Source: an optimization exercise on an open RTL-to-GDS flow (aim: small area). Production flows keep margins and buffers that such runs may drop.
The RTL was checked by simulation tests, not by an equivalence proof against the original design.
The series may have gaps, and a smaller design here may also do less where the tests do not look.
The clock port is modelled as an ideal driver; clocking choices that lean on that would not hold on a real chip.

`flow/run.sh`:
```
#!/bin/bash
# synth_recipe.tcl (not shown) runs the flow's synth.tcl, then flattens the netlist and writes it again
# the make line also repeats each setting of config.mk as NAME=value (left out here)
make -C /OpenROAD-flow-scripts/flow DESIGN_CONFIG=/design/flow/config.mk WORK_HOME=/design/flow/orfs CLKGATE_MAP_FILE= SYNTH_SCRIPT=/design/flow/synth_recipe.tcl finish
```
`flow/config.mk`:
```
export PLATFORM = sky130hd
export DESIGN_NAME = ASP
export DESIGN_NICKNAME = ASP
export VERILOG_FILES = /design/flow/design.v
export SDC_FILE = /design/flow/constraint.sdc
export NUM_CORES = 4
export LEC_CHECK = 0
export CAP_MARGIN = 20
export CORE_MARGIN = 2
export CORE_UTILIZATION = 40
export SLEW_MARGIN = 20
```
`flow/constraint.sdc`:
```
create_clock -name core_clock -period 5.0 [get_ports {clk}]
set_input_delay 1.0000 -clock core_clock [delete_from_list [all_inputs] [get_ports {clk}]]
set_output_delay 1.0000 -clock core_clock [all_outputs]
set_load 0.01 [all_outputs]
```
`flow/design.v`:
```
module ASP #(parameter data_size = 32, parameter tag_size = 8, parameter mem_depth = 256) (
    input clk,
    input reset,
    input data_parity_ready_in,
    input[(data_size):0] data_parity_in,
    input network_data_ready_in,
    input network_ACK_in,
    input[(data_size+tag_size-1):0] network_data_tag_in,
    output parity_error_out,
    output host_data_ready_out,
    output[(data_size-1):0] host_data_out,
    output network_data_ready_out,
    output network_ACK_out,
    output[(data_size+tag_size-1):0] network_data_tag_out
);
    function [7:0] tag;
        input [31:0] d;
        reg [7:0] b0, b1, b2, b3;
        begin
            b0 = ~d[7:0];
            b1 = d[15:8];
            b2 = ~d[23:16];
            b3 = ~d[31:24];
            tag = {b0[2:0], b0[7:3]} ^ {b1[2:0], b1[7:3]} ^ {b2[5:0], b2[7:6]} ^ {b3[0], b3[7:1]};
        end
    endfunction
    wire [31:0] h = data_parity_in[32:1];
    wire [31:0] n = network_data_tag_in[39:8];
    wire e_in = ^data_parity_in;
    wire m_in = (tag(n) == network_data_tag_in[7:0]);
    wire a_in = network_data_ready_in & ~network_ACK_in & m_in;
    wire t_in = ~network_data_ready_in & data_parity_ready_in & ~e_in;
    reg [31:0] x1, x2, x3, y1, y2, y3;
    reg e1, e2, e3, a1, a2, a3, t1, t2, t3;
    always @(posedge clk) begin
        x1 <= e_in ? h : n;
        y1 <= network_data_ready_in ? n : h;
        x2 <= x1;
        y2 <= y1;
        x3 <= x2;
        y3 <= y2;
        if (reset) begin
            {e1, a1, t1} <= 3'b000;
            {e2, a2, t2} <= 3'b000;
            {e3, a3, t3} <= 3'b000;
        end else begin
            {e1, a1, t1} <= {e_in, a_in, t_in};
            {e2, a2, t2} <= {e1, a1, t1};
            {e3, a3, t3} <= {e2, a2, t2};
        end
    end
    assign parity_error_out       = ~reset & e3;
    assign host_data_ready_out    = ~reset & (e3 | a3);
    assign network_data_ready_out = ~reset & (t3 | a3);
    assign network_ACK_out        = ~reset & a3;
    assign host_data_out          = x3;
    assign network_data_tag_out   = {y3, tag(y3)};
endmodule
```
==> flow_metrics.py, run 1 <==
metrics = {
    "run_status": {
        "status": "no timing/DRC/antenna violations",
    },
    "synth": {
        "synth-compound-area-share_pct": 0,
        "netlist_area_um2": 5700,
        "synth_xor_area_share_pct": 13.8,
        "ys_ff_latch": 201,
        "syn_area_per_cell_um2": 15.0,
        "synthAdderAreaFrac_pct": 0.176,
        "ys_types": 18,
    },
    "global_routing": {
        "grt_pass1_wl_um": 16900,
        "grt_pass1_vias": 3244,
        "antenna_found_initial": 0,
    },
    "setup_path": {
        "cp_max_fo": 12,
        "critical_path_class": "primary input to output port",
        "reg2reg_to": "e2$_SDFF_PP0_",
        "worstPathRequired_ns": 4.00,
        "cp-start-kind": "primary input",
        "crit_path_end": "host_data_ready_out",
        "rrSetupSlack_ns": 4.46,
        "path_delay_family": "buffers and inverters",
        "worst-path-buf-inv": 2,
        "max_stage_delay_ns": 0.70,
    },
    "placed_design": {
        "dpl_cell_area_um2": 7400,
        "place_ws_ns": 1.07,
        "numPortBuffers": 153,
        "place_congestion": 0.745,
    },
    "cells_and_area": {
        "seq_area_um2": 4020,
        "buf_share_pct": 19.0,
        "seq_cell_count": 201,
        "multi_input_area_share_pct": 20.1,
        "utilization_pct": 58.0,
        "clock_buffers": 28,
        "sh_seq_area_pct": 50.0,
        "n_all_inverters": 0,
        "syn2layout_area_growth_pct": 41.4,
        "clk_share_pct": 8.16,
        "fin_area_um2": 8050,
        "fin_cells": 740,
    },
    "clock_network": {
        "htree_levels": 1,
        "clkSinkCount": 201,
        "cts_root_buffer": "clkbuf_16",
    },
    "routing": {
        "drt_iter0_markers": 134,
        "firstDrtPassIters": 4,
        "drcViolationCount": 0,
    },
    "die": {
        "core_um2": 13900,
        "dieArea_um2": 15200,
        "initial_core_util_pct": 41.0,
        "die_h_um": 123,
        "nWellTaps": 180,
        "die_x_um": 123,
    },
    "sta": {
        "slew_headroom_pct": 37.1,
        "setup_tns_ns": 0,
    },
    "hold_path": {
        "holdPathStages": 0,
        "whs_endpoint": "y2[2]$_DFF_P_",
        "min_path_type": "flop to flop",
    },
    "job": {
        "drv_cap": 0,
    },
}
-- run 1: cell usage after synthesis --
cell type / n / area (um^2)
nand2_1: 1 / 3.75
mux2_4: 3 / 45.0
nand4_1: 1 / 6.26
xnor2_1: 82 / 718
nor2b_1: 8 / 50.1
nor2_1: 5 / 18.8
xor2_1: 5 / 43.8
and3_2: 1 / 7.51
buf_6: 3 / 33.8
buf_1: 3 / 11.3
nor4_1: 1 / 6.26
nand3_1: 1 / 5.00
maj3_1: 1 / 10.0
or2_2: 1 / 6.26
mux2_2: 60 / 676
xnor3_2: 1 / 23.8
dfxtp_1: 201 / 4020
clkbuf_1: 2 / 7.51
-- run 1: sequential cells by signal, indices dropped and copies added (netlist names), 32 cells and up --
| signal | count |
|---|---|
| y1 | 32 |
| y3 | 32 |
| x1 | 32 |
| x3 | 32 |
| y2 | 32 |
| x2 | 32 |
-- run 1: metal layers --
layer	global-route usage, %	routed length, um	vias to the layer above
li1	-	-	1556
met1	19.1	4910	1412
met2	23.3	5020	111
met3	4.70	909	18
met4	4.33	178	0
met5	0	0	-
**Run 1: placement view**

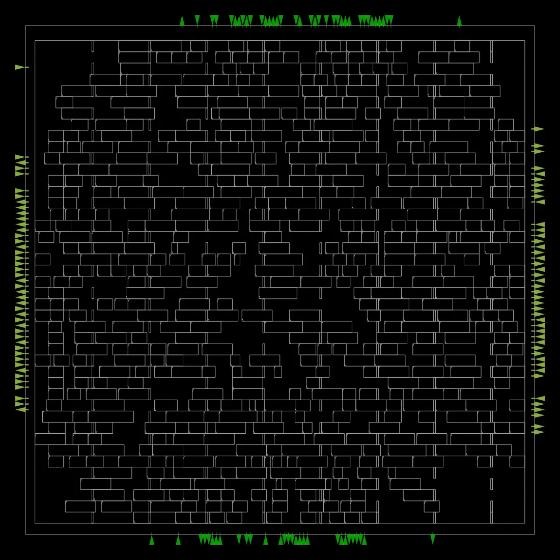
# fillers: 1163
row count: 43

**Run 1: layout detail**

The bar under the picture is 10 um long. Window x 42 to 82, y 17 to 57 um. Cells in gray, sequential cells in the stronger gray; small squares are vias.
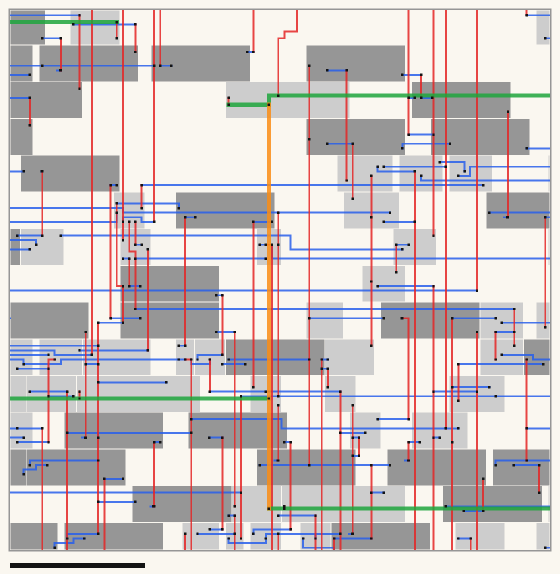
[green] M3
[red] M2
[orange] M4
[blue] M1
sequential cells in the window: 25
cells with their middle in the window: 59
most frequent: dfxtp_1 (25), xnor2_1 (8), nor2b_1 (6)
netlist names of flops here include: x2 (5), x3 (5), x1 (4)

**Run 1: signal wires by layer**

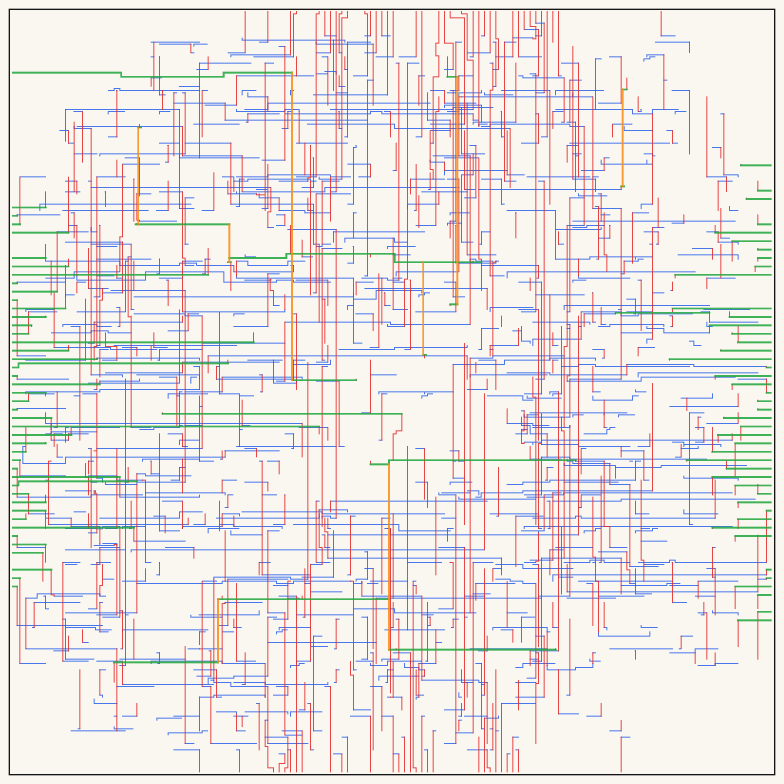
[green] M3 | wire length: 910 um
[orange] M4 | wire length: 179 um
[blue] M1 | wire length: 4910 um
[red] M2 | wire length: 5020 um
GRT Overall Usage: 14.6%
drt wl/cell: 14.9 um
total wire length: 11000 um
via count: 3097

==> run 2: changes to the inputs <==
==> flow/flow/run.sh (new file) <==
#!/bin/bash
set -euo pipefail
export BUFFER_PORTS_ARGS="-buffer_cell sky130_fd_sc_hd__buf_1"
bash standard.sh > standard.log 2>&1
==> flow/standard.sh (new file) <==
#!/bin/bash
# synth_recipe.tcl (not shown) runs the flow's synth.tcl, then flattens the netlist and writes it again
# the make line also repeats each setting of config.mk as NAME=value (left out here)
make -C /OpenROAD-flow-scripts/flow DESIGN_CONFIG=/design/flow/config.mk WORK_HOME=/design/flow/orfs CLKGATE_MAP_FILE= SYNTH_SCRIPT=/design/flow/synth_recipe.tcl "${@:-finish}"
removed: flow/run.sh
**Run 2: signal wires by layer**

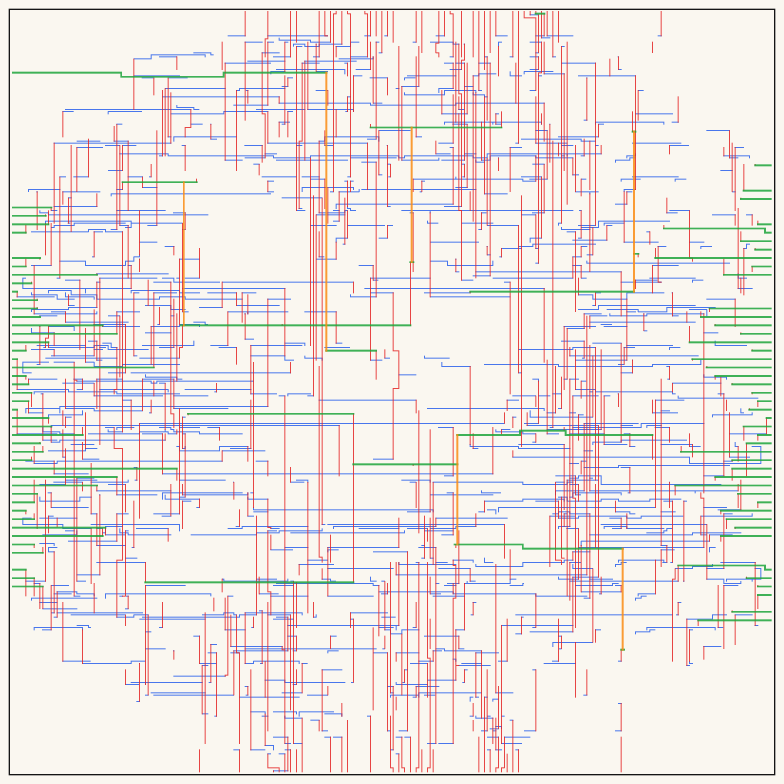
[orange] M4 | wire length: 150 um
[blue] M1 | wire length: 4670 um
[green] M3 | wire length: 885 um
[red] M2 | wire length: 4880 um
via count: 3134
GRT Overall Usage: 13.7%
drt wl/cell: 14.3 um
total wire length: 10600 um

**Run 2: signal wires on met3**

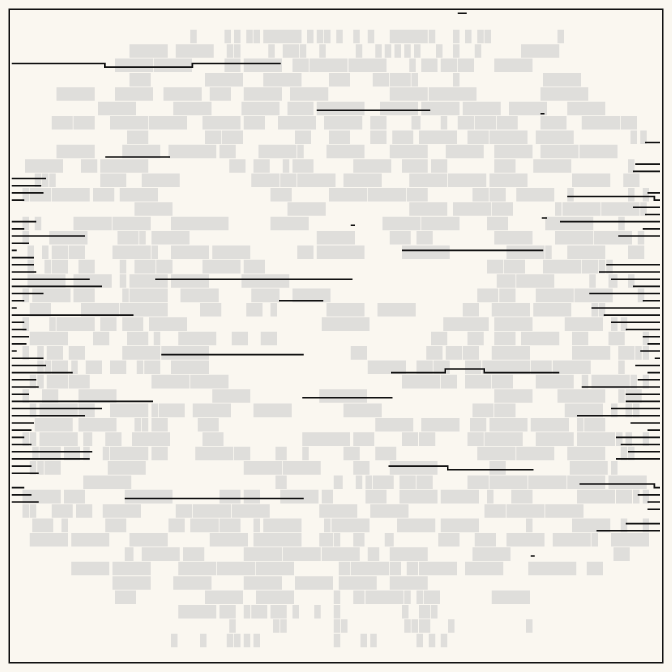
main direction: horizontal
wire length on this layer: 885 um
nets with wire on the layer: 91
met3 usage: 4.24%

==> flow_metrics.py, run 2 <==
metrics = {
    "synth": {
        "synth_xor_area_share_pct": 13.8,
        "netlist_area_um2": 5700,
        "synth_area_leaders": "dfxtp_1, xnor2_1, mux2_2",
        "synthArstFlopShare_pct": 0,
        "yosysMostFrequentCell": "dfxtp_1",
        "synthAdderAreaFrac_pct": 0.176,
        "synth.largest_area_cell": "dfxtp_1",
        "ys_ff_latch": 201,
    },
    "cells_and_area": {
        "syn2layout_area_growth_pct": 25.1,
        "clock_buffers": 31,
        "n_all_inverters": 0,
        "sh_seq_area_pct": 56.4,
    },
    "global_routing": {
        "use_met2_pct": 22.4,
        "grt_pass1_vias": 3147,
        "antenna_found_initial": 0,
        "met1_usage_pct": 17.4,
    },
    "run_status": {
        "status": "no timing/DRC/antenna violations",
    },
    "placed_design": {
        "place_ws_ns": 1.36,
        "numPortBuffers": 153,
    },
    "setup_path": {
        "path_delay_family": "XOR/XNOR gates",
        "critical_path_class": "primary input to flop",
        "cp-start-kind": "primary input",
        "rrSetupSlack_ns": 4.46,
        "worstPathRequired_ns": 5.35,
        "worst-path-buf-inv": 1,
    },
    "die": {
        "die_x_um": 123,
        "die_h_um": 123,
        "nWellTaps": 180,
    },
    "sta": {
        "slew_headroom_pct": 30.7,
    },
    "routing": {
        "drcViolationCount": 0,
    },
    "hold_path": {
        "min_path_type": "flop to flop",
    },
}
**Run 2: layout detail**

The bar under the picture is 10 um long. Window x 42 to 82, y 17 to 57 um. Cells in gray, sequential cells in the stronger gray; small squares are vias.
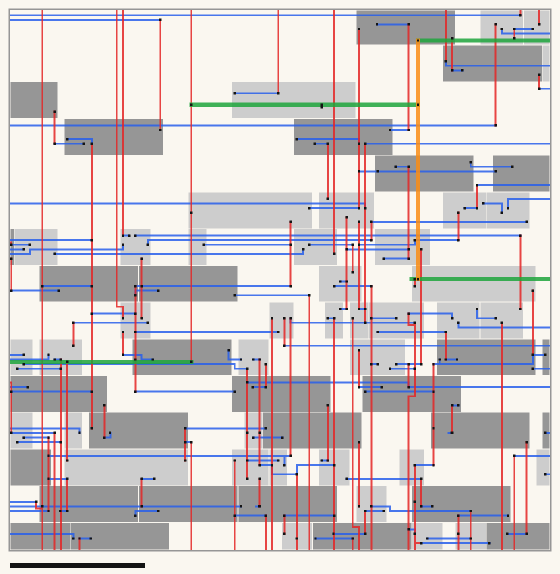
[blue] M1
[red] M2
[orange] M4
[green] M3
cells with their middle in the window: 59
sequential cells in the window: 24
most frequent: dfxtp_1 (24), xnor2_1 (10), nor2b_1 (6)
netlist names of flops here include: x2 (5), x1 (3), x3 (3)

**Run 2: placement view**

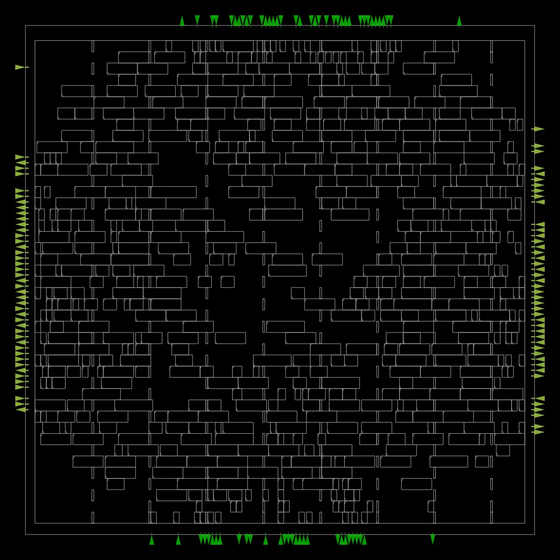
core box area: 13900 um^2
# fillers: 1276
FFs & Latches: 201
Cell Count, Final, Fillers Out: 742

[run 2: cells by family after synthesis]
family,count (synthesis)
buffers and inverters,8
adders and majority gates,1
muxes,63
xor gates and xnor gates,88
and+or+nand+nor,19
DFF,201
[run 2: how the worst max path moves through the flow]
stage / from / to / slack (ns) / cells after the start
2_1_floorplan: data_parity_in[21] / x1[23]$_DFF_P_ / 2.28 / 7
3_3_place_gp: data_parity_in[16] / x1[7]$_DFF_P_ / 1.42 / 7
3_5_place_dp: data_parity_in[16] / x1[5]$_DFF_P_ / 1.36 / 7
4_1_cts: data_parity_in[16] / x1[5]$_DFF_P_ / 1.86 / 7
5_1_grt: data_parity_in[16] / x1[17]$_DFF_P_ / 1.82 / 7
6_report: data_parity_in[16] / x1[17]$_DFF_P_ / 1.95 / 7
[run 2: stage by stage]
stage | area [um^2] | hold slack (ns)
4_1_cts | 7130 | 0.317
6_report | 7130 | 0.314
5_1_grt | 7130 | 0.320
3_3_place_gp | 6440 | 0.310
3_5_place_dp | 6440 | 0.312
2_1_floorplan | 5700 | 0.310
==> run 3: changes to the inputs <==
--- a/flow/config.mk
+++ b/flow/config.mk
@@ -5,7 +5,9 @@
 export SDC_FILE = /design/flow/constraint.sdc
 export NUM_CORES = 4
 export LEC_CHECK = 0
+export ABC_AREA = 1
 export CAP_MARGIN = 20
 export CORE_MARGIN = 2
 export CORE_UTILIZATION = 40
+export CTS_BUF_LIST = sky130_fd_sc_hd__clkbuf_4
 export SLEW_MARGIN = 20
**Run 3: signal wires by layer**

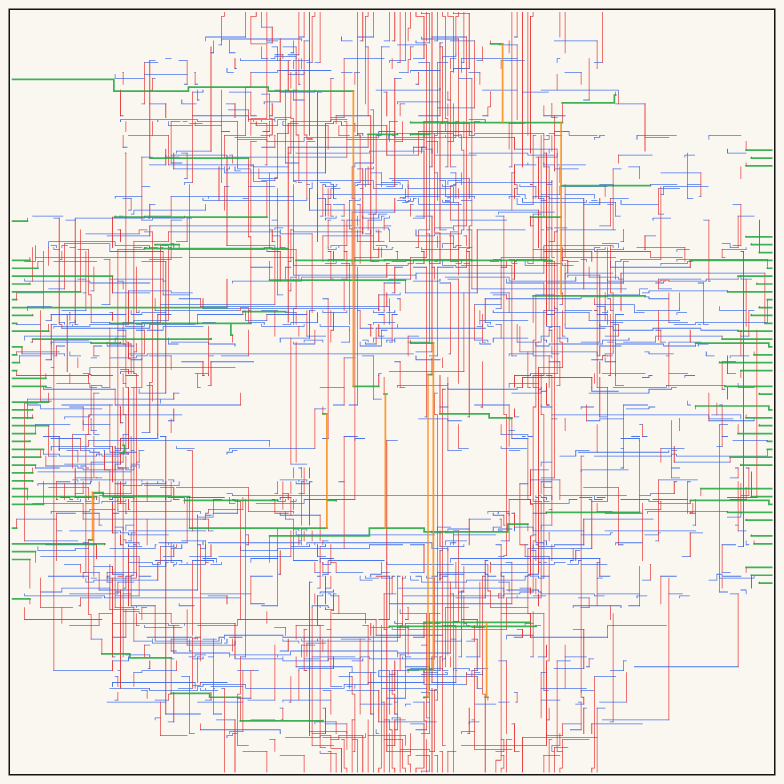
[blue] M1 | wire length: 6430 um
[green] M3 | wire length: 1010 um
[red] M2 | wire length: 6690 um
[orange] M4 | wire length: 271 um
drt wl/cell: 13.1 um
via count: 4695
total wire length: 14400 um
GRT Overall Usage: 17.1%

**Run 3: placement view**

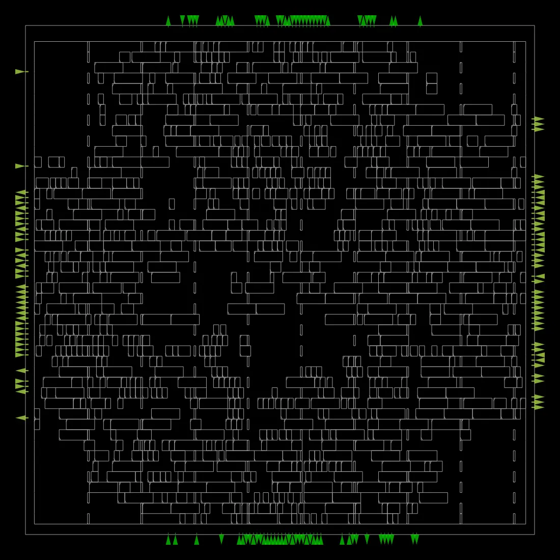
Cell Count, Final, Fillers Out: 1098
core box area: 15900 um^2
# fillers: 1557
tap cell count: 216
row count: 46

==> flow_metrics.py, run 3 <==
metrics = {
    "hold_path": {
        "whs_endpoint": "x2[24]$_DFF_P_",
        "min_path_type": "flop to flop",
        "holdPathStages": 0,
    },
    "global_routing": {
        "grt_pass1_wl_um": 23400,
        "use_met2_pct": 27.8,
        "antenna_found_initial": 1,
        "busiest_layer": "met2",
        "grt_pass1_vias": 4643,
        "met1_usage_pct": 21.1,
    },
    "sta": {
        "slew_headroom_pct": 46.5,
    },
    "synth": {
        "ys_types": 24,
        "ys.flop_type": "dfxtp_1",
        "synth_common_cells": "nand2_1, dfxtp_1, xnor2_1",
        "yosys.area.top_type_share_pct": 61.4,
        "synthArstFlopShare_pct": 0,
        "syn_area_per_cell_um2": 9.87,
        "netlist_area_um2": 6550,
    },
    "setup_path": {
        "reg2reg_to": "a2$_SDFF_PP0_",
        "worst-path-buf-inv": 2,
        "crit_path_end": "network_data_ready_out",
        "cp-start-kind": "primary input",
        "critPathLaunch": "reset",
        "critical_path_class": "primary input to output port",
        "rrSetupSlack_ns": 4.48,
        "path_delay_family": "buffers and inverters",
        "worstPathRequired_ns": 4.00,
        "cp_max_fo": 13,
        "worst-path-stages": 3,
    },
    "clock_network": {
        "cts_root_buffer": "clkbuf_4",
        "clkSinkCount": 201,
        "htree_levels": 2,
    },
    "cells_and_area": {
        "utilization_pct": 49.2,
    },
    "routing": {
        "dr_wl_met3_um": 1010,
        "firstDrtPassIters": 4,
        "drcViolationCount": 0,
        "wl_met1_um": 6430,
        "route.met2.wl_um": 6690,
        "dr.max_layer_used": "met4",
    },
    "run_status": {
        "status": "no timing/DRC/antenna violations",
    },
    "die": {
        "die_h_um": 132,
        "initial_core_util_pct": 41.1,
        "die_x_um": 132,
    },
    "placed_design": {
        "place_congestion": 0.830,
        "numPortBuffers": 153,
    },
}
**Run 3: layout detail**

The bar under the picture is 10 um long. Window x 46 to 86, y 20 to 60 um. Cells in gray, sequential cells in the stronger gray; small squares are vias.
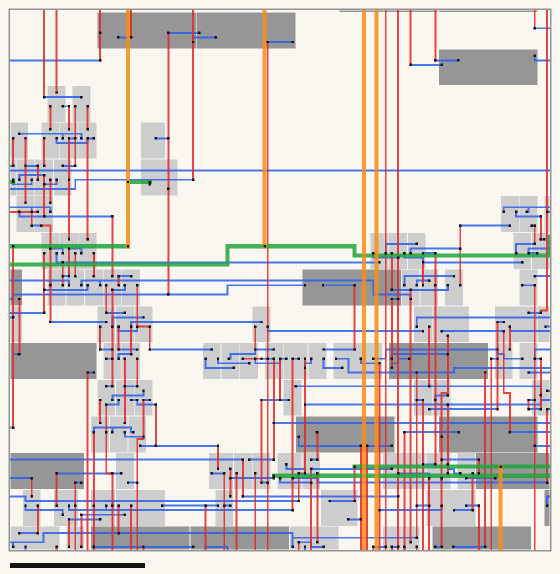
[orange] M4
[red] M2
[blue] M1
[green] M3
netlist names of flops here include: x1 (5), x2 (2), y2 (2)
sequential cells in the window: 13
cells with their middle in the window: 95
most frequent: nand2_1 (48), dfxtp_1 (13), inv_1 (7)

**Run 3: signal wires on met3**

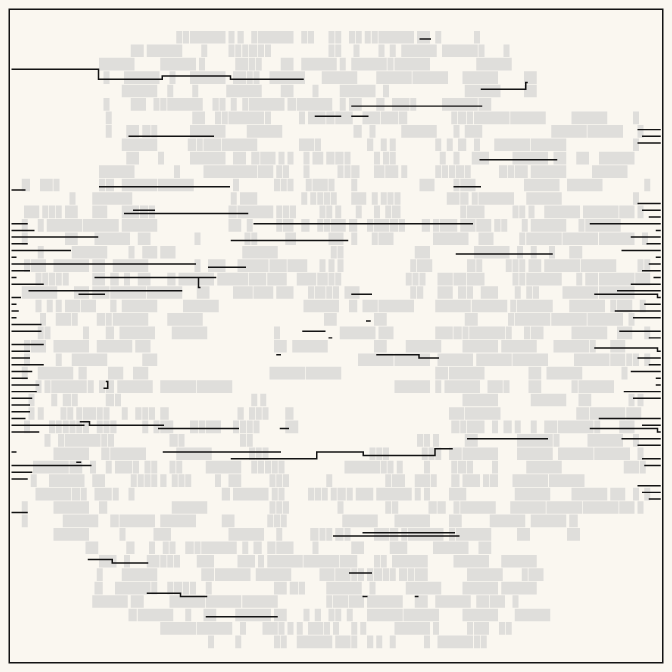
share of all routed wire: 7.0%
nets with wire on the layer: 96
main direction: horizontal
longest straight run: 44.2 um
met3 usage: 5.23%

-- run 3: metrics by stage --
step / hold slack [ns] / setup WS (ns) / cell area [um^2] / std cells
after floorplan: 0.310 / 2.60 / 6550 / 664
after global routing: 0.327 / 2.23 / 7840 / 1098
after CTS: 0.318 / 2.32 / 7830 / 1097
after detailed placement: 0.312 / 1.83 / 7240 / 1014
final: 0.312 / 2.34 / 7840 / 1098
after global placement: 0.310 / 1.87 / 7240 / 1014
-- run 3: logic make-up after synthesis --
| logic type | share of synthesized area [%] |
|---|---|
| AND/OR/NAND/NOR | 22.7 |
| flip-flops | 61.4 |
| buffers and inverters | 5.04 |
| XOR/XNOR | 8.50 |
| AO/OA/AOI/OAI | 2.33 |
-- run 3: final cells by class --
cell class | instances | area (um^2) | area share [%]
flip-flops and latches | 201 | 4020 | 51.3
multi-input cells | 400 | 2200 | 28.1
repair buffers | 154 | 583 | 7.44
clock buffers | 67 | 503 | 6.42
well taps | 216 | 270 | 3.45
inverters | 43 | 161 | 2.06
clock inverters | 16 | 92.6 | 1.18
diodes | 1 | 2.50 | 0.0319
==> run 4: changes to the inputs <==
==> flow/flow/run.sh (replaced) <==
#!/bin/bash
set -euo pipefail
export BUFFER_PORTS_ARGS="-buffer_cell sky130_fd_sc_hd__buf_1"
export CTS_ARGS="-sink_clustering_enable -repair_clock_nets -dont_use_dummy_load "
bash standard.sh > standard.log 2>&1
==> flow/config.mk (replaced) <==
export PLATFORM = sky130hd
export DESIGN_NAME = ASP
export DESIGN_NICKNAME = ASP
export VERILOG_FILES = /design/flow/design.v
export SDC_FILE = /design/flow/constraint.sdc
export NUM_CORES = 4
export LEC_CHECK = 0
export CAP_MARGIN = 20
export CORE_MARGIN = 2
export CORE_UTILIZATION = 60
export SLEW_MARGIN = 20
**Run 4: signal wires by layer**

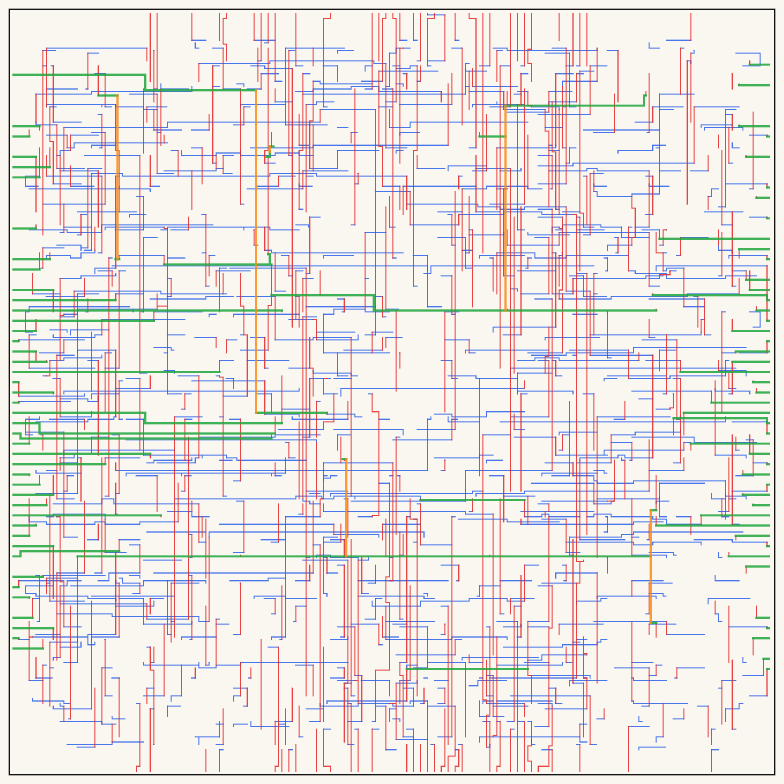
[orange] M4 | wire length: 120 um
[green] M3 | wire length: 797 um
[blue] M1 | wire length: 3980 um
[red] M2 | wire length: 4450 um
GRT Overall Usage: 18.1%
via count: 3067
total wire length: 9350 um
drt wl/cell: 13.9 um

**Run 4: signal wires on met3**

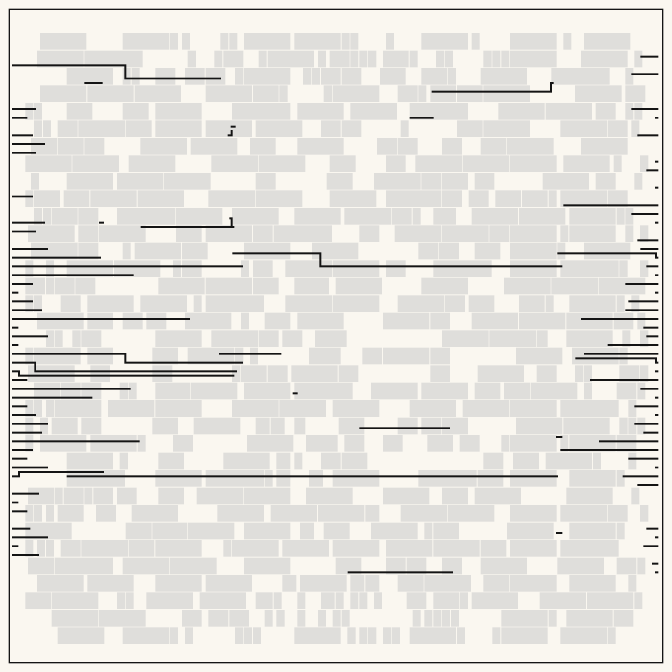
nets with wire on the layer: 91
wire length on this layer: 797 um
main direction: horizontal
share of all routed wire: 8.5%
met3 usage: 6.00%

==> flow_metrics.py, run 4 <==
metrics = {
    "synth": {
        "synthArstFlopShare_pct": 0,
        "netlist_area_um2": 5700,
        "yosys.area.top_type_share_pct": 70.6,
        "ys.flop_type": "dfxtp_1",
        "ys_types": 18,
        "yosysMostFrequentCell": "dfxtp_1",
        "ys_ff_latch": 201,
        "synth_common_cells": "dfxtp_1, xnor2_1, mux2_2",
    },
    "setup_path": {
        "worstPathRequired_ns": 5.36,
        "cp-start-kind": "primary input",
        "cp_max_fo": 33,
        "rrSetupSlack_ns": 4.46,
        "critical_path_class": "primary input to flop",
        "worst-path-buf-inv": 1,
        "max_stage_delay_ns": 0.92,
        "path_delay_family": "XOR/XNOR gates",
    },
    "clock_network": {
        "clk_path_buf_depth": 3,
        "htree_levels": 1,
        "clkSinkCount": 201,
        "cts_root_buffer": "clkbuf_8",
    },
    "die": {
        "die_x_um": 101,
        "dieArea_um2": 10300,
    },
    "sta": {
        "slew_headroom_pct": 34.0,
        "holdWs_ns": 0.284,
        "setup_tns_ns": 0,
    },
    "global_routing": {
        "grt_pass1_wl_um": 14300,
        "use_met2_pct": 30.6,
        "grt_pass1_vias": 3006,
        "antenna_found_initial": 0,
    },
    "placed_design": {
        "dpl_cell_area_um2": 6380,
        "place_ws_ns": 1.47,
        "place_congestion": 0.724,
        "numPortBuffers": 153,
        "place_inst": 654,
    },
    "job": {
        "drv_cap": 0,
    },
    "cells_and_area": {
        "fin_cells": 673,
        "fin_area_um2": 6820,
        "utilization_pct": 73.8,
        "syn2layout_area_growth_pct": 19.8,
    },
    "routing": {
        "route.met2.wl_um": 4450,
        "drt_iter0_markers": 32,
        "dr_wl_met3_um": 796,
        "firstDrtPassIters": 4,
        "dr.max_layer_used": "met4",
        "wl_met1_um": 3980,
    },
    "run_status": {
        "status": "no timing/DRC/antenna violations",
    },
    "hold_path": {
        "min_path_type": "flop to flop",
    },
}
**Run 4: signal wires on met1**

The bar under the picture is 20 um long. Supply wires on this layer in gray.
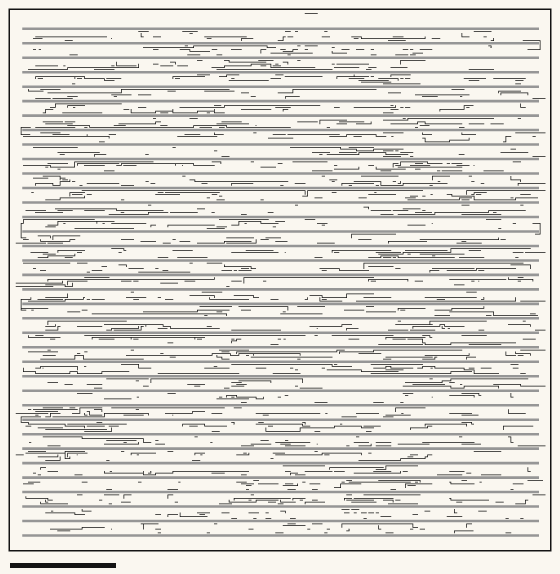
longest straight run: 41.9 um
wire length on this layer: 3980 um
GR Util met1: 22.1%

**Run 4: placement view**

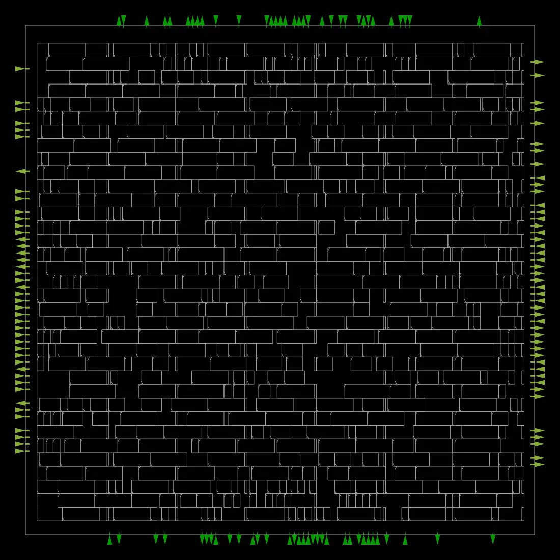
Seq/total area: 59.0%
row count: 35
tap cell count: 129

-- run 4: cell count changes after synthesis, sizes merged, moves of 4 or more --
cell / delta
clkbuf: -6
nor2b: +8
nand3: -70
inv: -43
a21oi: -4
xnor2: +36
mux2: +63
buf: -6
o21ai: -23
nand2: -212
xor2: -10
nor2: -18
-- run 4: path summary, 6_finish.rpt --
check                startpoint             end  depth (start not counted)
max          data_parity_in[24]  x1[26]$_DFF_P_                          7
min              y1[24]$_DFF_P_  y2[24]$_DFF_P_                          0
max reg2reg       e1$_SDFF_PP0_   e2$_SDFF_PP0_                          1
min reg2reg      y1[24]$_DFF_P_  y2[24]$_DFF_P_                          0
-- run 4: cells by family after synthesis --
group,after synthesis,share of synthesized area (%)
xor+xnor,88,13.8
fa+ha+maj,1,0.176
buf+inv,8,0.922
flops,201,70.6
mux,63,12.7
simple gates,19,1.82
-- run 4: final cells by class --
class | count | area, um^2
fillers | 633 | 2420
flip-flops and latches | 201 | 4020
multi-input cells | 171 | 1620
clock buffers | 19 | 442
repair buffers | 153 | 576
well taps | 129 | 161
==> run 5: changes to the inputs <==
==> flow/flow/run.sh (replaced) <==
#!/bin/bash
set -euo pipefail
export BUFFER_PORTS_ARGS="-buffer_cell sky130_fd_sc_hd__buf_1"
export CTS_ARGS="-sink_clustering_enable -repair_clock_nets -dont_use_dummy_load -buf_list sky130_fd_sc_hd__clkbuf_8 -sink_clustering_size 24 -sink_clustering_max_diameter 50"
bash standard.sh > standard.log 2>&1
**Run 5: signal wires by layer**

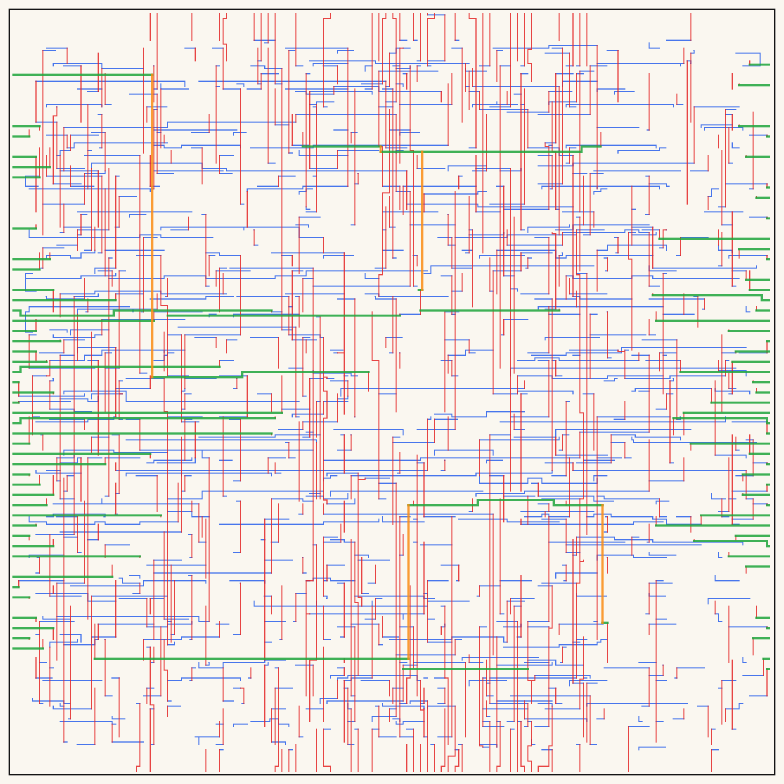
[green] M3 | wire length: 813 um
[orange] M4 | wire length: 95.2 um
[blue] M1 | wire length: 3920 um
[red] M2 | wire length: 4330 um
GRT Overall Usage: 17.6%
drt wl/cell: 13.7 um

**Run 5: signal wires on met1**

The bar under the picture is 20 um long. Supply wires on this layer in gray.
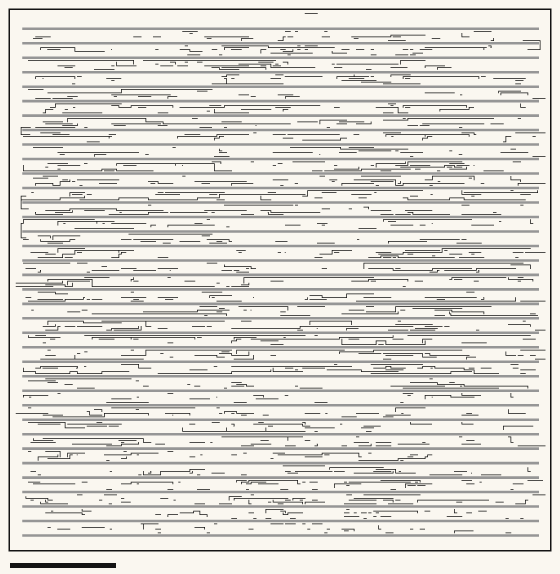
share of all routed wire: 43%
longest straight run: 41.4 um
wire length on this layer: 3920 um
total wire length: 9150 um
via count: 3003
GR Util met1: 21.6%

==> flow_metrics.py, run 5 <==
metrics = {
    "synth": {
        "synth_top_family_by_area": "XOR/XNOR gates",
        "syn_area_per_cell_um2": 15.0,
        "ys_types": 18,
        "synth-edff-count": 0,
        "synthAdderAreaFrac_pct": 0.176,
        "netlist_area_um2": 5700,
        "yosys.area.top_type_share_pct": 70.6,
        "muxShareOfSynthArea_pct": 12.7,
        "synth.largest_area_cell": "dfxtp_1",
        "ys.flop_type": "dfxtp_1",
        "synth-compound-area-share_pct": 0,
        "ys_ff_latch": 201,
        "synth_area_leaders": "dfxtp_1, xnor2_1, mux2_2",
    },
    "clock_network": {
        "clk_path_buf_depth": 3,
        "clkSinkCount": 201,
    },
    "global_routing": {
        "busiest_layer": "met2",
        "grt_use_met3_pct": 5.87,
        "grt_pass1_wl_um": 13900,
        "grt_pass1_vias": 2938,
        "antenna_found_initial": 0,
    },
    "sta": {
        "setup_viol": 0,
        "layout_setup_ws_ns": 1.99,
        "slew_headroom_pct": 34.7,
    },
    "hold_path": {
        "min_path_type": "flop to flop",
    },
    "placed_design": {
        "dpl_cell_area_um2": 6380,
        "place_congestion": 0.724,
        "place_inst": 654,
        "place_ws_ns": 1.47,
        "numPortBuffers": 153,
    },
    "job": {
        "drv_cap": 0,
    },
    "die": {
        "die_h_um": 101,
        "dieArea_um2": 10300,
        "die_x_um": 101,
        "initial_core_util_pct": 61.7,
    },
    "run_status": {
        "status": "no timing/DRC/antenna violations",
    },
    "setup_path": {
        "cp_max_fo": 33,
        "cp-start-kind": "primary input",
        "critical_path_class": "primary input to flop",
    },
    "cells_and_area": {
        "syn2layout_area_growth_pct": 15.2,
        "fin_area_um2": 6560,
        "antenna_cells": 0,
        "utilization_pct": 71.0,
    },
    "routing": {
        "firstDrtPassIters": 4,
        "route.met2.wl_um": 4330,
        "wl_met1_um": 3920,
        "drcViolationCount": 0,
        "dr_wl_met3_um": 813,
        "drt_iter0_markers": 33,
    },
}
**Run 5: placement view**

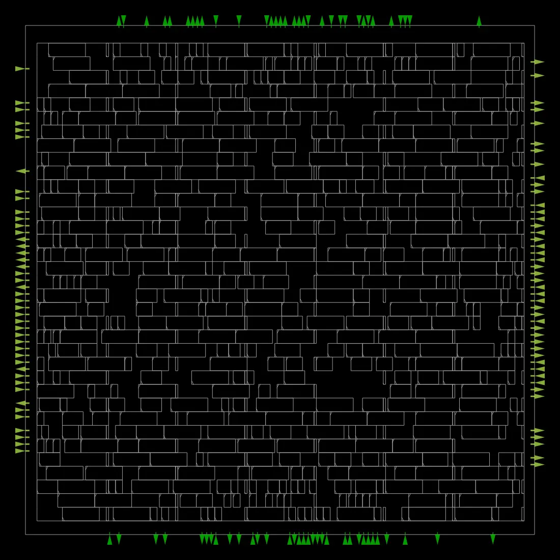
# fillers: 677
core box area: 9240 um^2
Cell Count, Final, Fillers Out: 667

**Run 5: layout detail**

The bar under the picture is 10 um long. Window x 31 to 71, y 10 to 50 um. Cells in gray, sequential cells in the stronger gray; small squares are vias.
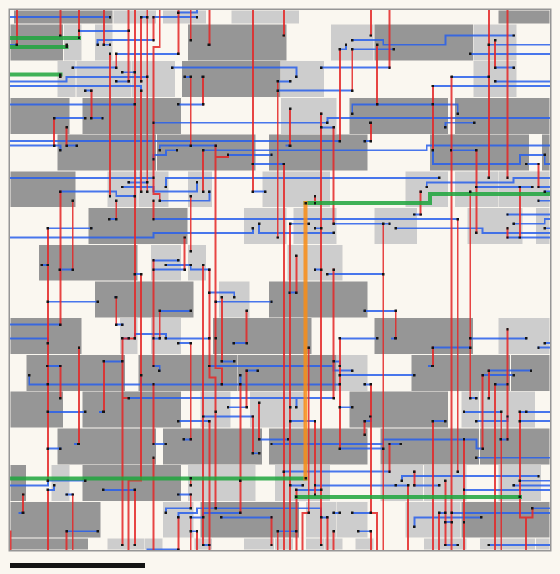
[red] M2
[orange] M4
[blue] M1
[green] M3
cells with their middle in the window: 79
sequential cells in the window: 36
most frequent: dfxtp_1 (36), xnor2_1 (13), mux2_2 (10)
netlist names of flops here include: x1 (7), x2 (7), x3 (6)

## run 5: logic make-up after synthesis
| family | count (synthesis) |
|---|---|
| flops | 201 |
| xor+xnor | 88 |
| mux | 63 |
| simple gates | 19 |
| buf+inv | 8 |
| fa+ha+maj | 1 |
## run 5: final timing paths
path | end | cells after the start | slack [ns] | startpoint
worst max-delay path | x1[15]$_DFF_P_ | 7 | 1.99 | data_parity_in[24]
worst min-delay path | y3[30]$_DFF_P_ | 0 | 0.31 | y2[30]$_DFF_P_
worst max register to register | t2$_SDFF_PP0_ | 1 | 4.45 | t1$_SDFF_PP0_
worst min register to register | y3[30]$_DFF_P_ | 0 | 0.31 | y2[30]$_DFF_P_
## run 5: cell type report
class / instances / area, um^2
repair buffers: 153 / 576
fillers: 677 / 2680
multi-input cells: 171 / 1620
well taps: 129 / 161
clock buffers: 13 / 179
flip-flops and latches: 201 / 4020
## run 5: worst max-delay path: stages
cell and delay, ns:
buf_1 0.17, xor2_1 0.22, xnor2_1 0.12, xnor2_1 0.26, xnor2_1 0.22, xnor3_2 0.92
mux2_2 0.41
==> run 6: changes to the inputs <==
==> flow/flow/run.sh (replaced) <==
#!/bin/bash
set -euo pipefail
export BUFFER_PORTS_ARGS="-buffer_cell sky130_fd_sc_hd__buf_1"
export CTS_ARGS="-sink_clustering_enable -repair_clock_nets -dont_use_dummy_load -buf_list sky130_fd_sc_hd__clkbuf_4 -sink_clustering_size 12 -sink_clustering_max_diameter 40"
bash standard.sh > standard.log 2>&1
**Run 6: signal wires on met1**

The bar under the picture is 20 um long. Supply wires on this layer in gray.
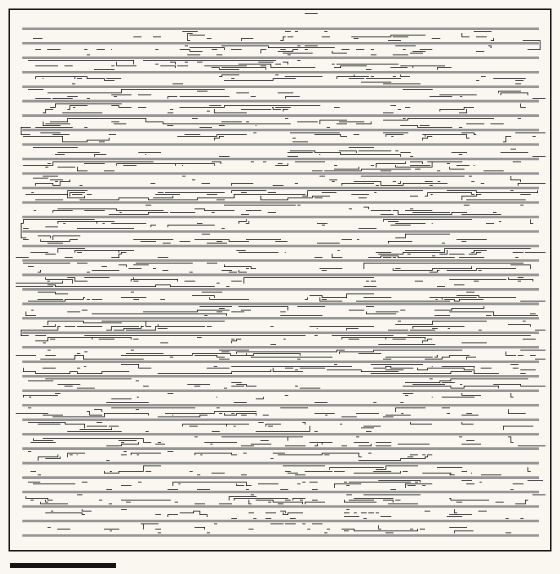
main direction: horizontal
longest straight run: 41.4 um
wire length on this layer: 3860 um
share of all routed wire: 42%
nets with wire on the layer: 541
GR Util met1: 21.6%
total wire length: 9150 um
via count: 3052

**Run 6: signal wires by layer**

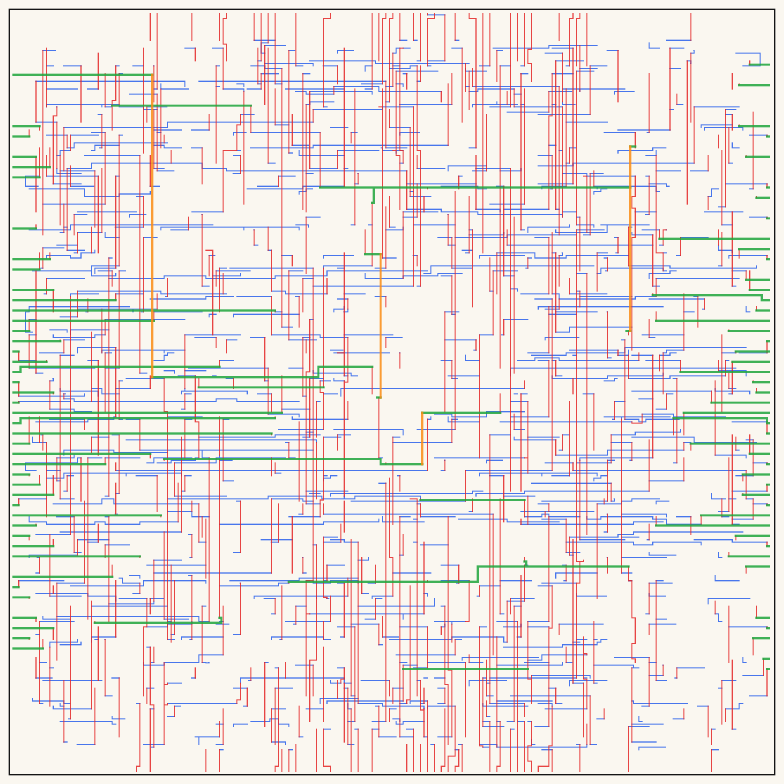
[orange] M4 | wire length: 90.4 um
[red] M2 | wire length: 4350 um
[blue] M1 | wire length: 3860 um
[green] M3 | wire length: 844 um
GRT Overall Usage: 17.8%
drt wl/cell: 13.5 um

==> flow_metrics.py, run 6 <==
metrics = {
    "run_status": {
        "status": "no timing/DRC/antenna violations",
    },
    "cells_and_area": {
        "fin_area_um2": 6550,
        "n_all_inverters": 0,
        "fin_cells": 676,
        "syn2layout_area_growth_pct": 14.9,
        "clock_buffers": 22,
        "multi_input_area_share_pct": 24.8,
        "utilization_pct": 70.8,
        "largest_cell_class": "sequential cells",
        "num-nonclk-buffers": 153,
    },
    "routing": {
        "drt_iter0_markers": 29,
        "firstDrtPassIters": 4,
        "drcViolationCount": 0,
    },
    "setup_path": {
        "worstPathRequired_ns": 4.00,
        "cpMaxStageDelayCell": "buf_1",
        "max_stage_delay_ns": 0.37,
        "crit_chain": "buf_1, nor2b_1, or2_2, buf_1",
        "cp-start-kind": "primary input",
    },
    "sta": {
        "layout_setup_ws_ns": 2.06,
        "setup_viol": 0,
        "setup_tns_ns": 0,
        "slew_headroom_pct": 34.9,
        "holdWs_ns": 0.291,
    },
    "placed_design": {
        "dpl_cell_area_um2": 6380,
        "place_inst": 654,
    },
    "job": {
        "drv_cap": 0,
    },
    "synth": {
        "netlist_area_um2": 5700,
        "ys_ff_latch": 201,
        "syn_area_per_cell_um2": 15.0,
        "ys.flop_type": "dfxtp_1",
        "ys_types": 18,
        "synth_area_leaders": "dfxtp_1, xnor2_1, mux2_2",
        "synth.largest_area_cell": "dfxtp_1",
        "yosysMostFrequentCell": "dfxtp_1",
        "yosys.area.top_type_share_pct": 70.6,
    },
    "global_routing": {
        "use_met2_pct": 30.2,
        "busiest_layer": "met2",
        "grt_pass1_wl_um": 14100,
    },
    "die": {
        "dieArea_um2": 10300,
        "nWellTaps": 129,
        "initial_core_util_pct": 61.7,
    },
    "clock_network": {
        "cts_root_buffer": "clkbuf_4",
        "htree_levels": 1,
        "clkSinkCount": 201,
    },
}
**Run 6: placement view**

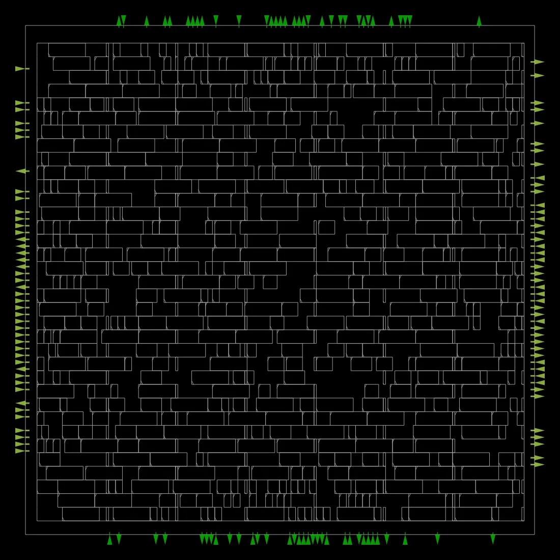
# fillers: 687
Seq/total area: 61.5%

**Run 6: signal wires on met3**

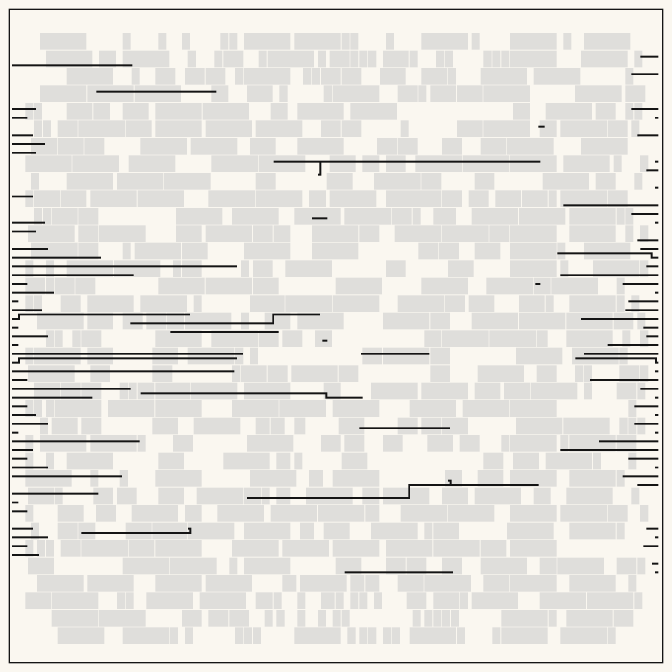
share of all routed wire: 9.2%
wire length on this layer: 844 um
met3 usage: 6.63%

==> run 6: path summary, 6_finish.rpt <==
kind,from,endpoint,slack [ns],cells after the start
max,reset,host_data_ready_out,2.06,4
min,y1[24]$_DFF_P_,y2[24]$_DFF_P_,0.29,0
max reg2reg,e2$_SDFF_PP0_,e3$_SDFF_PP0_,4.42,1
min reg2reg,y1[24]$_DFF_P_,y2[24]$_DFF_P_,0.29,0
==> run 6: cells by family after synthesis <==
logic type / count (synthesis) / synth area share [%]
simple gates: 19 / 1.82
mux: 63 / 12.7
flops: 201 / 70.6
fa+ha+maj: 1 / 0.176
buf+inv: 8 / 0.922
xor+xnor: 88 / 13.8
==> run 6: worst max-delay path, delay by kind of cell <==
kind	cells	cell delay (ns)
buffers and inverters	2	0.50
AND/OR/NAND/NOR	2	0.44
==> run 7: changes to the inputs <==
--- a/flow/design.v
+++ b/flow/design.v
@@ -24,19 +24,17 @@
             tag = {b0[2:0], b0[7:3]} ^ {b1[2:0], b1[7:3]} ^ {b2[5:0], b2[7:6]} ^ {b3[0], b3[7:1]};
         end
     endfunction
-    wire [31:0] h = data_parity_in[32:1];
-    wire [31:0] n = network_data_tag_in[39:8];
     wire e_in = ^data_parity_in;
-    wire m_in = (tag(n) == network_data_tag_in[7:0]);
+    wire m_in = (network_data_tag_in[7:0] == tag(network_data_tag_in[39:8]));
     wire a_in = network_data_ready_in & ~network_ACK_in & m_in;
     wire t_in = ~network_data_ready_in & data_parity_ready_in & ~e_in;
-    reg [31:0] x1, x2, x3, y1, y2, y3;
+    reg [31:0] h1, n1, x2, x3, y2, y3;
     reg e1, e2, e3, a1, a2, a3, t1, t2, t3;
     always @(posedge clk) begin
-        x1 <= e_in ? h : n;
-        y1 <= network_data_ready_in ? n : h;
-        x2 <= x1;
-        y2 <= y1;
+        h1 <= data_parity_in[32:1];
+        n1 <= network_data_tag_in[39:8];
+        x2 <= ({32{e1}} & h1) | ({32{a1 & ~e1}} & n1);
+        y2 <= ({32{a1}} & n1) | ({32{t1}} & h1);
         x3 <= x2;
         y3 <= y2;
         if (reset) begin
**Run 7: signal wires on met3**

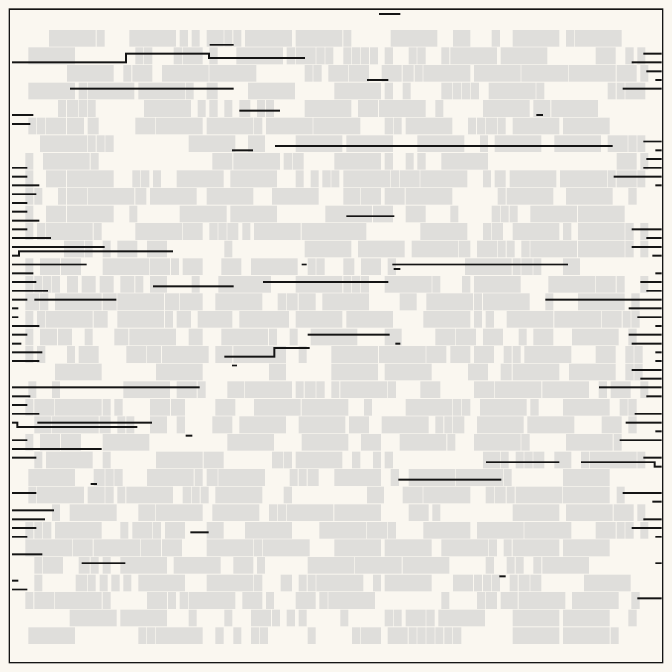
wire length on this layer: 677 um
share of all routed wire: 6.8%
main direction: horizontal
nets with wire on the layer: 94
longest straight run: 52.0 um
met3 usage: 4.79%
via count: 3468
total wire length: 9960 um

**Run 7: signal wires by layer**

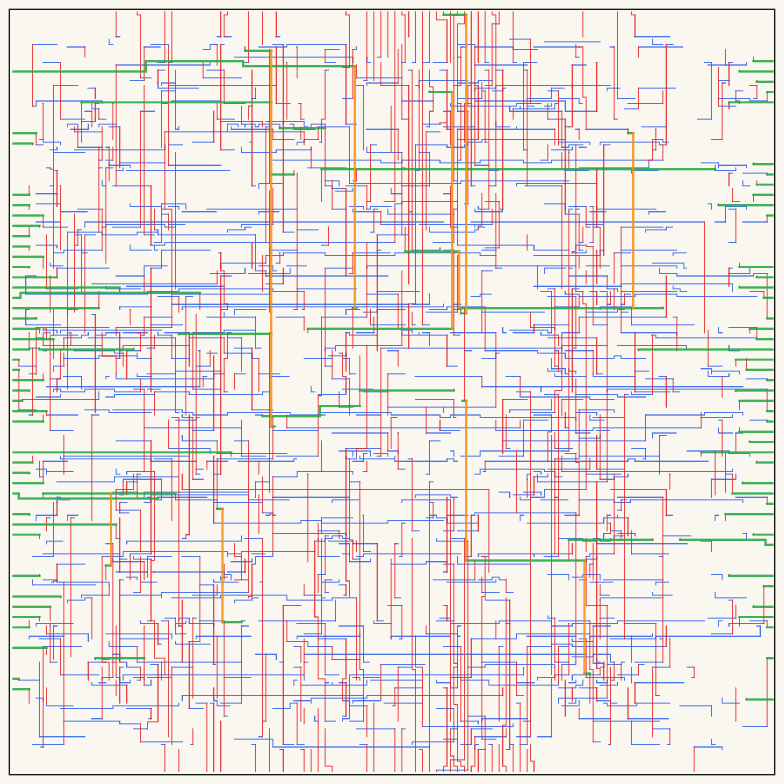
[green] M3 | wire length: 677 um
[orange] M4 | wire length: 243 um
[blue] M1 | wire length: 4630 um
[red] M2 | wire length: 4410 um
GRT Overall Usage: 19.4%
drt wl/cell: 13.2 um

==> flow_metrics.py, run 7 <==
metrics = {
    "run_status": {
        "status": "no timing/DRC/antenna violations",
    },
    "routing": {
        "drcViolationCount": 0,
        "firstDrtPassIters": 4,
        "wl_met1_um": 4630,
        "drt_iter0_markers": 82,
    },
    "clock_network": {
        "cts_root_buffer": "clkbuf_4",
        "htree_levels": 1,
    },
    "synth": {
        "muxShareOfSynthArea_pct": 0.444,
        "yosysMostFrequentCell": "dfxtp_1",
        "synthArstFlopShare_pct": 0,
        "yosys.area.top_type_share_pct": 71.4,
        "synth.largest_area_cell": "dfxtp_1",
        "synth_area_leaders": "dfxtp_1, xnor2_1, nand2_1",
        "synth_xor_area_share_pct": 13.7,
    },
    "cells_and_area": {
        "syn2layout_area_growth_pct": 15.2,
    },
    "setup_path": {
        "cp_max_fo": 13,
        "worst-path-buf-inv": 2,
        "reg2reg_to": "x2[12]$_DFF_P_",
        "worstPathRequired_ns": 4.00,
        "reg2regPathDepth": 3,
        "crit_chain": "buf_1, nor2b_1, or2_2, buf_1",
    },
    "sta": {
        "layout_setup_ws_ns": 2.04,
    },
    "placed_design": {
        "numPortBuffers": 153,
    },
    "global_routing": {
        "antenna_found_initial": 0,
        "grt_pass1_wl_um": 15100,
        "busiest_layer": "met2",
    },
    "hold_path": {
        "hold_start": "x2[30]$_DFF_P_",
    },
    "die": {
        "die_x_um": 101,
    },
}
**Run 7: placement view**

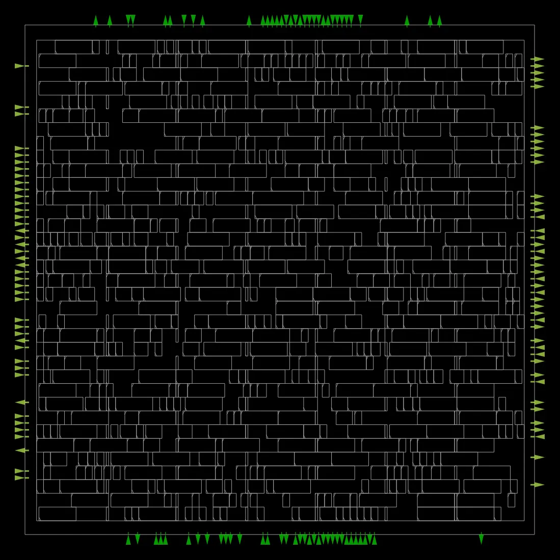
Cell Count, Final, Fillers Out: 757
Seq/total area: 62.0%
# fillers: 717
core box area: 9200 um^2

**Run 7: signal wires on met1**

The bar under the picture is 20 um long. Supply wires on this layer in gray.
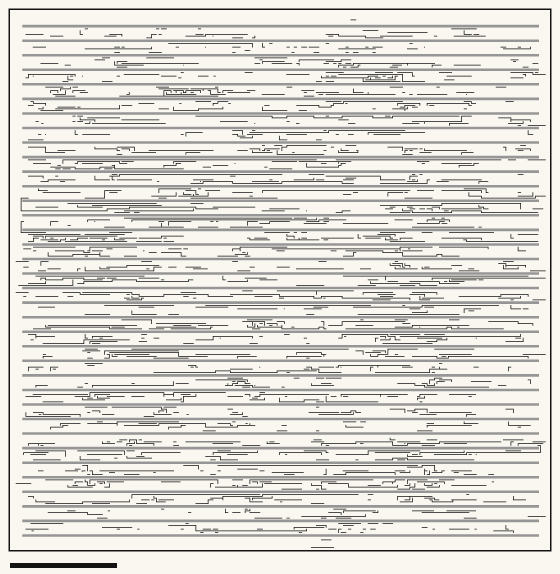
main direction: horizontal
wire length on this layer: 4630 um
share of all routed wire: 46%
longest straight run: 47.4 um
GR Util met1: 26.1%

## run 7: worst max path at each step
| stage | startpoint | endpoint | slack [ns] | depth (start not counted) |
|---|---|---|---|---|
| after detailed placement | reset | host_data_ready_out | 2.07 | 4 |
| after global placement | reset | host_data_ready_out | 2.12 | 4 |
| after floorplan | reset | host_data_ready_out | 2.62 | 2 |
| after CTS | reset | host_data_ready_out | 2.07 | 4 |
| after global routing | reset | host_data_ready_out | 1.97 | 4 |
| final | reset | host_data_ready_out | 2.04 | 4 |
## run 7: stage by stage
| stage | cells | cell area (um^2) | utilization, % |
|---|---|---|---|
| 5_1_grt | 757 | 6490 | 70.6 |
| 3_3_place_gp | 735 | 6310 | 68.6 |
| 3_5_place_dp | 735 | 6310 | 68.6 |
| 6_report | 757 | 6490 | 70.6 |
| 4_1_cts | 756 | 6460 | 70.3 |
| 2_1_floorplan | 485 | 5640 | - |
## run 7: final cells by class
cell class / instances / area, um^2
multi-input combinational: 268 / 1550
clock buffer: 21 / 158
tap: 111 / 139
sequential: 201 / 4030
fill: 717 / 2700
timing repair buffer: 156 / 617
==> run 8: changes to the inputs <==
--- a/flow/design.v
+++ b/flow/design.v
@@ -30,10 +30,12 @@
     wire t_in = ~network_data_ready_in & data_parity_ready_in & ~e_in;
     reg [31:0] h1, n1, x2, x3, y2, y3;
     reg e1, e2, e3, a1, a2, a3, t1, t2, t3;
+    reg xn1;   
     always @(posedge clk) begin
         h1 <= data_parity_in[32:1];
         n1 <= network_data_tag_in[39:8];
-        x2 <= ({32{e1}} & h1) | ({32{a1 & ~e1}} & n1);
+        xn1 <= a_in & ~e_in;
+        x2 <= ({32{e1}} & h1) | ({32{xn1}} & n1);
         y2 <= ({32{a1}} & n1) | ({32{t1}} & h1);
         x3 <= x2;
         y3 <= y2;
--- a/flow/config.mk
+++ b/flow/config.mk
@@ -7,5 +7,5 @@
 export LEC_CHECK = 0
 export CAP_MARGIN = 20
 export CORE_MARGIN = 2
-export CORE_UTILIZATION = 60
+export CORE_UTILIZATION = 70
 export SLEW_MARGIN = 20
**Run 8: layout detail**

The bar under the picture is 10 um long. Window x 27 to 67, y 8 to 48 um. Cells in gray, sequential cells in the stronger gray; small squares are vias.
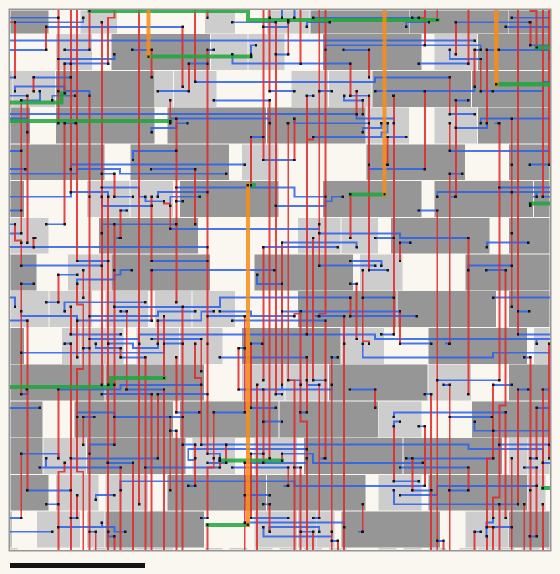
[orange] M4
[green] M3
[red] M2
[blue] M1
most frequent: dfxtp_1 (42), xnor2_1 (18), a22o_1 (15)
netlist names of flops here include: h1 (8), y2 (8), y3 (8)
cells with their middle in the window: 93
sequential cells in the window: 42

**Run 8: placement view**

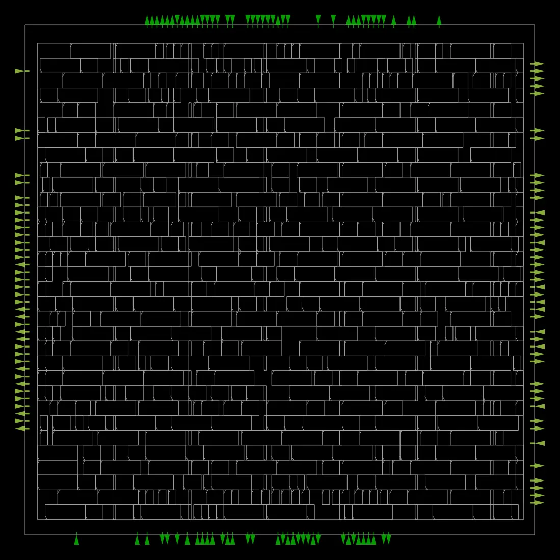
FFs & Latches: 202
Seq/total area: 63.4%

==> flow_metrics.py, run 8 <==
metrics = {
    "synth": {
        "ys_types": 14,
        "yosys.area.top_type_share_pct": 72.8,
        "syn_area_per_cell_um2": 14.3,
        "synth_area_leaders": "dfxtp_1, xnor2_1, a22o_1",
        "netlist_area_um2": 5560,
        "synth_common_cells": "dfxtp_1, xnor2_1, a22o_1",
        "ys_ff_latch": 202,
        "synth-edff-count": 0,
    },
    "setup_path": {
        "cp-start-kind": "primary input",
        "crit_chain": "buf_1, nor2b_1, or2_2, buf_1",
        "path_delay_family": "buffers and inverters",
        "crit_path_frequent_cell": "buf_1",
        "worstPathRequired_ns": 4.00,
    },
    "sta": {
        "holdWs_ns": 0.316,
        "layout_setup_ws_ns": 2.10,
    },
    "placed_design": {
        "numPortBuffers": 153,
        "place_inst": 631,
        "place_ws_ns": 2.10,
        "place_congestion": 0.792,
    },
    "global_routing": {
        "grt_pass1_wl_um": 16300,
        "grt_pass1_vias": 3355,
        "grt_use_total_pct": 24.6,
    },
    "die": {
        "die_h_um": 93.1,
        "core_um2": 7730,
        "dieArea_um2": 8670,
        "initial_core_util_pct": 71.9,
        "die_x_um": 93.1,
    },
    "cells_and_area": {
        "fin_cells": 651,
        "antenna_cells": 0,
        "fin_area_um2": 6380,
        "utilization_pct": 82.6,
    },
    "hold_path": {
        "hold_start": "x2[29]$_DFF_P_",
    },
    "run_status": {
        "status": "no timing/DRC/antenna violations",
    },
    "routing": {
        "drcViolationCount": 0,
    },
    "clock_network": {
        "clkSinkCount": 202,
        "clk_path_buf_depth": 3,
        "cts_root_buffer": "clkbuf_4",
    },
    "job": {
        "drv_cap": 0,
    },
}
**Run 8: signal wires by layer**

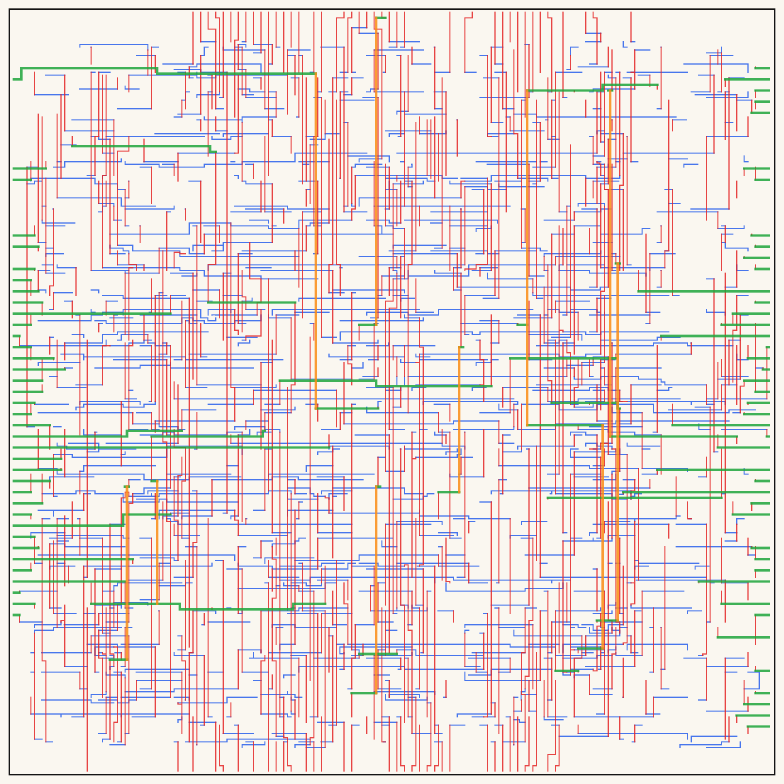
[green] M3 | wire length: 650 um
[blue] M1 | wire length: 4120 um
[red] M2 | wire length: 5480 um
[orange] M4 | wire length: 311 um
via count: 3324
drt wl/cell: 16.2 um

**Run 8: signal wires on met3**

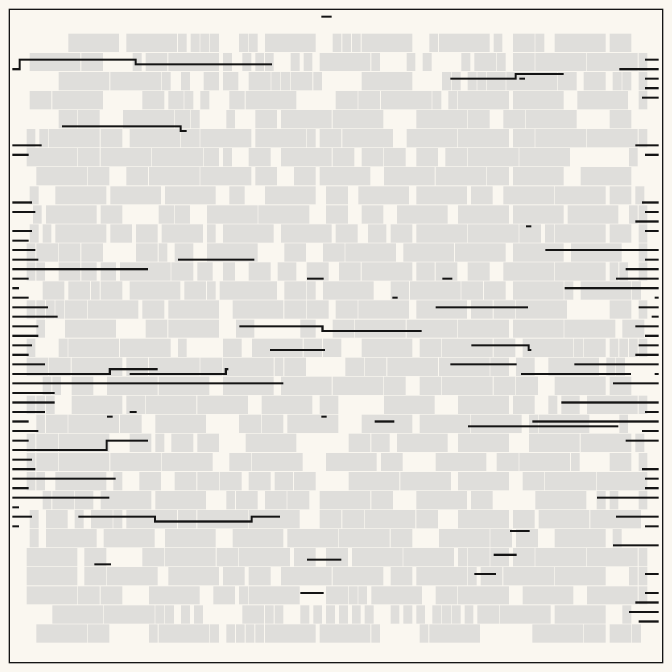
nets with wire on the layer: 93
main direction: horizontal
longest straight run: 38.4 um
share of all routed wire: 6.2%
wire length on this layer: 650 um
total wire length: 10600 um
met3 usage: 5.48%

-- run 8: cell count changes in the layout (fill, tap and decap cells not counted), sizes merged, moves of 4 or more --
cell / delta
o21ai: -32
xor2: +7
nand2: -130
a22o: +64
xnor2: -4
-- run 8: cells by family after synthesis --
group                  Yosys count  share of synthesized area, %
AND/OR/NAND/NOR                 19                          1.98
buffers and inverters           16                          1.08
flip-flops                     202                          72.8
AO/OA/AOI/OAI                   64                          10.1
XOR/XNOR                        87                          14.1
-- run 8: layout make-up --
class                      count  area (um^2)
clock buffer                  20          150
multi-input combinational    170         1450
fill                         458         1350
sequential                   202         4040
tap                          102          128
timing repair buffer         157          604
-- run 8: per-layer routing --
layer / global-route usage [%] / up-vias / part of all wire (%)
met4: 9.44 / 0 / 2.9
met3: 5.48 / 21 / 6.2
li1: - / 1627 / -
met1: 28.5 / 1554 / 39
met5: 0 / - / 0
met2: 44.4 / 122 / 52
-- run 8: final timing paths --
check                           slack [ns]  cells past startpoint                  end
worst min register to register        0.32                      0       x3[29]$_DFF_P_
worst max register to register        3.49                      2        y2[7]$_DFF_P_
worst min-delay path                  0.32                      0       x3[29]$_DFF_P_
worst max-delay path                  2.10                      4  host_data_ready_out
==> run 9: changes to the inputs <==
--- a/flow/config.mk
+++ b/flow/config.mk
@@ -8,4 +8,5 @@
 export CAP_MARGIN = 20
 export CORE_MARGIN = 2
 export CORE_UTILIZATION = 70
+export GPL_TIMING_DRIVEN = 0
 export SLEW_MARGIN = 20
**Run 9: signal wires by layer**

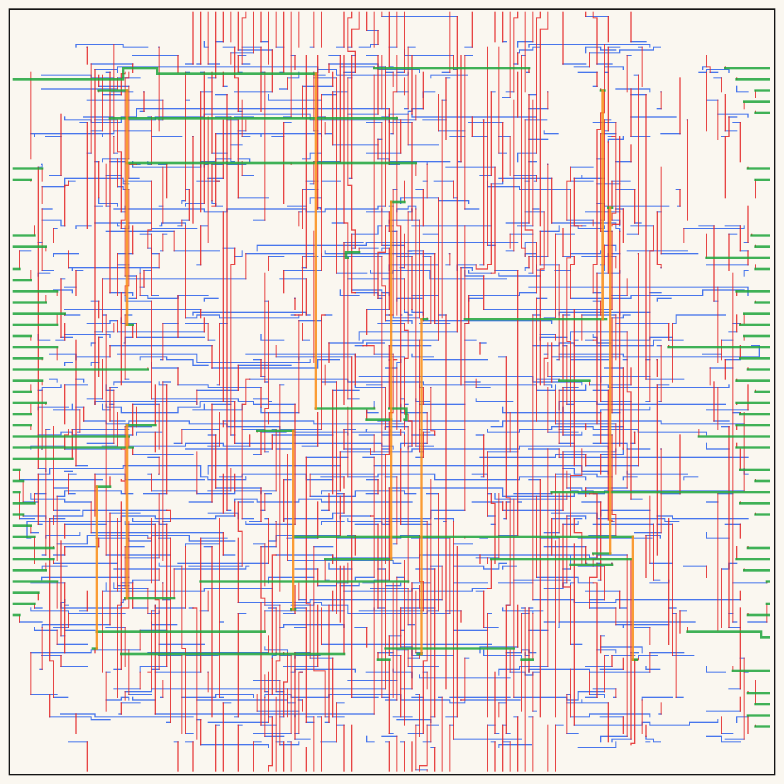
[orange] M4 | wire length: 301 um
[red] M2 | wire length: 5700 um
[green] M3 | wire length: 667 um
[blue] M1 | wire length: 4310 um
GRT Overall Usage: 25.5%
total wire length: 11000 um
drt wl/cell: 16.6 um
via count: 3415

**Run 9: signal wires on met3**

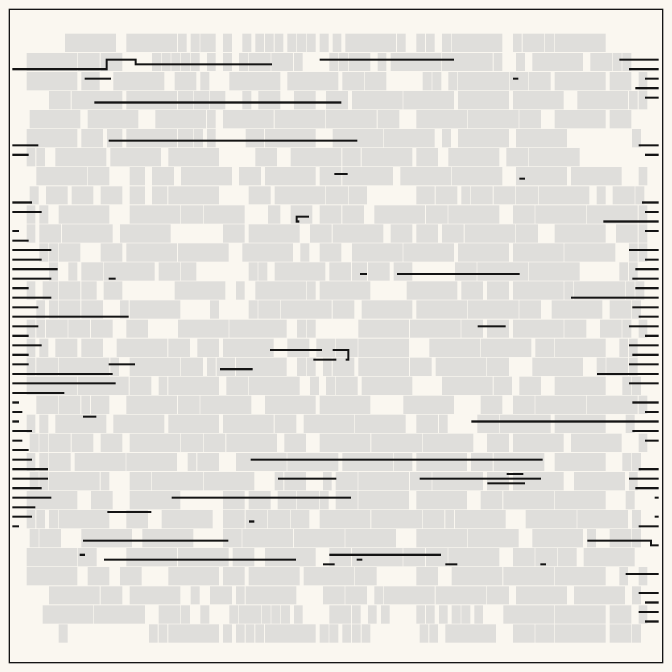
nets with wire on the layer: 97
main direction: horizontal
longest straight run: 41.4 um
met3 usage: 4.27%

==> flow_metrics.py, run 9 <==
metrics = {
    "global_routing": {
        "antenna_found_initial": 0,
    },
    "synth": {
        "synth_area_leaders": "dfxtp_1, xnor2_1, a22o_1",
        "synth.largest_area_cell": "dfxtp_1",
        "ys_types": 14,
        "ys.flop_type": "dfxtp_1",
        "synthArstFlopShare_pct": 0,
        "yosys.area.top_type_share_pct": 72.8,
    },
    "cells_and_area": {
        "seq_area_um2": 4040,
        "fin_cells": 663,
        "syn2layout_area_growth_pct": 15.3,
        "fin_area_um2": 6410,
        "antenna_cells": 0,
    },
    "setup_path": {
        "rrSetupSlack_ns": 3.56,
        "crit_path_end": "network_data_ready_out",
        "cp_max_fo": 10,
        "worstPathRequired_ns": 4.00,
        "critPathLaunch": "reset",
    },
    "placed_design": {
        "place_ws_ns": 2.29,
    },
    "sta": {
        "slew_headroom_pct": 58.8,
        "layout_setup_ws_ns": 2.30,
    },
    "clock_network": {
        "clk_path_buf_depth": 3,
        "htree_levels": 1,
    },
    "die": {
        "dieArea_um2": 8670,
        "initial_core_util_pct": 71.9,
    },
    "hold_path": {
        "whs_endpoint": "x3[2]$_DFF_P_",
        "holdPathStages": 0,
    },
    "run_status": {
        "status": "no timing/DRC/antenna violations",
    },
    "routing": {
        "drcViolationCount": 0,
    },
    "job": {
        "drv_cap": 0,
    },
}
**Run 9: signal wires on met1**

The bar under the picture is 20 um long. Supply wires on this layer in gray.
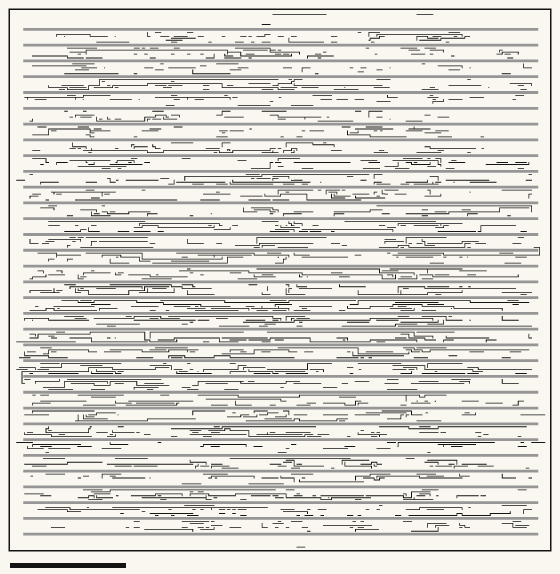
main direction: horizontal
share of all routed wire: 39%
nets with wire on the layer: 560
wire length on this layer: 4310 um
GR Util met1: 29.7%

**Run 9: layout detail**

The bar under the picture is 10 um long. Window x 27 to 67, y 8 to 48 um. Cells in gray, sequential cells in the stronger gray; small squares are vias.
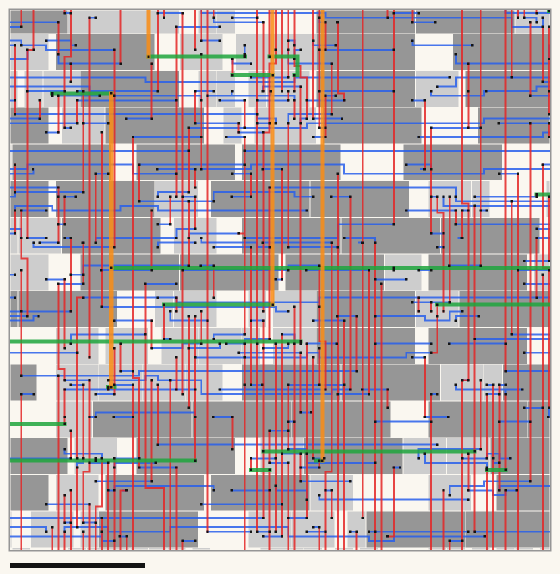
[orange] M4
[red] M2
[blue] M1
[green] M3
cells with their middle in the window: 104
most frequent: dfxtp_1 (48), xnor2_1 (17), a22o_1 (15)
sequential cells in the window: 48
netlist names of flops here include: h1 (9), n1 (9), x2 (8)

run 9: cell counts after synthesis:
No cell type changed its count.
run 9: metrics by stage:
step	util, %	hold WS [ns]
final	83.0	0.318
after global routing	83.0	0.321
after CTS	83.0	0.324
after detailed placement	81.0	0.312
after global placement	81.0	0.310
after floorplan	-	0.310
run 9: area by class of cell:
type                    instances  share of cell area [%]
plain buffers                  16                   0.937
clock buffers                  20                    2.34
multi-input cells             170                    22.7
flip-flops and latches        202                    63.1
well taps                     102                    1.99
repair buffers                153                    8.96
run 9: cell families (layout without fill, tap and decap cells):
family | after synthesis | after routing | share of synthesized area, %
AOI/OAI and AO/OA | 64 | 64 | 10.1
xor gates and xnor gates | 87 | 87 | 14.1
buffers and inverters | 16 | 189 | 1.08
DFF | 202 | 202 | 72.8
and+or+nand+nor | 19 | 19 | 1.98
run 9: metal layers:
metal  vias up  share of wire, %  track usage, %
met5         -                 0               0
met4         0               2.7            9.80
met3        24               6.1            4.27
met2       132                52            46.9
met1      1613                39            29.7
li1       1646                 -               -
run 9: worst max-delay path: stages:
cell and delay [ns]:
buf_1 0.11, clkbuf_1 0.34, nor2_1 0.10, buf_1 0.14
==> run 10: changes to the inputs <==
==> flow/flow/run.sh (replaced) <==
#!/bin/bash
set -euo pipefail
export BUFFER_PORTS_ARGS="-buffer_cell sky130_fd_sc_hd__buf_1"
export REMOVE_ABC_BUFFERS=1
export CTS_ARGS="-sink_clustering_enable -repair_clock_nets -dont_use_dummy_load -buf_list sky130_fd_sc_hd__clkbuf_4 -sink_clustering_size 12 -sink_clustering_max_diameter 40"
bash standard.sh > standard.log 2>&1
**Run 10: placement view**

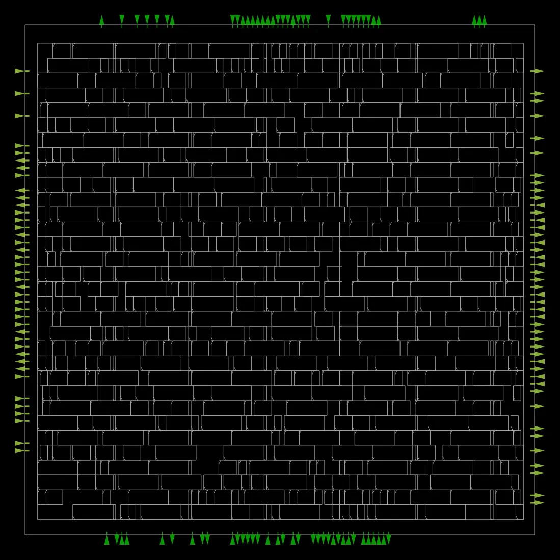
row count: 32
Cell Count, Final, Fillers Out: 647
Seq/total area: 63.7%
tap cell count: 102
# fillers: 491

**Run 10: signal wires on met3**

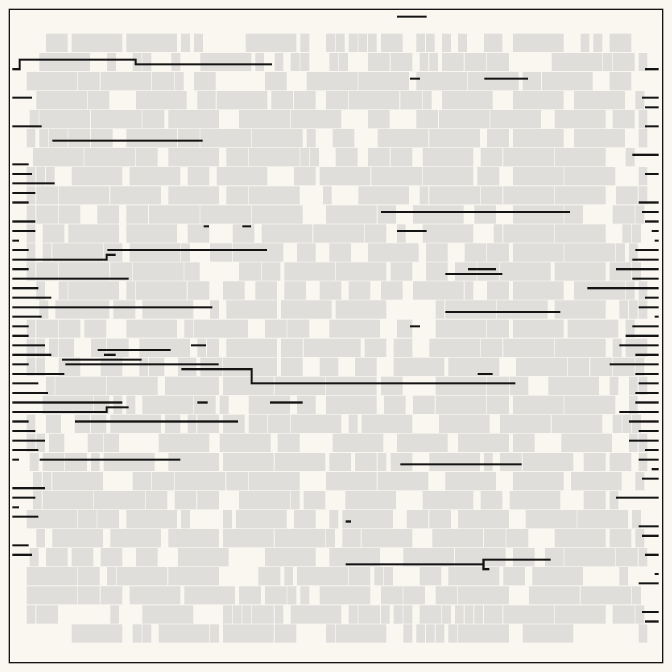
longest straight run: 37.5 um
nets with wire on the layer: 100
main direction: horizontal
share of all routed wire: 6.7%
wire length on this layer: 670 um
met3 usage: 5.16%
total wire length: 9980 um

==> flow_metrics.py, run 10 <==
metrics = {
    "synth": {
        "ys_ff_latch": 202,
        "syn_area_per_cell_um2": 14.3,
        "synth-edff-count": 0,
    },
    "placed_design": {
        "dpl_cell_area_um2": 6200,
        "numPortBuffers": 153,
    },
    "global_routing": {
        "use_met2_pct": 41.5,
        "grt_use_total_pct": 23.0,
        "grt_pass1_wl_um": 15300,
    },
    "run_status": {
        "status": "no timing/DRC/antenna violations",
    },
    "setup_path": {
        "critPathLaunch": "reset",
        "rrSetupSlack_ns": 3.83,
        "rr_startpoint": "e1$_SDFF_PP0_",
        "max_stage_delay_ns": 0.37,
        "crit_path_frequent_cell": "buf_1",
        "crit_chain": "buf_1, nor2b_1, or2_2, buf_1",
    },
    "cells_and_area": {
        "fin_area_um2": 6350,
        "syn2layout_area_growth_pct": 14.3,
    },
    "sta": {
        "layout_setup_ws_ns": 2.08,
        "setup_viol": 0,
    },
    "routing": {
        "dr_wl_met3_um": 670,
        "drt_iter0_markers": 85,
    },
    "die": {
        "initial_core_util_pct": 71.9,
        "die_h_um": 93.1,
    },
}
**Run 10: signal wires by layer**

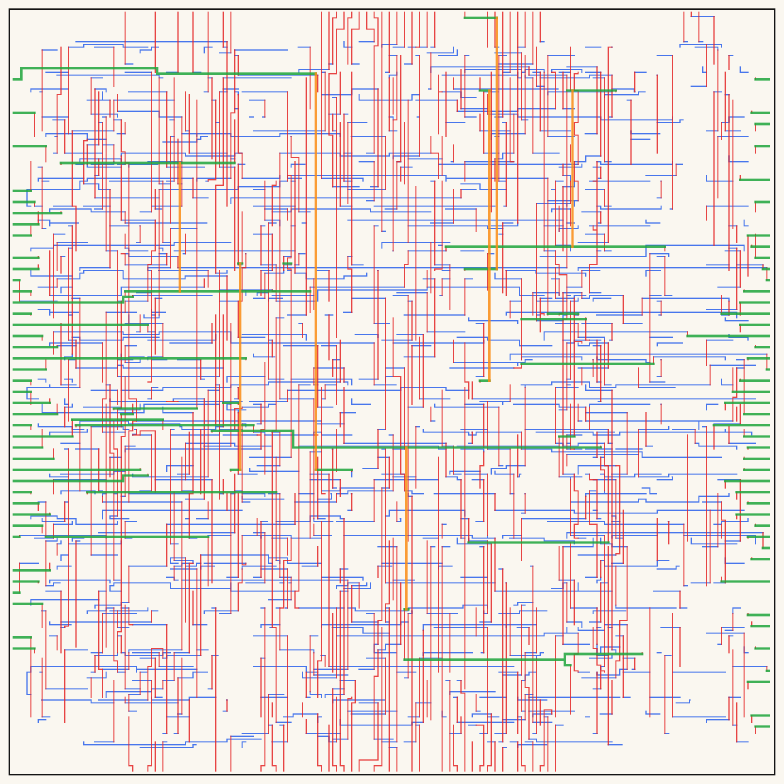
[blue] M1 | wire length: 4070 um
[green] M3 | wire length: 670 um
[red] M2 | wire length: 5040 um
[orange] M4 | wire length: 194 um
via count: 3295
drt wl/cell: 15.4 um

**Run 10: layout detail**

The bar under the picture is 10 um long. Window x 27 to 67, y 8 to 48 um. Cells in gray, sequential cells in the stronger gray; small squares are vias.
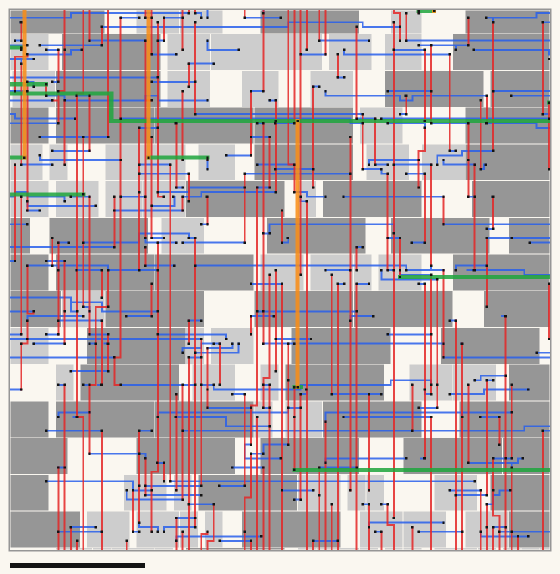
[red] M2
[blue] M1
[orange] M4
[green] M3
sequential cells in the window: 45
most frequent: dfxtp_1 (43), xnor2_1 (15), a22o_1 (14)
netlist names of flops here include: h1 (9), n1 (9), x2 (7)
cells with their middle in the window: 99

run 10: area by class of cell:
| class | count | area (um^2) | area share [%] |
|---|---|---|---|
| sequential | 202 | 4050 | 63.7 |
| multi-input combinational | 170 | 1450 | 22.9 |
| timing repair buffer | 153 | 574 | 9.04 |
| clock buffer | 20 | 150 | 2.36 |
| tap | 102 | 128 | 2.01 |
run 10: kinds of logic after synthesis:
| kind of cell | after synthesis | synth area share, % |
|---|---|---|
| flops | 202 | 72.8 |
| xor+xnor | 87 | 14.1 |
| compound gates | 64 | 10.1 |
| simple gates | 19 | 1.98 |
| buf+inv | 16 | 1.08 |
run 10: worst min path at each step:
stage                    from              to  slack [ns]
2_1_floorplan   x2[0]$_DFF_P_   x3[0]$_DFF_P_        0.31
3_3_place_gp   x2[13]$_DFF_P_  x3[13]$_DFF_P_        0.31
3_5_place_dp   x2[19]$_DFF_P_  x3[19]$_DFF_P_        0.31
4_1_cts         y2[8]$_DFF_P_   y3[8]$_DFF_P_        0.33
5_1_grt        y2[30]$_DFF_P_  y3[30]$_DFF_P_        0.33
6_report        y2[5]$_DFF_P_   y3[5]$_DFF_P_        0.32
==> run 11: changes to the inputs <==
==> flow/flow/run.sh (replaced) <==
#!/bin/bash
set -euo pipefail
export BUFFER_PORTS_ARGS="-buffer_cell sky130_fd_sc_hd__buf_1"
export CTS_ARGS="-sink_clustering_enable -repair_clock_nets -dont_use_dummy_load -buf_list sky130_fd_sc_hd__clkbuf_4 -sink_clustering_size 12 -sink_clustering_max_diameter 40"
bash standard.sh > standard.log 2>&1
==> flow/config.mk (replaced) <==
export PLATFORM = sky130hd
export DESIGN_NAME = ASP
export DESIGN_NICKNAME = ASP
export VERILOG_FILES = /design/flow/design.v
export SDC_FILE = /design/flow/constraint.sdc
export NUM_CORES = 4
export LEC_CHECK = 0
export CAP_MARGIN = 0
export CORE_MARGIN = 2
export CORE_UTILIZATION = 70
export SLEW_MARGIN = 0
**Run 11: signal wires on met1**

The bar under the picture is 20 um long. Supply wires on this layer in gray.
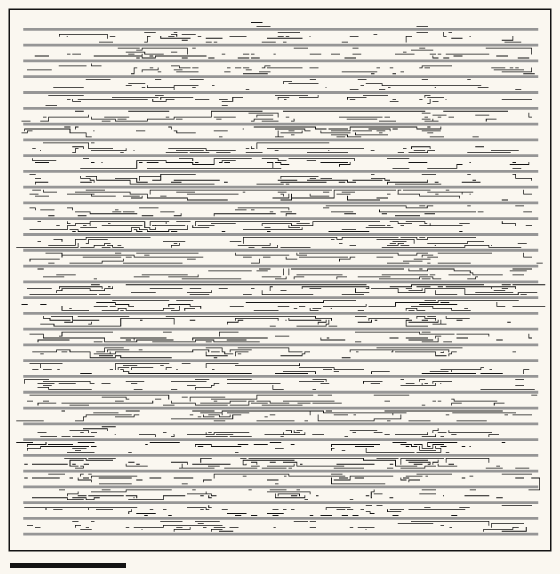
nets with wire on the layer: 539
longest straight run: 41.4 um
share of all routed wire: 39%
wire length on this layer: 4120 um
GR Util met1: 28.5%
via count: 3324

==> flow_metrics.py, run 11 <==
metrics = {
    "synth": {
        "syn_area_per_cell_um2": 14.3,
        "yosysMostFrequentCell": "dfxtp_1",
        "synth_common_cells": "dfxtp_1, xnor2_1, a22o_1",
        "synth_area_leaders": "dfxtp_1, xnor2_1, a22o_1",
        "yosys.area.top_type_share_pct": 72.8,
        "ys.flop_type": "dfxtp_1",
        "synth-edff-count": 0,
    },
    "setup_path": {
        "worstPathRequired_ns": 4.00,
        "rrSetupSlack_ns": 3.49,
        "reg2regPathDepth": 2,
        "critical_path_class": "primary input to output port",
        "cp_max_fo": 12,
        "reg2reg_to": "y2[7]$_DFF_P_",
        "crit_path_end": "host_data_ready_out",
        "critPathLaunch": "reset",
    },
    "sta": {
        "setup_viol": 0,
        "slew_headroom_pct": 41.2,
        "setup_tns_ns": 0,
    },
    "cells_and_area": {
        "fin_cells": 651,
        "syn2layout_area_growth_pct": 14.8,
        "fin_area_um2": 6380,
        "seq_area_um2": 4040,
    },
    "die": {
        "rows": 32,
        "initial_core_util_pct": 71.9,
        "die_h_um": 93.1,
    },
    "global_routing": {
        "grt_pass1_vias": 3355,
        "grt_pass1_wl_um": 16300,
        "antenna_found_initial": 0,
    },
    "routing": {
        "dr_wl_met3_um": 650,
        "wl_um": 10600,
        "drt_iter0_markers": 123,
        "dr.max_layer_used": "met4",
        "avgRoutedWirePerCell_um": 16.2,
    },
    "placed_design": {
        "dpl_cell_area_um2": 6230,
    },
    "hold_path": {
        "whs_endpoint": "x3[29]$_DFF_P_",
        "min_path_type": "flop to flop",
        "hold_start": "x2[29]$_DFF_P_",
    },
    "clock_network": {
        "clk_path_buf_depth": 3,
    },
    "run_status": {
        "status": "no timing/DRC/antenna violations",
    },
}
-- run 11: cell counts after synthesis --
Identical to the previous run, type by type.
-- run 11: stage by stage --
step | util, %
after global placement | 80.6
after global routing | 82.6
after floorplan | -
final | 82.6
after CTS | 82.6
after detailed placement | 80.6
-- run 11: layer usage --
metal	vias to the layer above	GRT usage, %
met3	21	5.48
met5	-	0
met4	0	9.44
li1	1627	-
met2	122	44.4
met1	1554	28.5
-- run 11: critical path: stages --
cell	delay, ns
buf_1	0.35
nor2b_1	0.12
or2_2	0.31
buf_1	0.13
-- run 11: final cells by class --
| cell class | count | area share, % |
|---|---|---|
| clock buffers | 20 | 2.35 |
| repair buffers | 157 | 9.47 |
| well taps | 102 | 2.00 |
| multi-input cells | 170 | 22.8 |
| flip-flops and latches | 202 | 63.4 |
-- run 11: logic make-up after synthesis --
family                    synth area share, %
AOI/OAI and AO/OA                        10.1
xor gates and xnor gates                 14.1
buffers and inverters                    1.08
DFF                                      72.8
and+or+nand+nor                          1.98
==> run 12: changes to the inputs <==
==> flow/flow/run.sh (replaced) <==
#!/bin/bash
set -euo pipefail
export BUFFER_PORTS_ARGS="-buffer_cell sky130_fd_sc_hd__buf_1"
export CTS_ARGS="-sink_clustering_enable -repair_clock_nets -dont_use_dummy_load -buf_list sky130_fd_sc_hd__clkbuf_4 -sink_clustering_size 10 -sink_clustering_max_diameter 40"
bash standard.sh > standard.log 2>&1
--- a/flow/config.mk
+++ b/flow/config.mk
@@ -5,7 +5,7 @@
 export SDC_FILE = /design/flow/constraint.sdc
 export NUM_CORES = 4
 export LEC_CHECK = 0
-export CAP_MARGIN = 0
+export CAP_MARGIN = 20
 export CORE_MARGIN = 2
 export CORE_UTILIZATION = 70
-export SLEW_MARGIN = 0
+export SLEW_MARGIN = 20
**Run 12: layout detail**

The bar under the picture is 10 um long. Window x 27 to 67, y 8 to 48 um. Cells in gray, sequential cells in the stronger gray; small squares are vias.
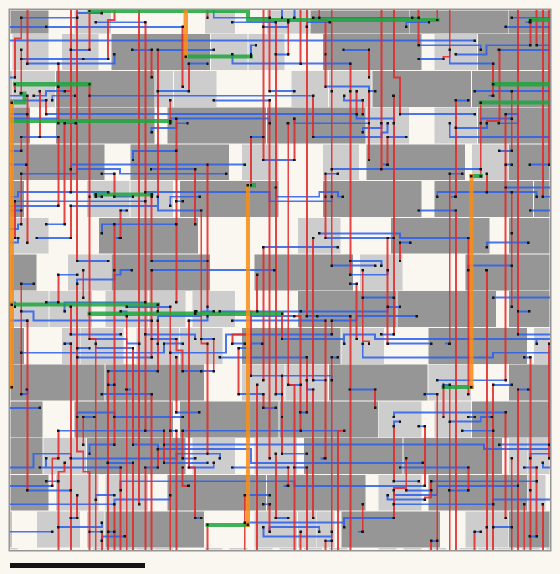
[blue] M1
[red] M2
[orange] M4
[green] M3
most frequent: dfxtp_1 (42), xnor2_1 (18), a22o_1 (15)
sequential cells in the window: 42
netlist names of flops here include: h1 (8), y2 (8), y3 (8)
cells with their middle in the window: 96

**Run 12: signal wires on met1**

The bar under the picture is 20 um long. Supply wires on this layer in gray.
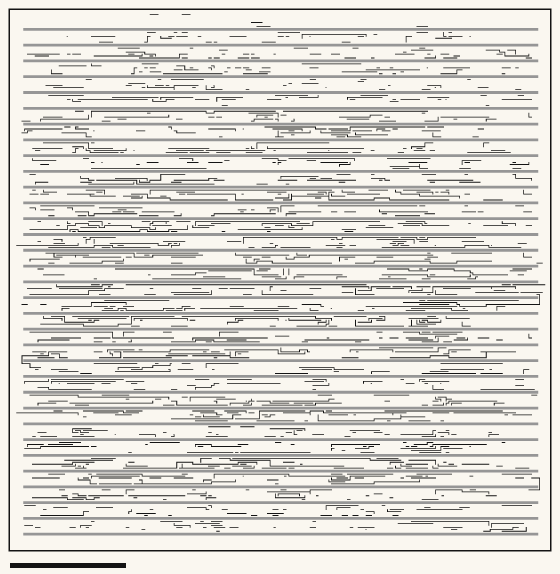
main direction: horizontal
share of all routed wire: 39%
total wire length: 10500 um
via count: 3343
GR Util met1: 28.1%

==> flow_metrics.py, run 12 <==
metrics = {
    "setup_path": {
        "cp-start-kind": "primary input",
        "worstPathRequired_ns": 4.00,
        "critical_path_class": "primary input to output port",
        "crit_path_end": "host_data_ready_out",
        "reg2reg_to": "y2[7]$_DFF_P_",
        "critPathLaunch": "reset",
        "rrSetupSlack_ns": 3.47,
        "cp_max_fo": 12,
        "reg2regPathDepth": 2,
        "rr_startpoint": "t1$_SDFF_PP0_",
    },
    "synth": {
        "ys.flop_type": "dfxtp_1",
        "ys_ff_latch": 202,
        "synth.largest_area_cell": "dfxtp_1",
        "yosys.area.top_type_share_pct": 72.8,
        "ys_types": 14,
        "netlist_area_um2": 5560,
        "synth_common_cells": "dfxtp_1, xnor2_1, a22o_1",
        "synth_area_leaders": "dfxtp_1, xnor2_1, a22o_1",
        "synthArstFlopShare_pct": 0,
        "syn_area_per_cell_um2": 14.3,
        "synth-edff-count": 0,
        "yosysMostFrequentCell": "dfxtp_1",
    },
    "die": {
        "initial_core_util_pct": 71.9,
        "die_x_um": 93.1,
        "rows": 32,
        "dieArea_um2": 8670,
    },
    "sta": {
        "holdWs_ns": 0.326,
        "layout_setup_ws_ns": 2.10,
        "slew_headroom_pct": 41.6,
        "setup_viol": 0,
    },
    "cells_and_area": {
        "syn2layout_area_growth_pct": 15.3,
        "fin_cells": 655,
        "antenna_cells": 0,
        "fin_area_um2": 6410,
    },
    "routing": {
        "drcViolationCount": 0,
        "drt_iter0_markers": 101,
    },
    "global_routing": {
        "antenna_found_initial": 0,
        "grt_use_total_pct": 24.6,
        "grt_pass1_wl_um": 16300,
    },
    "placed_design": {
        "numPortBuffers": 153,
        "place_congestion": 0.792,
        "place_inst": 631,
        "dpl_cell_area_um2": 6230,
    },
    "job": {
        "drv_cap": 0,
    },
    "clock_network": {
        "htree_levels": 1,
        "clk_path_buf_depth": 3,
    },
    "hold_path": {
        "hold_start": "y2[4]$_DFF_P_",
        "holdPathStages": 0,
        "whs_endpoint": "y3[4]$_DFF_P_",
    },
    "run_status": {
        "status": "no timing/DRC/antenna violations",
    },
}
**Run 12: placement view**

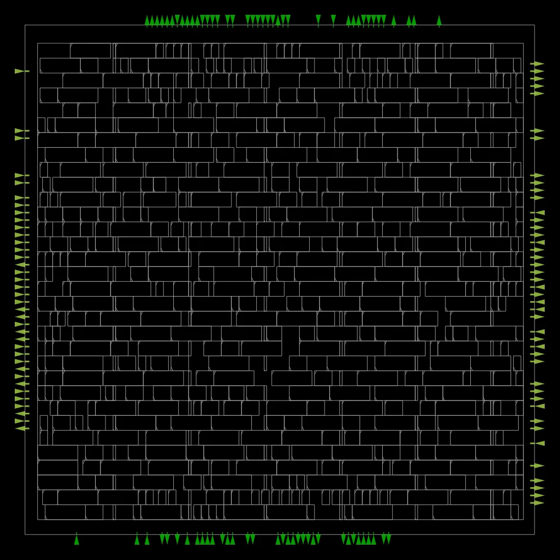
Seq/total area: 63.1%
# fillers: 460
Util after Layout: 83.0%

**Run 12: signal wires on met3**

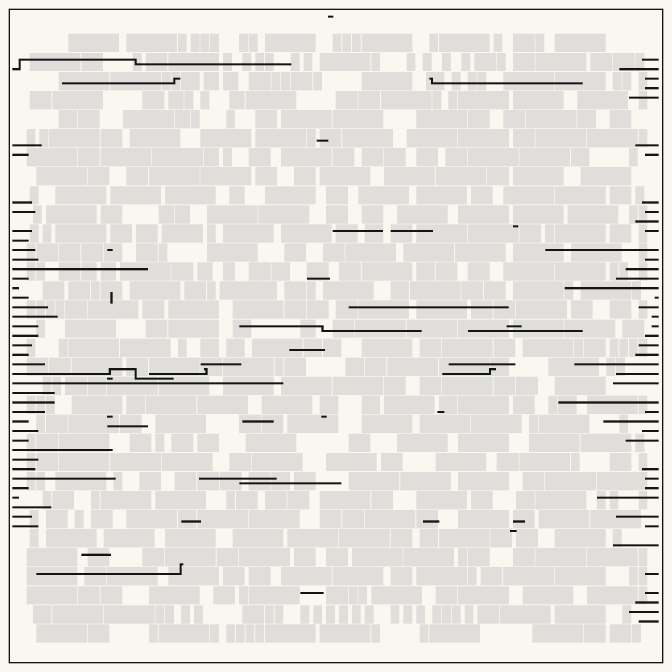
nets with wire on the layer: 96
wire length on this layer: 657 um
longest straight run: 38.4 um
share of all routed wire: 6.2%
main direction: horizontal
met3 usage: 5.88%

## run 12: worst max-delay path: stages
cell and delay, ns:
buf_1 0.35, nor2b_1 0.11, or2_2 0.31, buf_1 0.13
## run 12: cell families after synthesis
| group | share of synthesized area, % |
|---|---|
| buffers and inverters | 1.08 |
| and+or+nand+nor | 1.98 |
| DFF | 72.8 |
| AOI/OAI and AO/OA | 10.1 |
| xor gates and xnor gates | 14.1 |
## run 12: layer usage
layer  vias to the layer above  share of wire, %  track usage (%)
li1                       1638                 -                -
met2                       136                52             44.7
met5                         -                 0                0
met3                        20               6.2             5.88
met4                         0               2.5             8.70
met1                      1549                39             28.1
## run 12: final cells by class
| class | instances | area (um^2) | area share, % |
|---|---|---|---|
| Clock buffer | 24 | 180 | 2.81 |
| Sequential cell | 202 | 4040 | 63.1 |
| Multi-Input combinational cell | 170 | 1450 | 22.7 |
| Tap cell | 102 | 128 | 1.99 |
| Timing Repair Buffer | 157 | 604 | 9.43 |
==> run 13: changes to the inputs <==
==> flow/flow/run.sh (replaced) <==
#!/bin/bash
set -euo pipefail
export BUFFER_PORTS_ARGS="-buffer_cell sky130_fd_sc_hd__buf_1"
export CTS_ARGS="-sink_clustering_enable -repair_clock_nets -dont_use_dummy_load -buf_list sky130_fd_sc_hd__clkbuf_4 -sink_clustering_size 12 -sink_clustering_max_diameter 50"
bash standard.sh > standard.log 2>&1
**Run 13: layout detail**

The bar under the picture is 10 um long. Window x 27 to 67, y 8 to 48 um. Cells in gray, sequential cells in the stronger gray; small squares are vias.
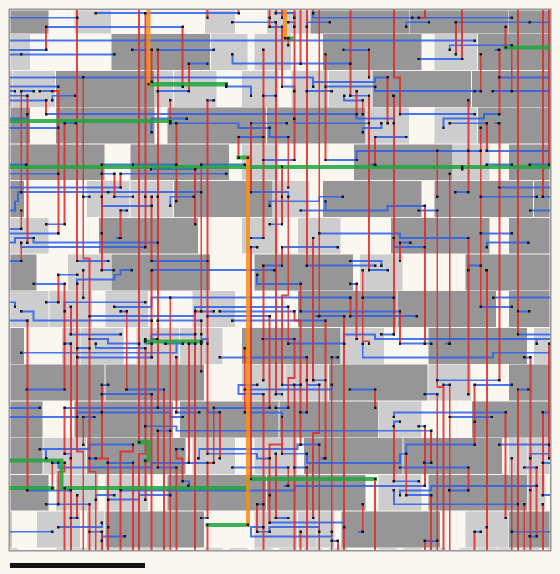
[red] M2
[green] M3
[orange] M4
[blue] M1
most frequent: dfxtp_1 (42), xnor2_1 (18), a22o_1 (15)
netlist names of flops here include: h1 (8), y2 (8), y3 (8)
cells with their middle in the window: 95
sequential cells in the window: 42

**Run 13: signal wires on met3**

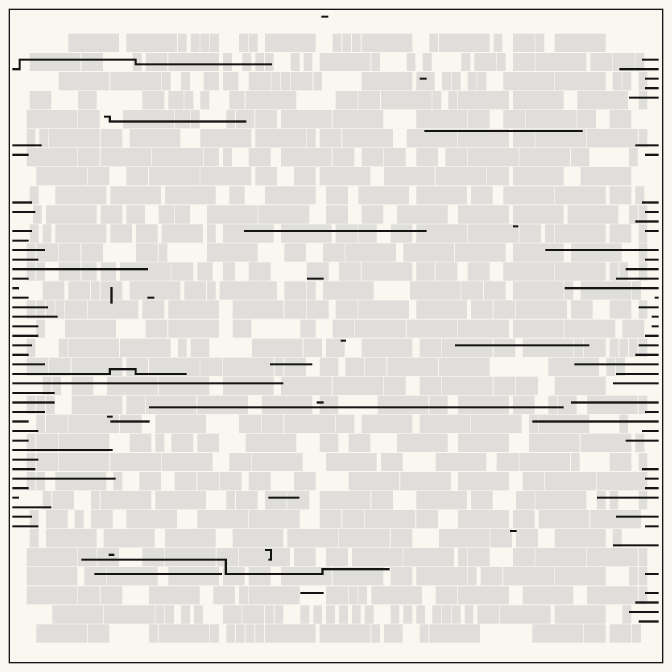
share of all routed wire: 6.4%
longest straight run: 58.9 um
wire length on this layer: 671 um
met3 usage: 5.08%
total wire length: 10600 um
via count: 3298

==> flow_metrics.py, run 13 <==
metrics = {
    "run_status": {
        "status": "no timing/DRC/antenna violations",
    },
    "setup_path": {
        "path_delay_family": "buffers and inverters",
        "worst-path-buf-inv": 2,
        "critical_path_class": "primary input to output port",
        "crit_path_frequent_cell": "buf_1",
        "cp-start-kind": "primary input",
    },
    "clock_network": {
        "htree_levels": 1,
        "clkSinkCount": 202,
    },
    "sta": {
        "setup_viol": 0,
    },
    "routing": {
        "drt_iter0_markers": 114,
        "firstDrtPassIters": 4,
        "drcViolationCount": 0,
    },
    "synth": {
        "synthAdderAreaFrac_pct": 0,
        "ys_types": 14,
        "netlist_area_um2": 5560,
        "ys.flop_type": "dfxtp_1",
        "synth_top_family_by_area": "XOR/XNOR gates",
        "synth-simple-area-share_pct": 1.98,
        "synth.largest_area_cell": "dfxtp_1",
        "synth_xor_area_share_pct": 14.1,
    },
    "placed_design": {
        "numPortBuffers": 153,
        "place_congestion": 0.792,
    },
    "cells_and_area": {
        "antenna_cells": 0,
    },
    "die": {
        "die_x_um": 93.1,
        "die_h_um": 93.1,
    },
    "global_routing": {
        "grt_use_total_pct": 24.3,
        "antenna_found_initial": 0,
        "grt_pass1_vias": 3326,
    },
    "job": {
        "drv_cap": 0,
    },
}
**Run 13: signal wires on met1**

The bar under the picture is 20 um long. Supply wires on this layer in gray.
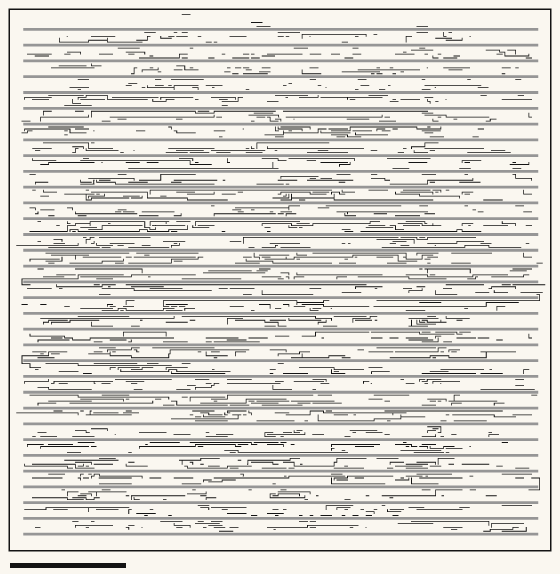
main direction: horizontal
longest straight run: 41.4 um
share of all routed wire: 39%
nets with wire on the layer: 535
wire length on this layer: 4170 um
GR Util met1: 28.6%

**Run 13: placement view**

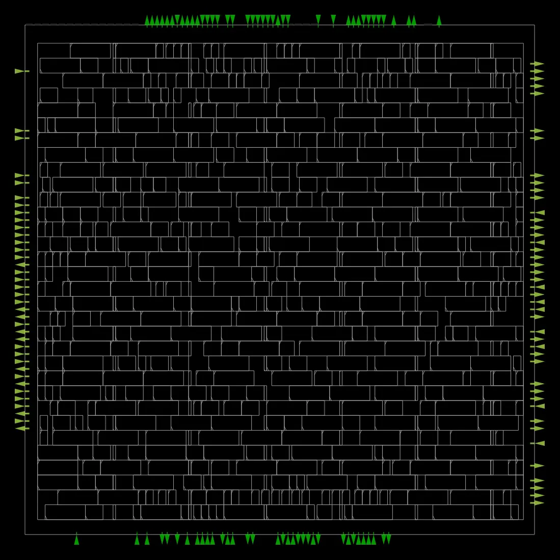
Cell Count, Final, Fillers Out: 651
Seq/total area: 63.4%
# fillers: 462
Util after Layout: 82.6%

-- run 13: worst paths after layout --
check | start | to | slack [ns] | depth (start not counted)
setup / recovery | reset | host_data_ready_out | 2.11 | 4
hold / removal | y2[6]$_DFF_P_ | y3[6]$_DFF_P_ | 0.33 | 0
setup reg to reg | t1$_SDFF_PP0_ | y2[7]$_DFF_P_ | 3.45 | 2
hold reg to reg | y2[6]$_DFF_P_ | y3[6]$_DFF_P_ | 0.33 | 0
-- run 13: layout make-up --
class | count | area, um^2
clock buffer | 20 | 150
multi-input combinational | 170 | 1450
timing repair buffer | 157 | 604
sequential | 202 | 4040
fill | 462 | 1350
tap | 102 | 128
-- run 13: per-stage QoR --
step	area (um^2)	util, %	std cells	setup slack (ns)
3_5_place_dp	6230	80.6	631	2.10
6_report	6380	82.6	651	2.11
3_3_place_gp	6230	80.6	631	2.14
2_1_floorplan	5560	-	388	2.62
5_1_grt	6380	82.6	651	2.00
4_1_cts	6380	82.6	651	2.10
-- run 13: routing by layer --
layer	track usage (%)	vias up	wire, um
li1	-	1628	-
met1	28.6	1534	4170
met2	44.6	117	5480
met3	5.08	19	671
met4	7.60	0	241
met5	0	-	0
==> run 14: changes to the inputs <==
--- a/flow/design.v
+++ b/flow/design.v
@@ -29,26 +29,25 @@
     wire a_in = network_data_ready_in & ~network_ACK_in & m_in;
     wire t_in = ~network_data_ready_in & data_parity_ready_in & ~e_in;
     reg [31:0] h1, n1, x2, x3, y2, y3;
-    reg e1, e2, e3, a1, a2, a3, t1, t2, t3;
-    reg xn1;   
+    reg e1, e2, e3, a1, a2, a3, t1, xn1;
     always @(posedge clk) begin
         h1 <= data_parity_in[32:1];
         n1 <= network_data_tag_in[39:8];
-        xn1 <= a_in & ~e_in;
-        x2 <= ({32{e1}} & h1) | ({32{xn1}} & n1);
+        x2[31:1] <= ({31{e1}} & h1[31:1]) | ({31{xn1}} & n1[31:1]);
         y2 <= ({32{a1}} & n1) | ({32{t1}} & h1);
-        x3 <= x2;
+        x3[31:1] <= x2[31:1];
         y3 <= y2;
         if (reset) begin
-            {e1, a1, t1} <= 3'b000;
-            {e2, a2, t2} <= 3'b000;
-            {e3, a3, t3} <= 3'b000;
+            {e1, a1, t1, xn1} <= 4'b0000;
+            {e2, a2, x2[0]} <= 3'b000;
+            {e3, a3, x3[0]} <= 3'b000;
         end else begin
-            {e1, a1, t1} <= {e_in, a_in, t_in};
-            {e2, a2, t2} <= {e1, a1, t1};
-            {e3, a3, t3} <= {e2, a2, t2};
+            {e1, a1, t1, xn1} <= {e_in, a_in, t_in, a_in & ~e_in};
+            {e2, a2, x2[0]} <= {e1, a1, (e1 & h1[0]) | (xn1 & n1[0]) | t1};
+            {e3, a3, x3[0]} <= {e2, a2, x2[0]};
         end
     end
+    wire t3 = ~e3 & ~a3 & x3[0];
     assign parity_error_out       = ~reset & e3;
     assign host_data_ready_out    = ~reset & (e3 | a3);
     assign network_data_ready_out = ~reset & (t3 | a3);
==> flow/flow/run.sh (replaced) <==
#!/bin/bash
set -euo pipefail
export BUFFER_PORTS_ARGS="-buffer_cell sky130_fd_sc_hd__buf_1"
export REMOVE_ABC_BUFFERS=1
export CTS_ARGS="-sink_clustering_enable -repair_clock_nets -dont_use_dummy_load -buf_list {sky130_fd_sc_hd__clkbuf_4 sky130_fd_sc_hd__clkbuf_8} -sink_clustering_size 12 -sink_clustering_max_diameter 40"
bash standard.sh > standard.log 2>&1
--- a/flow/config.mk
+++ b/flow/config.mk
@@ -8,4 +8,5 @@
 export CAP_MARGIN = 20
 export CORE_MARGIN = 2
 export CORE_UTILIZATION = 70
+export GPL_TIMING_DRIVEN = 0
 export SLEW_MARGIN = 20
**Run 14: signal wires by layer**

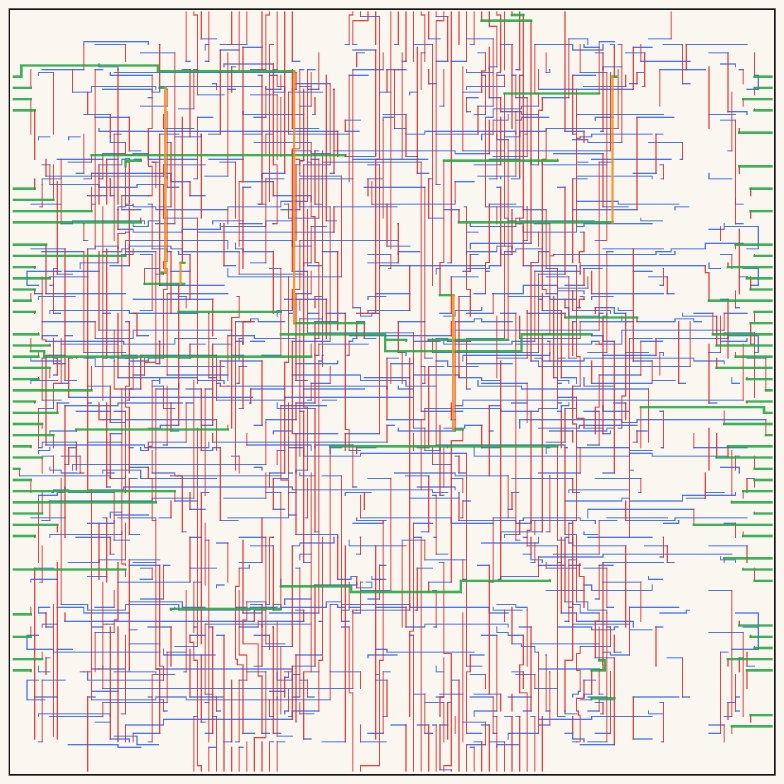
[orange] M4 | wire length: 89.6 um
[green] M3 | wire length: 722 um
[red] M2 | wire length: 5430 um
[blue] M1 | wire length: 4040 um
via count: 3354
total wire length: 10300 um
drt wl/cell: 16.0 um
GRT Overall Usage: 24.9%

**Run 14: layout detail**

The bar under the picture is 10 um long. Window x 26 to 66, y 8 to 48 um. Cells in gray, sequential cells in the stronger gray; small squares are vias.
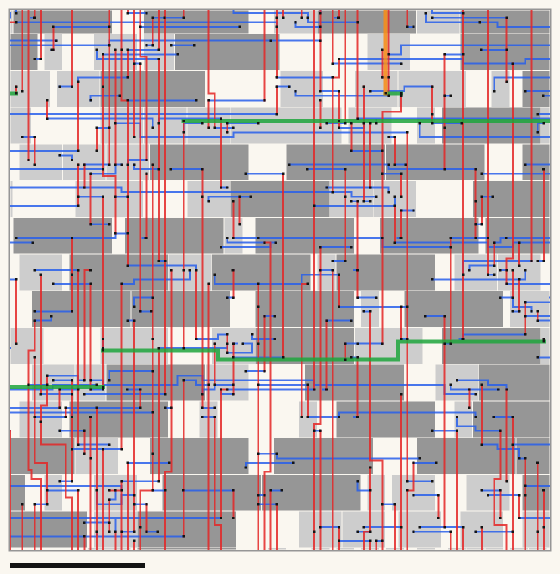
[red] M2
[orange] M4
[blue] M1
[green] M3
sequential cells in the window: 41
cells with their middle in the window: 98
most frequent: dfxtp_1 (38), xnor2_1 (21), a22o_1 (11)
netlist names of flops here include: h1 (11), n1 (9), y2 (5)

==> flow_metrics.py, run 14 <==
metrics = {
    "run_status": {
        "status": "no timing/DRC/antenna violations",
    },
    "clock_network": {
        "cts_root_buffer": "clkbuf_8",
        "htree_levels": 4,
        "clkSinkCount": 200,
    },
    "hold_path": {
        "min_path_type": "flop to flop",
        "hold_start": "x2[5]$_DFF_P_",
        "holdPathStages": 0,
        "whs_endpoint": "x3[5]$_DFF_P_",
    },
    "die": {
        "core_um2": 7690,
        "dieArea_um2": 8600,
        "rows": 32,
        "die_x_um": 92.8,
    },
    "synth": {
        "yosys.area.top_type_share_pct": 72.6,
        "synth.largest_area_cell": "dfxtp_1",
        "synthArstFlopShare_pct": 0,
        "synth_area_leaders": "dfxtp_1, xnor2_1, a22o_1",
        "synth_common_cells": "dfxtp_1, xnor2_1, a22o_1",
        "ys_ff_latch": 200,
        "synth-edff-count": 0,
        "syn_area_per_cell_um2": 14.2,
    },
    "setup_path": {
        "worstPathRequired_ns": 4.00,
        "crit_path_end": "host_data_ready_out",
        "reg2reg_to": "x2[0]$_SDFF_PP0_",
        "path_delay_family": "buffers and inverters",
        "rr_startpoint": "e1$_SDFF_PP0_",
        "max_stage_delay_ns": 0.38,
        "cpMaxStageDelayCell": "buf_1",
        "crit_path_frequent_cell": "buf_1",
        "critical_path_class": "primary input to output port",
        "rrSetupSlack_ns": 3.77,
        "crit_chain": "buf_1, nor2_1, or2_2, buf_1",
        "cp-start-kind": "primary input",
        "cp_max_fo": 12,
        "critPathLaunch": "reset",
        "worst-path-buf-inv": 2,
    },
    "cells_and_area": {
        "fill_cells": 453,
        "syn2layout_area_growth_pct": 16.0,
        "seq_area_um2": 4010,
        "multi_input_area_um2": 1450,
    },
    "placed_design": {
        "numPortBuffers": 153,
        "place_congestion": 0.841,
    },
    "global_routing": {
        "grt_pass1_wl_um": 15800,
        "antenna_found_initial": 0,
        "busiest_layer": "met2",
        "met1_usage_pct": 27.0,
    },
    "routing": {
        "drcViolationCount": 0,
        "drt_iter0_markers": 115,
        "firstDrtPassIters": 5,
        "route.met2.wl_um": 5430,
        "dr_wl_met3_um": 722,
    },
    "sta": {
        "slew_headroom_pct": 50.9,
        "setup_tns_ns": 0,
        "setup_viol": 0,
    },
    "job": {
        "drv_cap": 0,
    },
}
**Run 14: placement view**

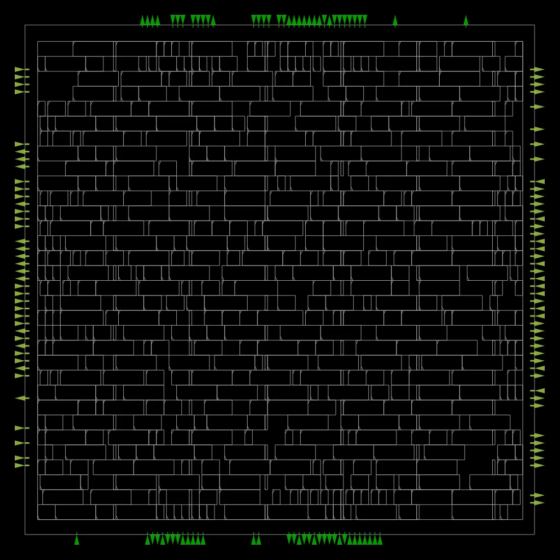
Util after Layout: 83.2%
Seq/total area: 62.7%

**Run 14: signal wires on met3**

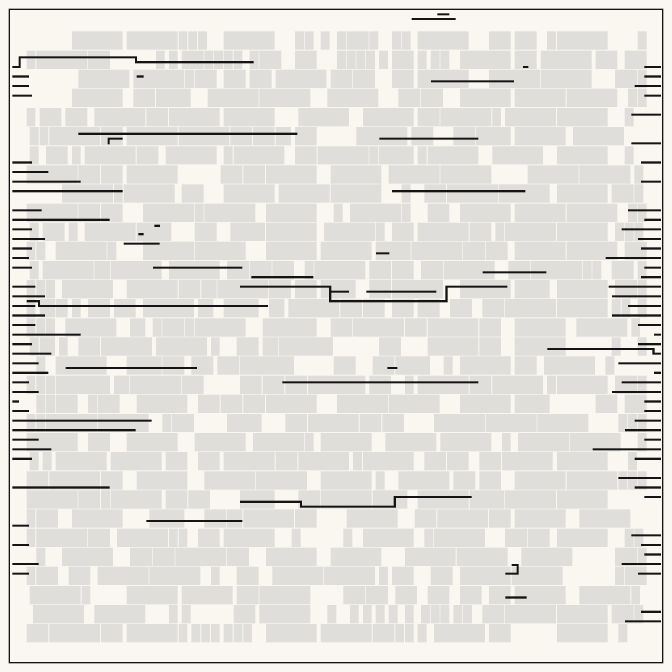
longest straight run: 32.4 um
share of all routed wire: 7.0%
wire length on this layer: 722 um
met3 usage: 8.14%

-- run 14: metrics by stage --
step	hold slack, ns	area [um^2]	setup WS [ns]	std cells
3_3_place_gp	0.310	6160	2.15	626
4_1_cts	0.311	6390	2.10	643
5_1_grt	0.308	6390	2.02	643
6_report	0.311	6390	2.09	643
3_5_place_dp	0.312	6160	2.11	626
2_1_floorplan	0.310	5450	2.62	371
-- run 14: cell type report --
cell class | count | share of cell area, %
Clock buffer | 17 | 3.66
Sequential cell | 200 | 62.7
Tap cell | 102 | 2.00
Timing Repair Buffer | 153 | 8.98
Multi-Input combinational cell | 170 | 22.6
Inverter | 1 | 0.0587
-- run 14: cell families after synthesis --
logic type / synth area share [%]
flip-flops: 72.6
XOR/XNOR: 14.1
AO/OA/AOI/OAI: 10.3
AND/OR/NAND/NOR: 1.91
buffers and inverters: 1.16
==> run 15: changes to the inputs <==
==> flow/flow/run.sh (replaced) <==
#!/bin/bash
set -euo pipefail
export BUFFER_PORTS_ARGS="-buffer_cell sky130_fd_sc_hd__buf_1"
export REMOVE_ABC_BUFFERS=1
export CTS_ARGS="-sink_clustering_enable -repair_clock_nets -dont_use_dummy_load -buf_list sky130_fd_sc_hd__clkbuf_4 -sink_clustering_size 12 -sink_clustering_max_diameter 40"
export POST_CTS_TCL="$PWD/flow/post_cts.tcl"
bash standard.sh > standard.log 2>&1
==> flow/flow/post_cts.tcl (new file) <==
set block [ord::get_db_block]
set big [[ord::get_db] findMaster sky130_fd_sc_hd__clkbuf_8]
set upsized 0
foreach inst [$block getInsts] {
  if { [[$inst getMaster] getName] ne "sky130_fd_sc_hd__clkbuf_4" } {
    continue
  }
  set net [[$inst findITerm X] getNet]
  if { $net eq "NULL" } {
    continue
  }
  set loads [expr { [llength [$net getITerms]] - 1 }]
  if { $loads > 12 } {
    $inst swapMaster $big
    incr upsized
  }
}
puts "post_cts: upsized $upsized clock buffers to clkbuf_8"
if { $upsized > 0 } {
  detailed_placement
  check_placement -verbose
}
**Run 15: signal wires on met3**

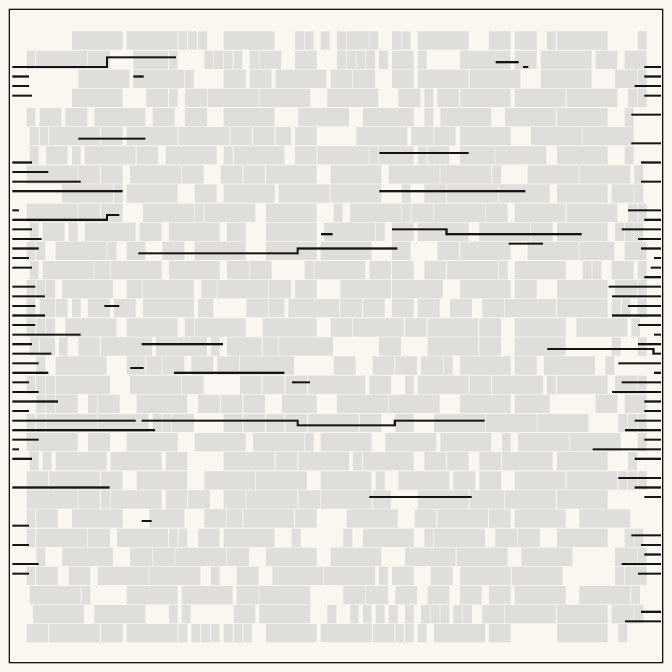
share of all routed wire: 5.8%
main direction: horizontal
wire length on this layer: 606 um
longest straight run: 22.5 um
nets with wire on the layer: 91
total wire length: 10400 um
via count: 3318
met3 usage: 8.87%

**Run 15: layout detail**

The bar under the picture is 10 um long. Window x 26 to 66, y 8 to 48 um. Cells in gray, sequential cells in the stronger gray; small squares are vias.
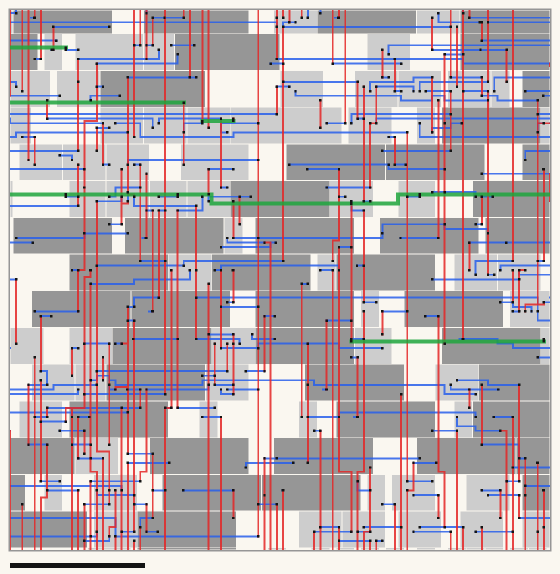
[red] M2
[green] M3
[blue] M1
cells with their middle in the window: 101
most frequent: dfxtp_1 (38), xnor2_1 (22), a22o_1 (11)
netlist names of flops here include: h1 (11), n1 (9), y2 (5)
sequential cells in the window: 41

==> flow_metrics.py, run 15 <==
metrics = {
    "run_status": {
        "status": "no timing/DRC/antenna violations",
    },
    "setup_path": {
        "critPathLaunch": "reset",
        "cp_max_fo": 12,
        "cpMaxStageDelayCell": "buf_1",
        "cp-start-kind": "primary input",
    },
    "synth": {
        "synth_xor_area_share_pct": 14.1,
        "synth_common_cells": "dfxtp_1, xnor2_1, a22o_1",
    },
    "placed_design": {
        "place_ws_ns": 2.11,
    },
    "global_routing": {
        "antenna_found_initial": 0,
    },
    "cells_and_area": {
        "seq_area_um2": 4010,
    },
    "clock_network": {
        "clkSinkCount": 200,
    },
    "routing": {
        "dr_wl_met3_um": 605,
        "drcViolationCount": 0,
        "wl_met1_um": 4320,
    },
}
**Run 15: placement view**

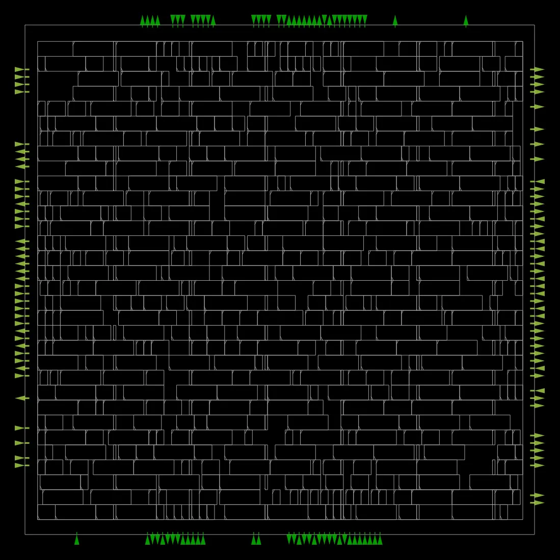
FFs & Latches: 200
Util after Layout: 82.5%

**Run 15: signal wires by layer**

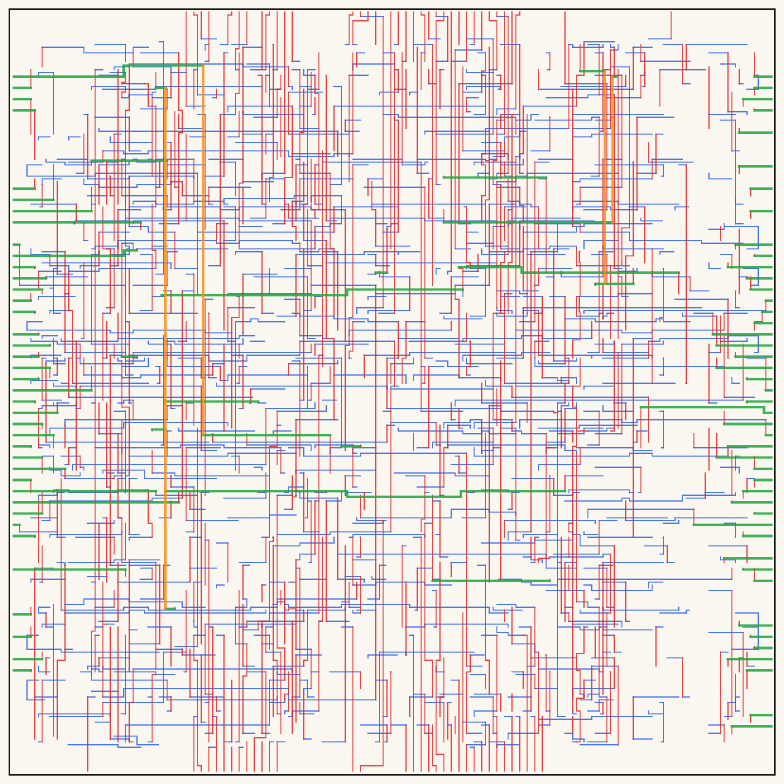
[green] M3 | wire length: 606 um
[red] M2 | wire length: 5330 um
[orange] M4 | wire length: 152 um
[blue] M1 | wire length: 4320 um
drt wl/cell: 16.2 um
GRT Overall Usage: 25.3%

==> run 15: cell types whose count changed in the layout (fill, tap and decap cells not counted) <==
cell,previous run,this run
clkbuf_4,0,8
clkbuf_8,17,9
==> run 15: logic make-up after synthesis <==
| family | count (synthesis) |
|---|---|
| compound gates | 65 |
| xor+xnor | 87 |
| buf+inv | 17 |
| simple gates | 18 |
| flops | 200 |
==> run 15: path summary, 6_finish.rpt <==
kind | end | slack (ns) | cells past startpoint
worst min register to register | x3[5]$_DFF_P_ | 0.31 | 0
worst min-delay path | x3[5]$_DFF_P_ | 0.31 | 0
worst max register to register | x2[0]$_SDFF_PP0_ | 3.76 | 2
worst max-delay path | host_data_ready_out | 2.11 | 4

==> separate check: timing with driven ports <==
Ports are ideal in the flow. The routed layouts listed here were re-timed in OpenROAD. Step 1 (the two cells are an assumption about what drives the block):
set clk [get_ports {clk}]
set_driving_cell -lib_cell sky130_fd_sc_hd__clkbuf_16 $clk
set_driving_cell -lib_cell sky130_fd_sc_hd__buf_2 [delete_from_list [all_inputs] $clk]
Step 2 adds t to the input delays and takes it off the output delays; t is the mean of the earliest and latest rising clock arrival at the registers after step 1. Input paths then give back, and output paths get back, about the clock's delay inside the block. a / b / c = ideal ports / drivers / drivers and shift; a / b = the first two.
| run | t, ns | setup WS [ns] | worst hold slack (ns) | worst setup path after step 2 | cell pins on the clock port's net |
|---|---|---|---|---|---|
| run 1 | 0.498 | 1.419 / 1.395 / 1.168 | 0.319 / 0.319 / 0.319 | input to register | 1 |
| run 2 | 0.504 | 1.949 / 1.965 / 1.461 | 0.314 / 0.314 / 0.314 | input to register | 1 |
| run 3 | 0.639 | 2.344 / 2.318 / 1.839 | 0.312 / 0.312 / 0.312 | input to register | 1 |
| run 4 | 0.520 | 2.024 / 2.024 / 1.503 | 0.284 / 0.284 / 0.284 | input to register | 1 |
| run 5 | 0.486 | 1.994 / 2.002 / 1.517 | 0.307 / 0.307 / 0.307 | input to register | 1 |
| run 6 | 0.556 | 2.057 / 2.035 / 1.520 | 0.291 / 0.291 / 0.291 | input to register | 1 |
| run 7 | 0.558 | 2.040 / 2.017 / 2.017 | 0.260 / 0.260 / 0.260 | input to output | 1 |
| run 8 | 0.574 | 2.096 / 2.066 / 2.066 | 0.316 / 0.316 / 0.316 | input to output | 1 |
| run 9 | 0.600 | 2.301 / 2.266 / 2.266 | 0.318 / 0.318 / 0.318 | input to output | 1 |
| run 10 | 0.573 | 2.083 / 2.059 / 2.059 | 0.320 / 0.320 / 0.320 | input to output | 1 |
| run 11 | 0.574 | 2.096 / 2.066 / 2.066 | 0.316 / 0.316 / 0.316 | input to output | 1 |
| run 12 | 0.574 | 2.104 / 2.074 / 2.074 | 0.326 / 0.326 / 0.326 | input to output | 1 |
| run 13 | 0.566 | 2.106 / 2.075 / 2.075 | 0.331 / 0.331 / 0.331 | input to output | 1 |
| run 14 | 0.459 | 2.095 / 2.073 / 2.073 | 0.311 / 0.311 / 0.311 | input to output | 1 |
| run 15 | 0.450 | 2.111 / 2.089 / 2.089 | 0.312 / 0.312 / 0.312 | input to output | 1 |
After both steps setup and hold are still met in every run listed. For run 6, which loses most, drivers alone change the setup slack by -0.022 ns; drivers and shift together by -0.537 ns.
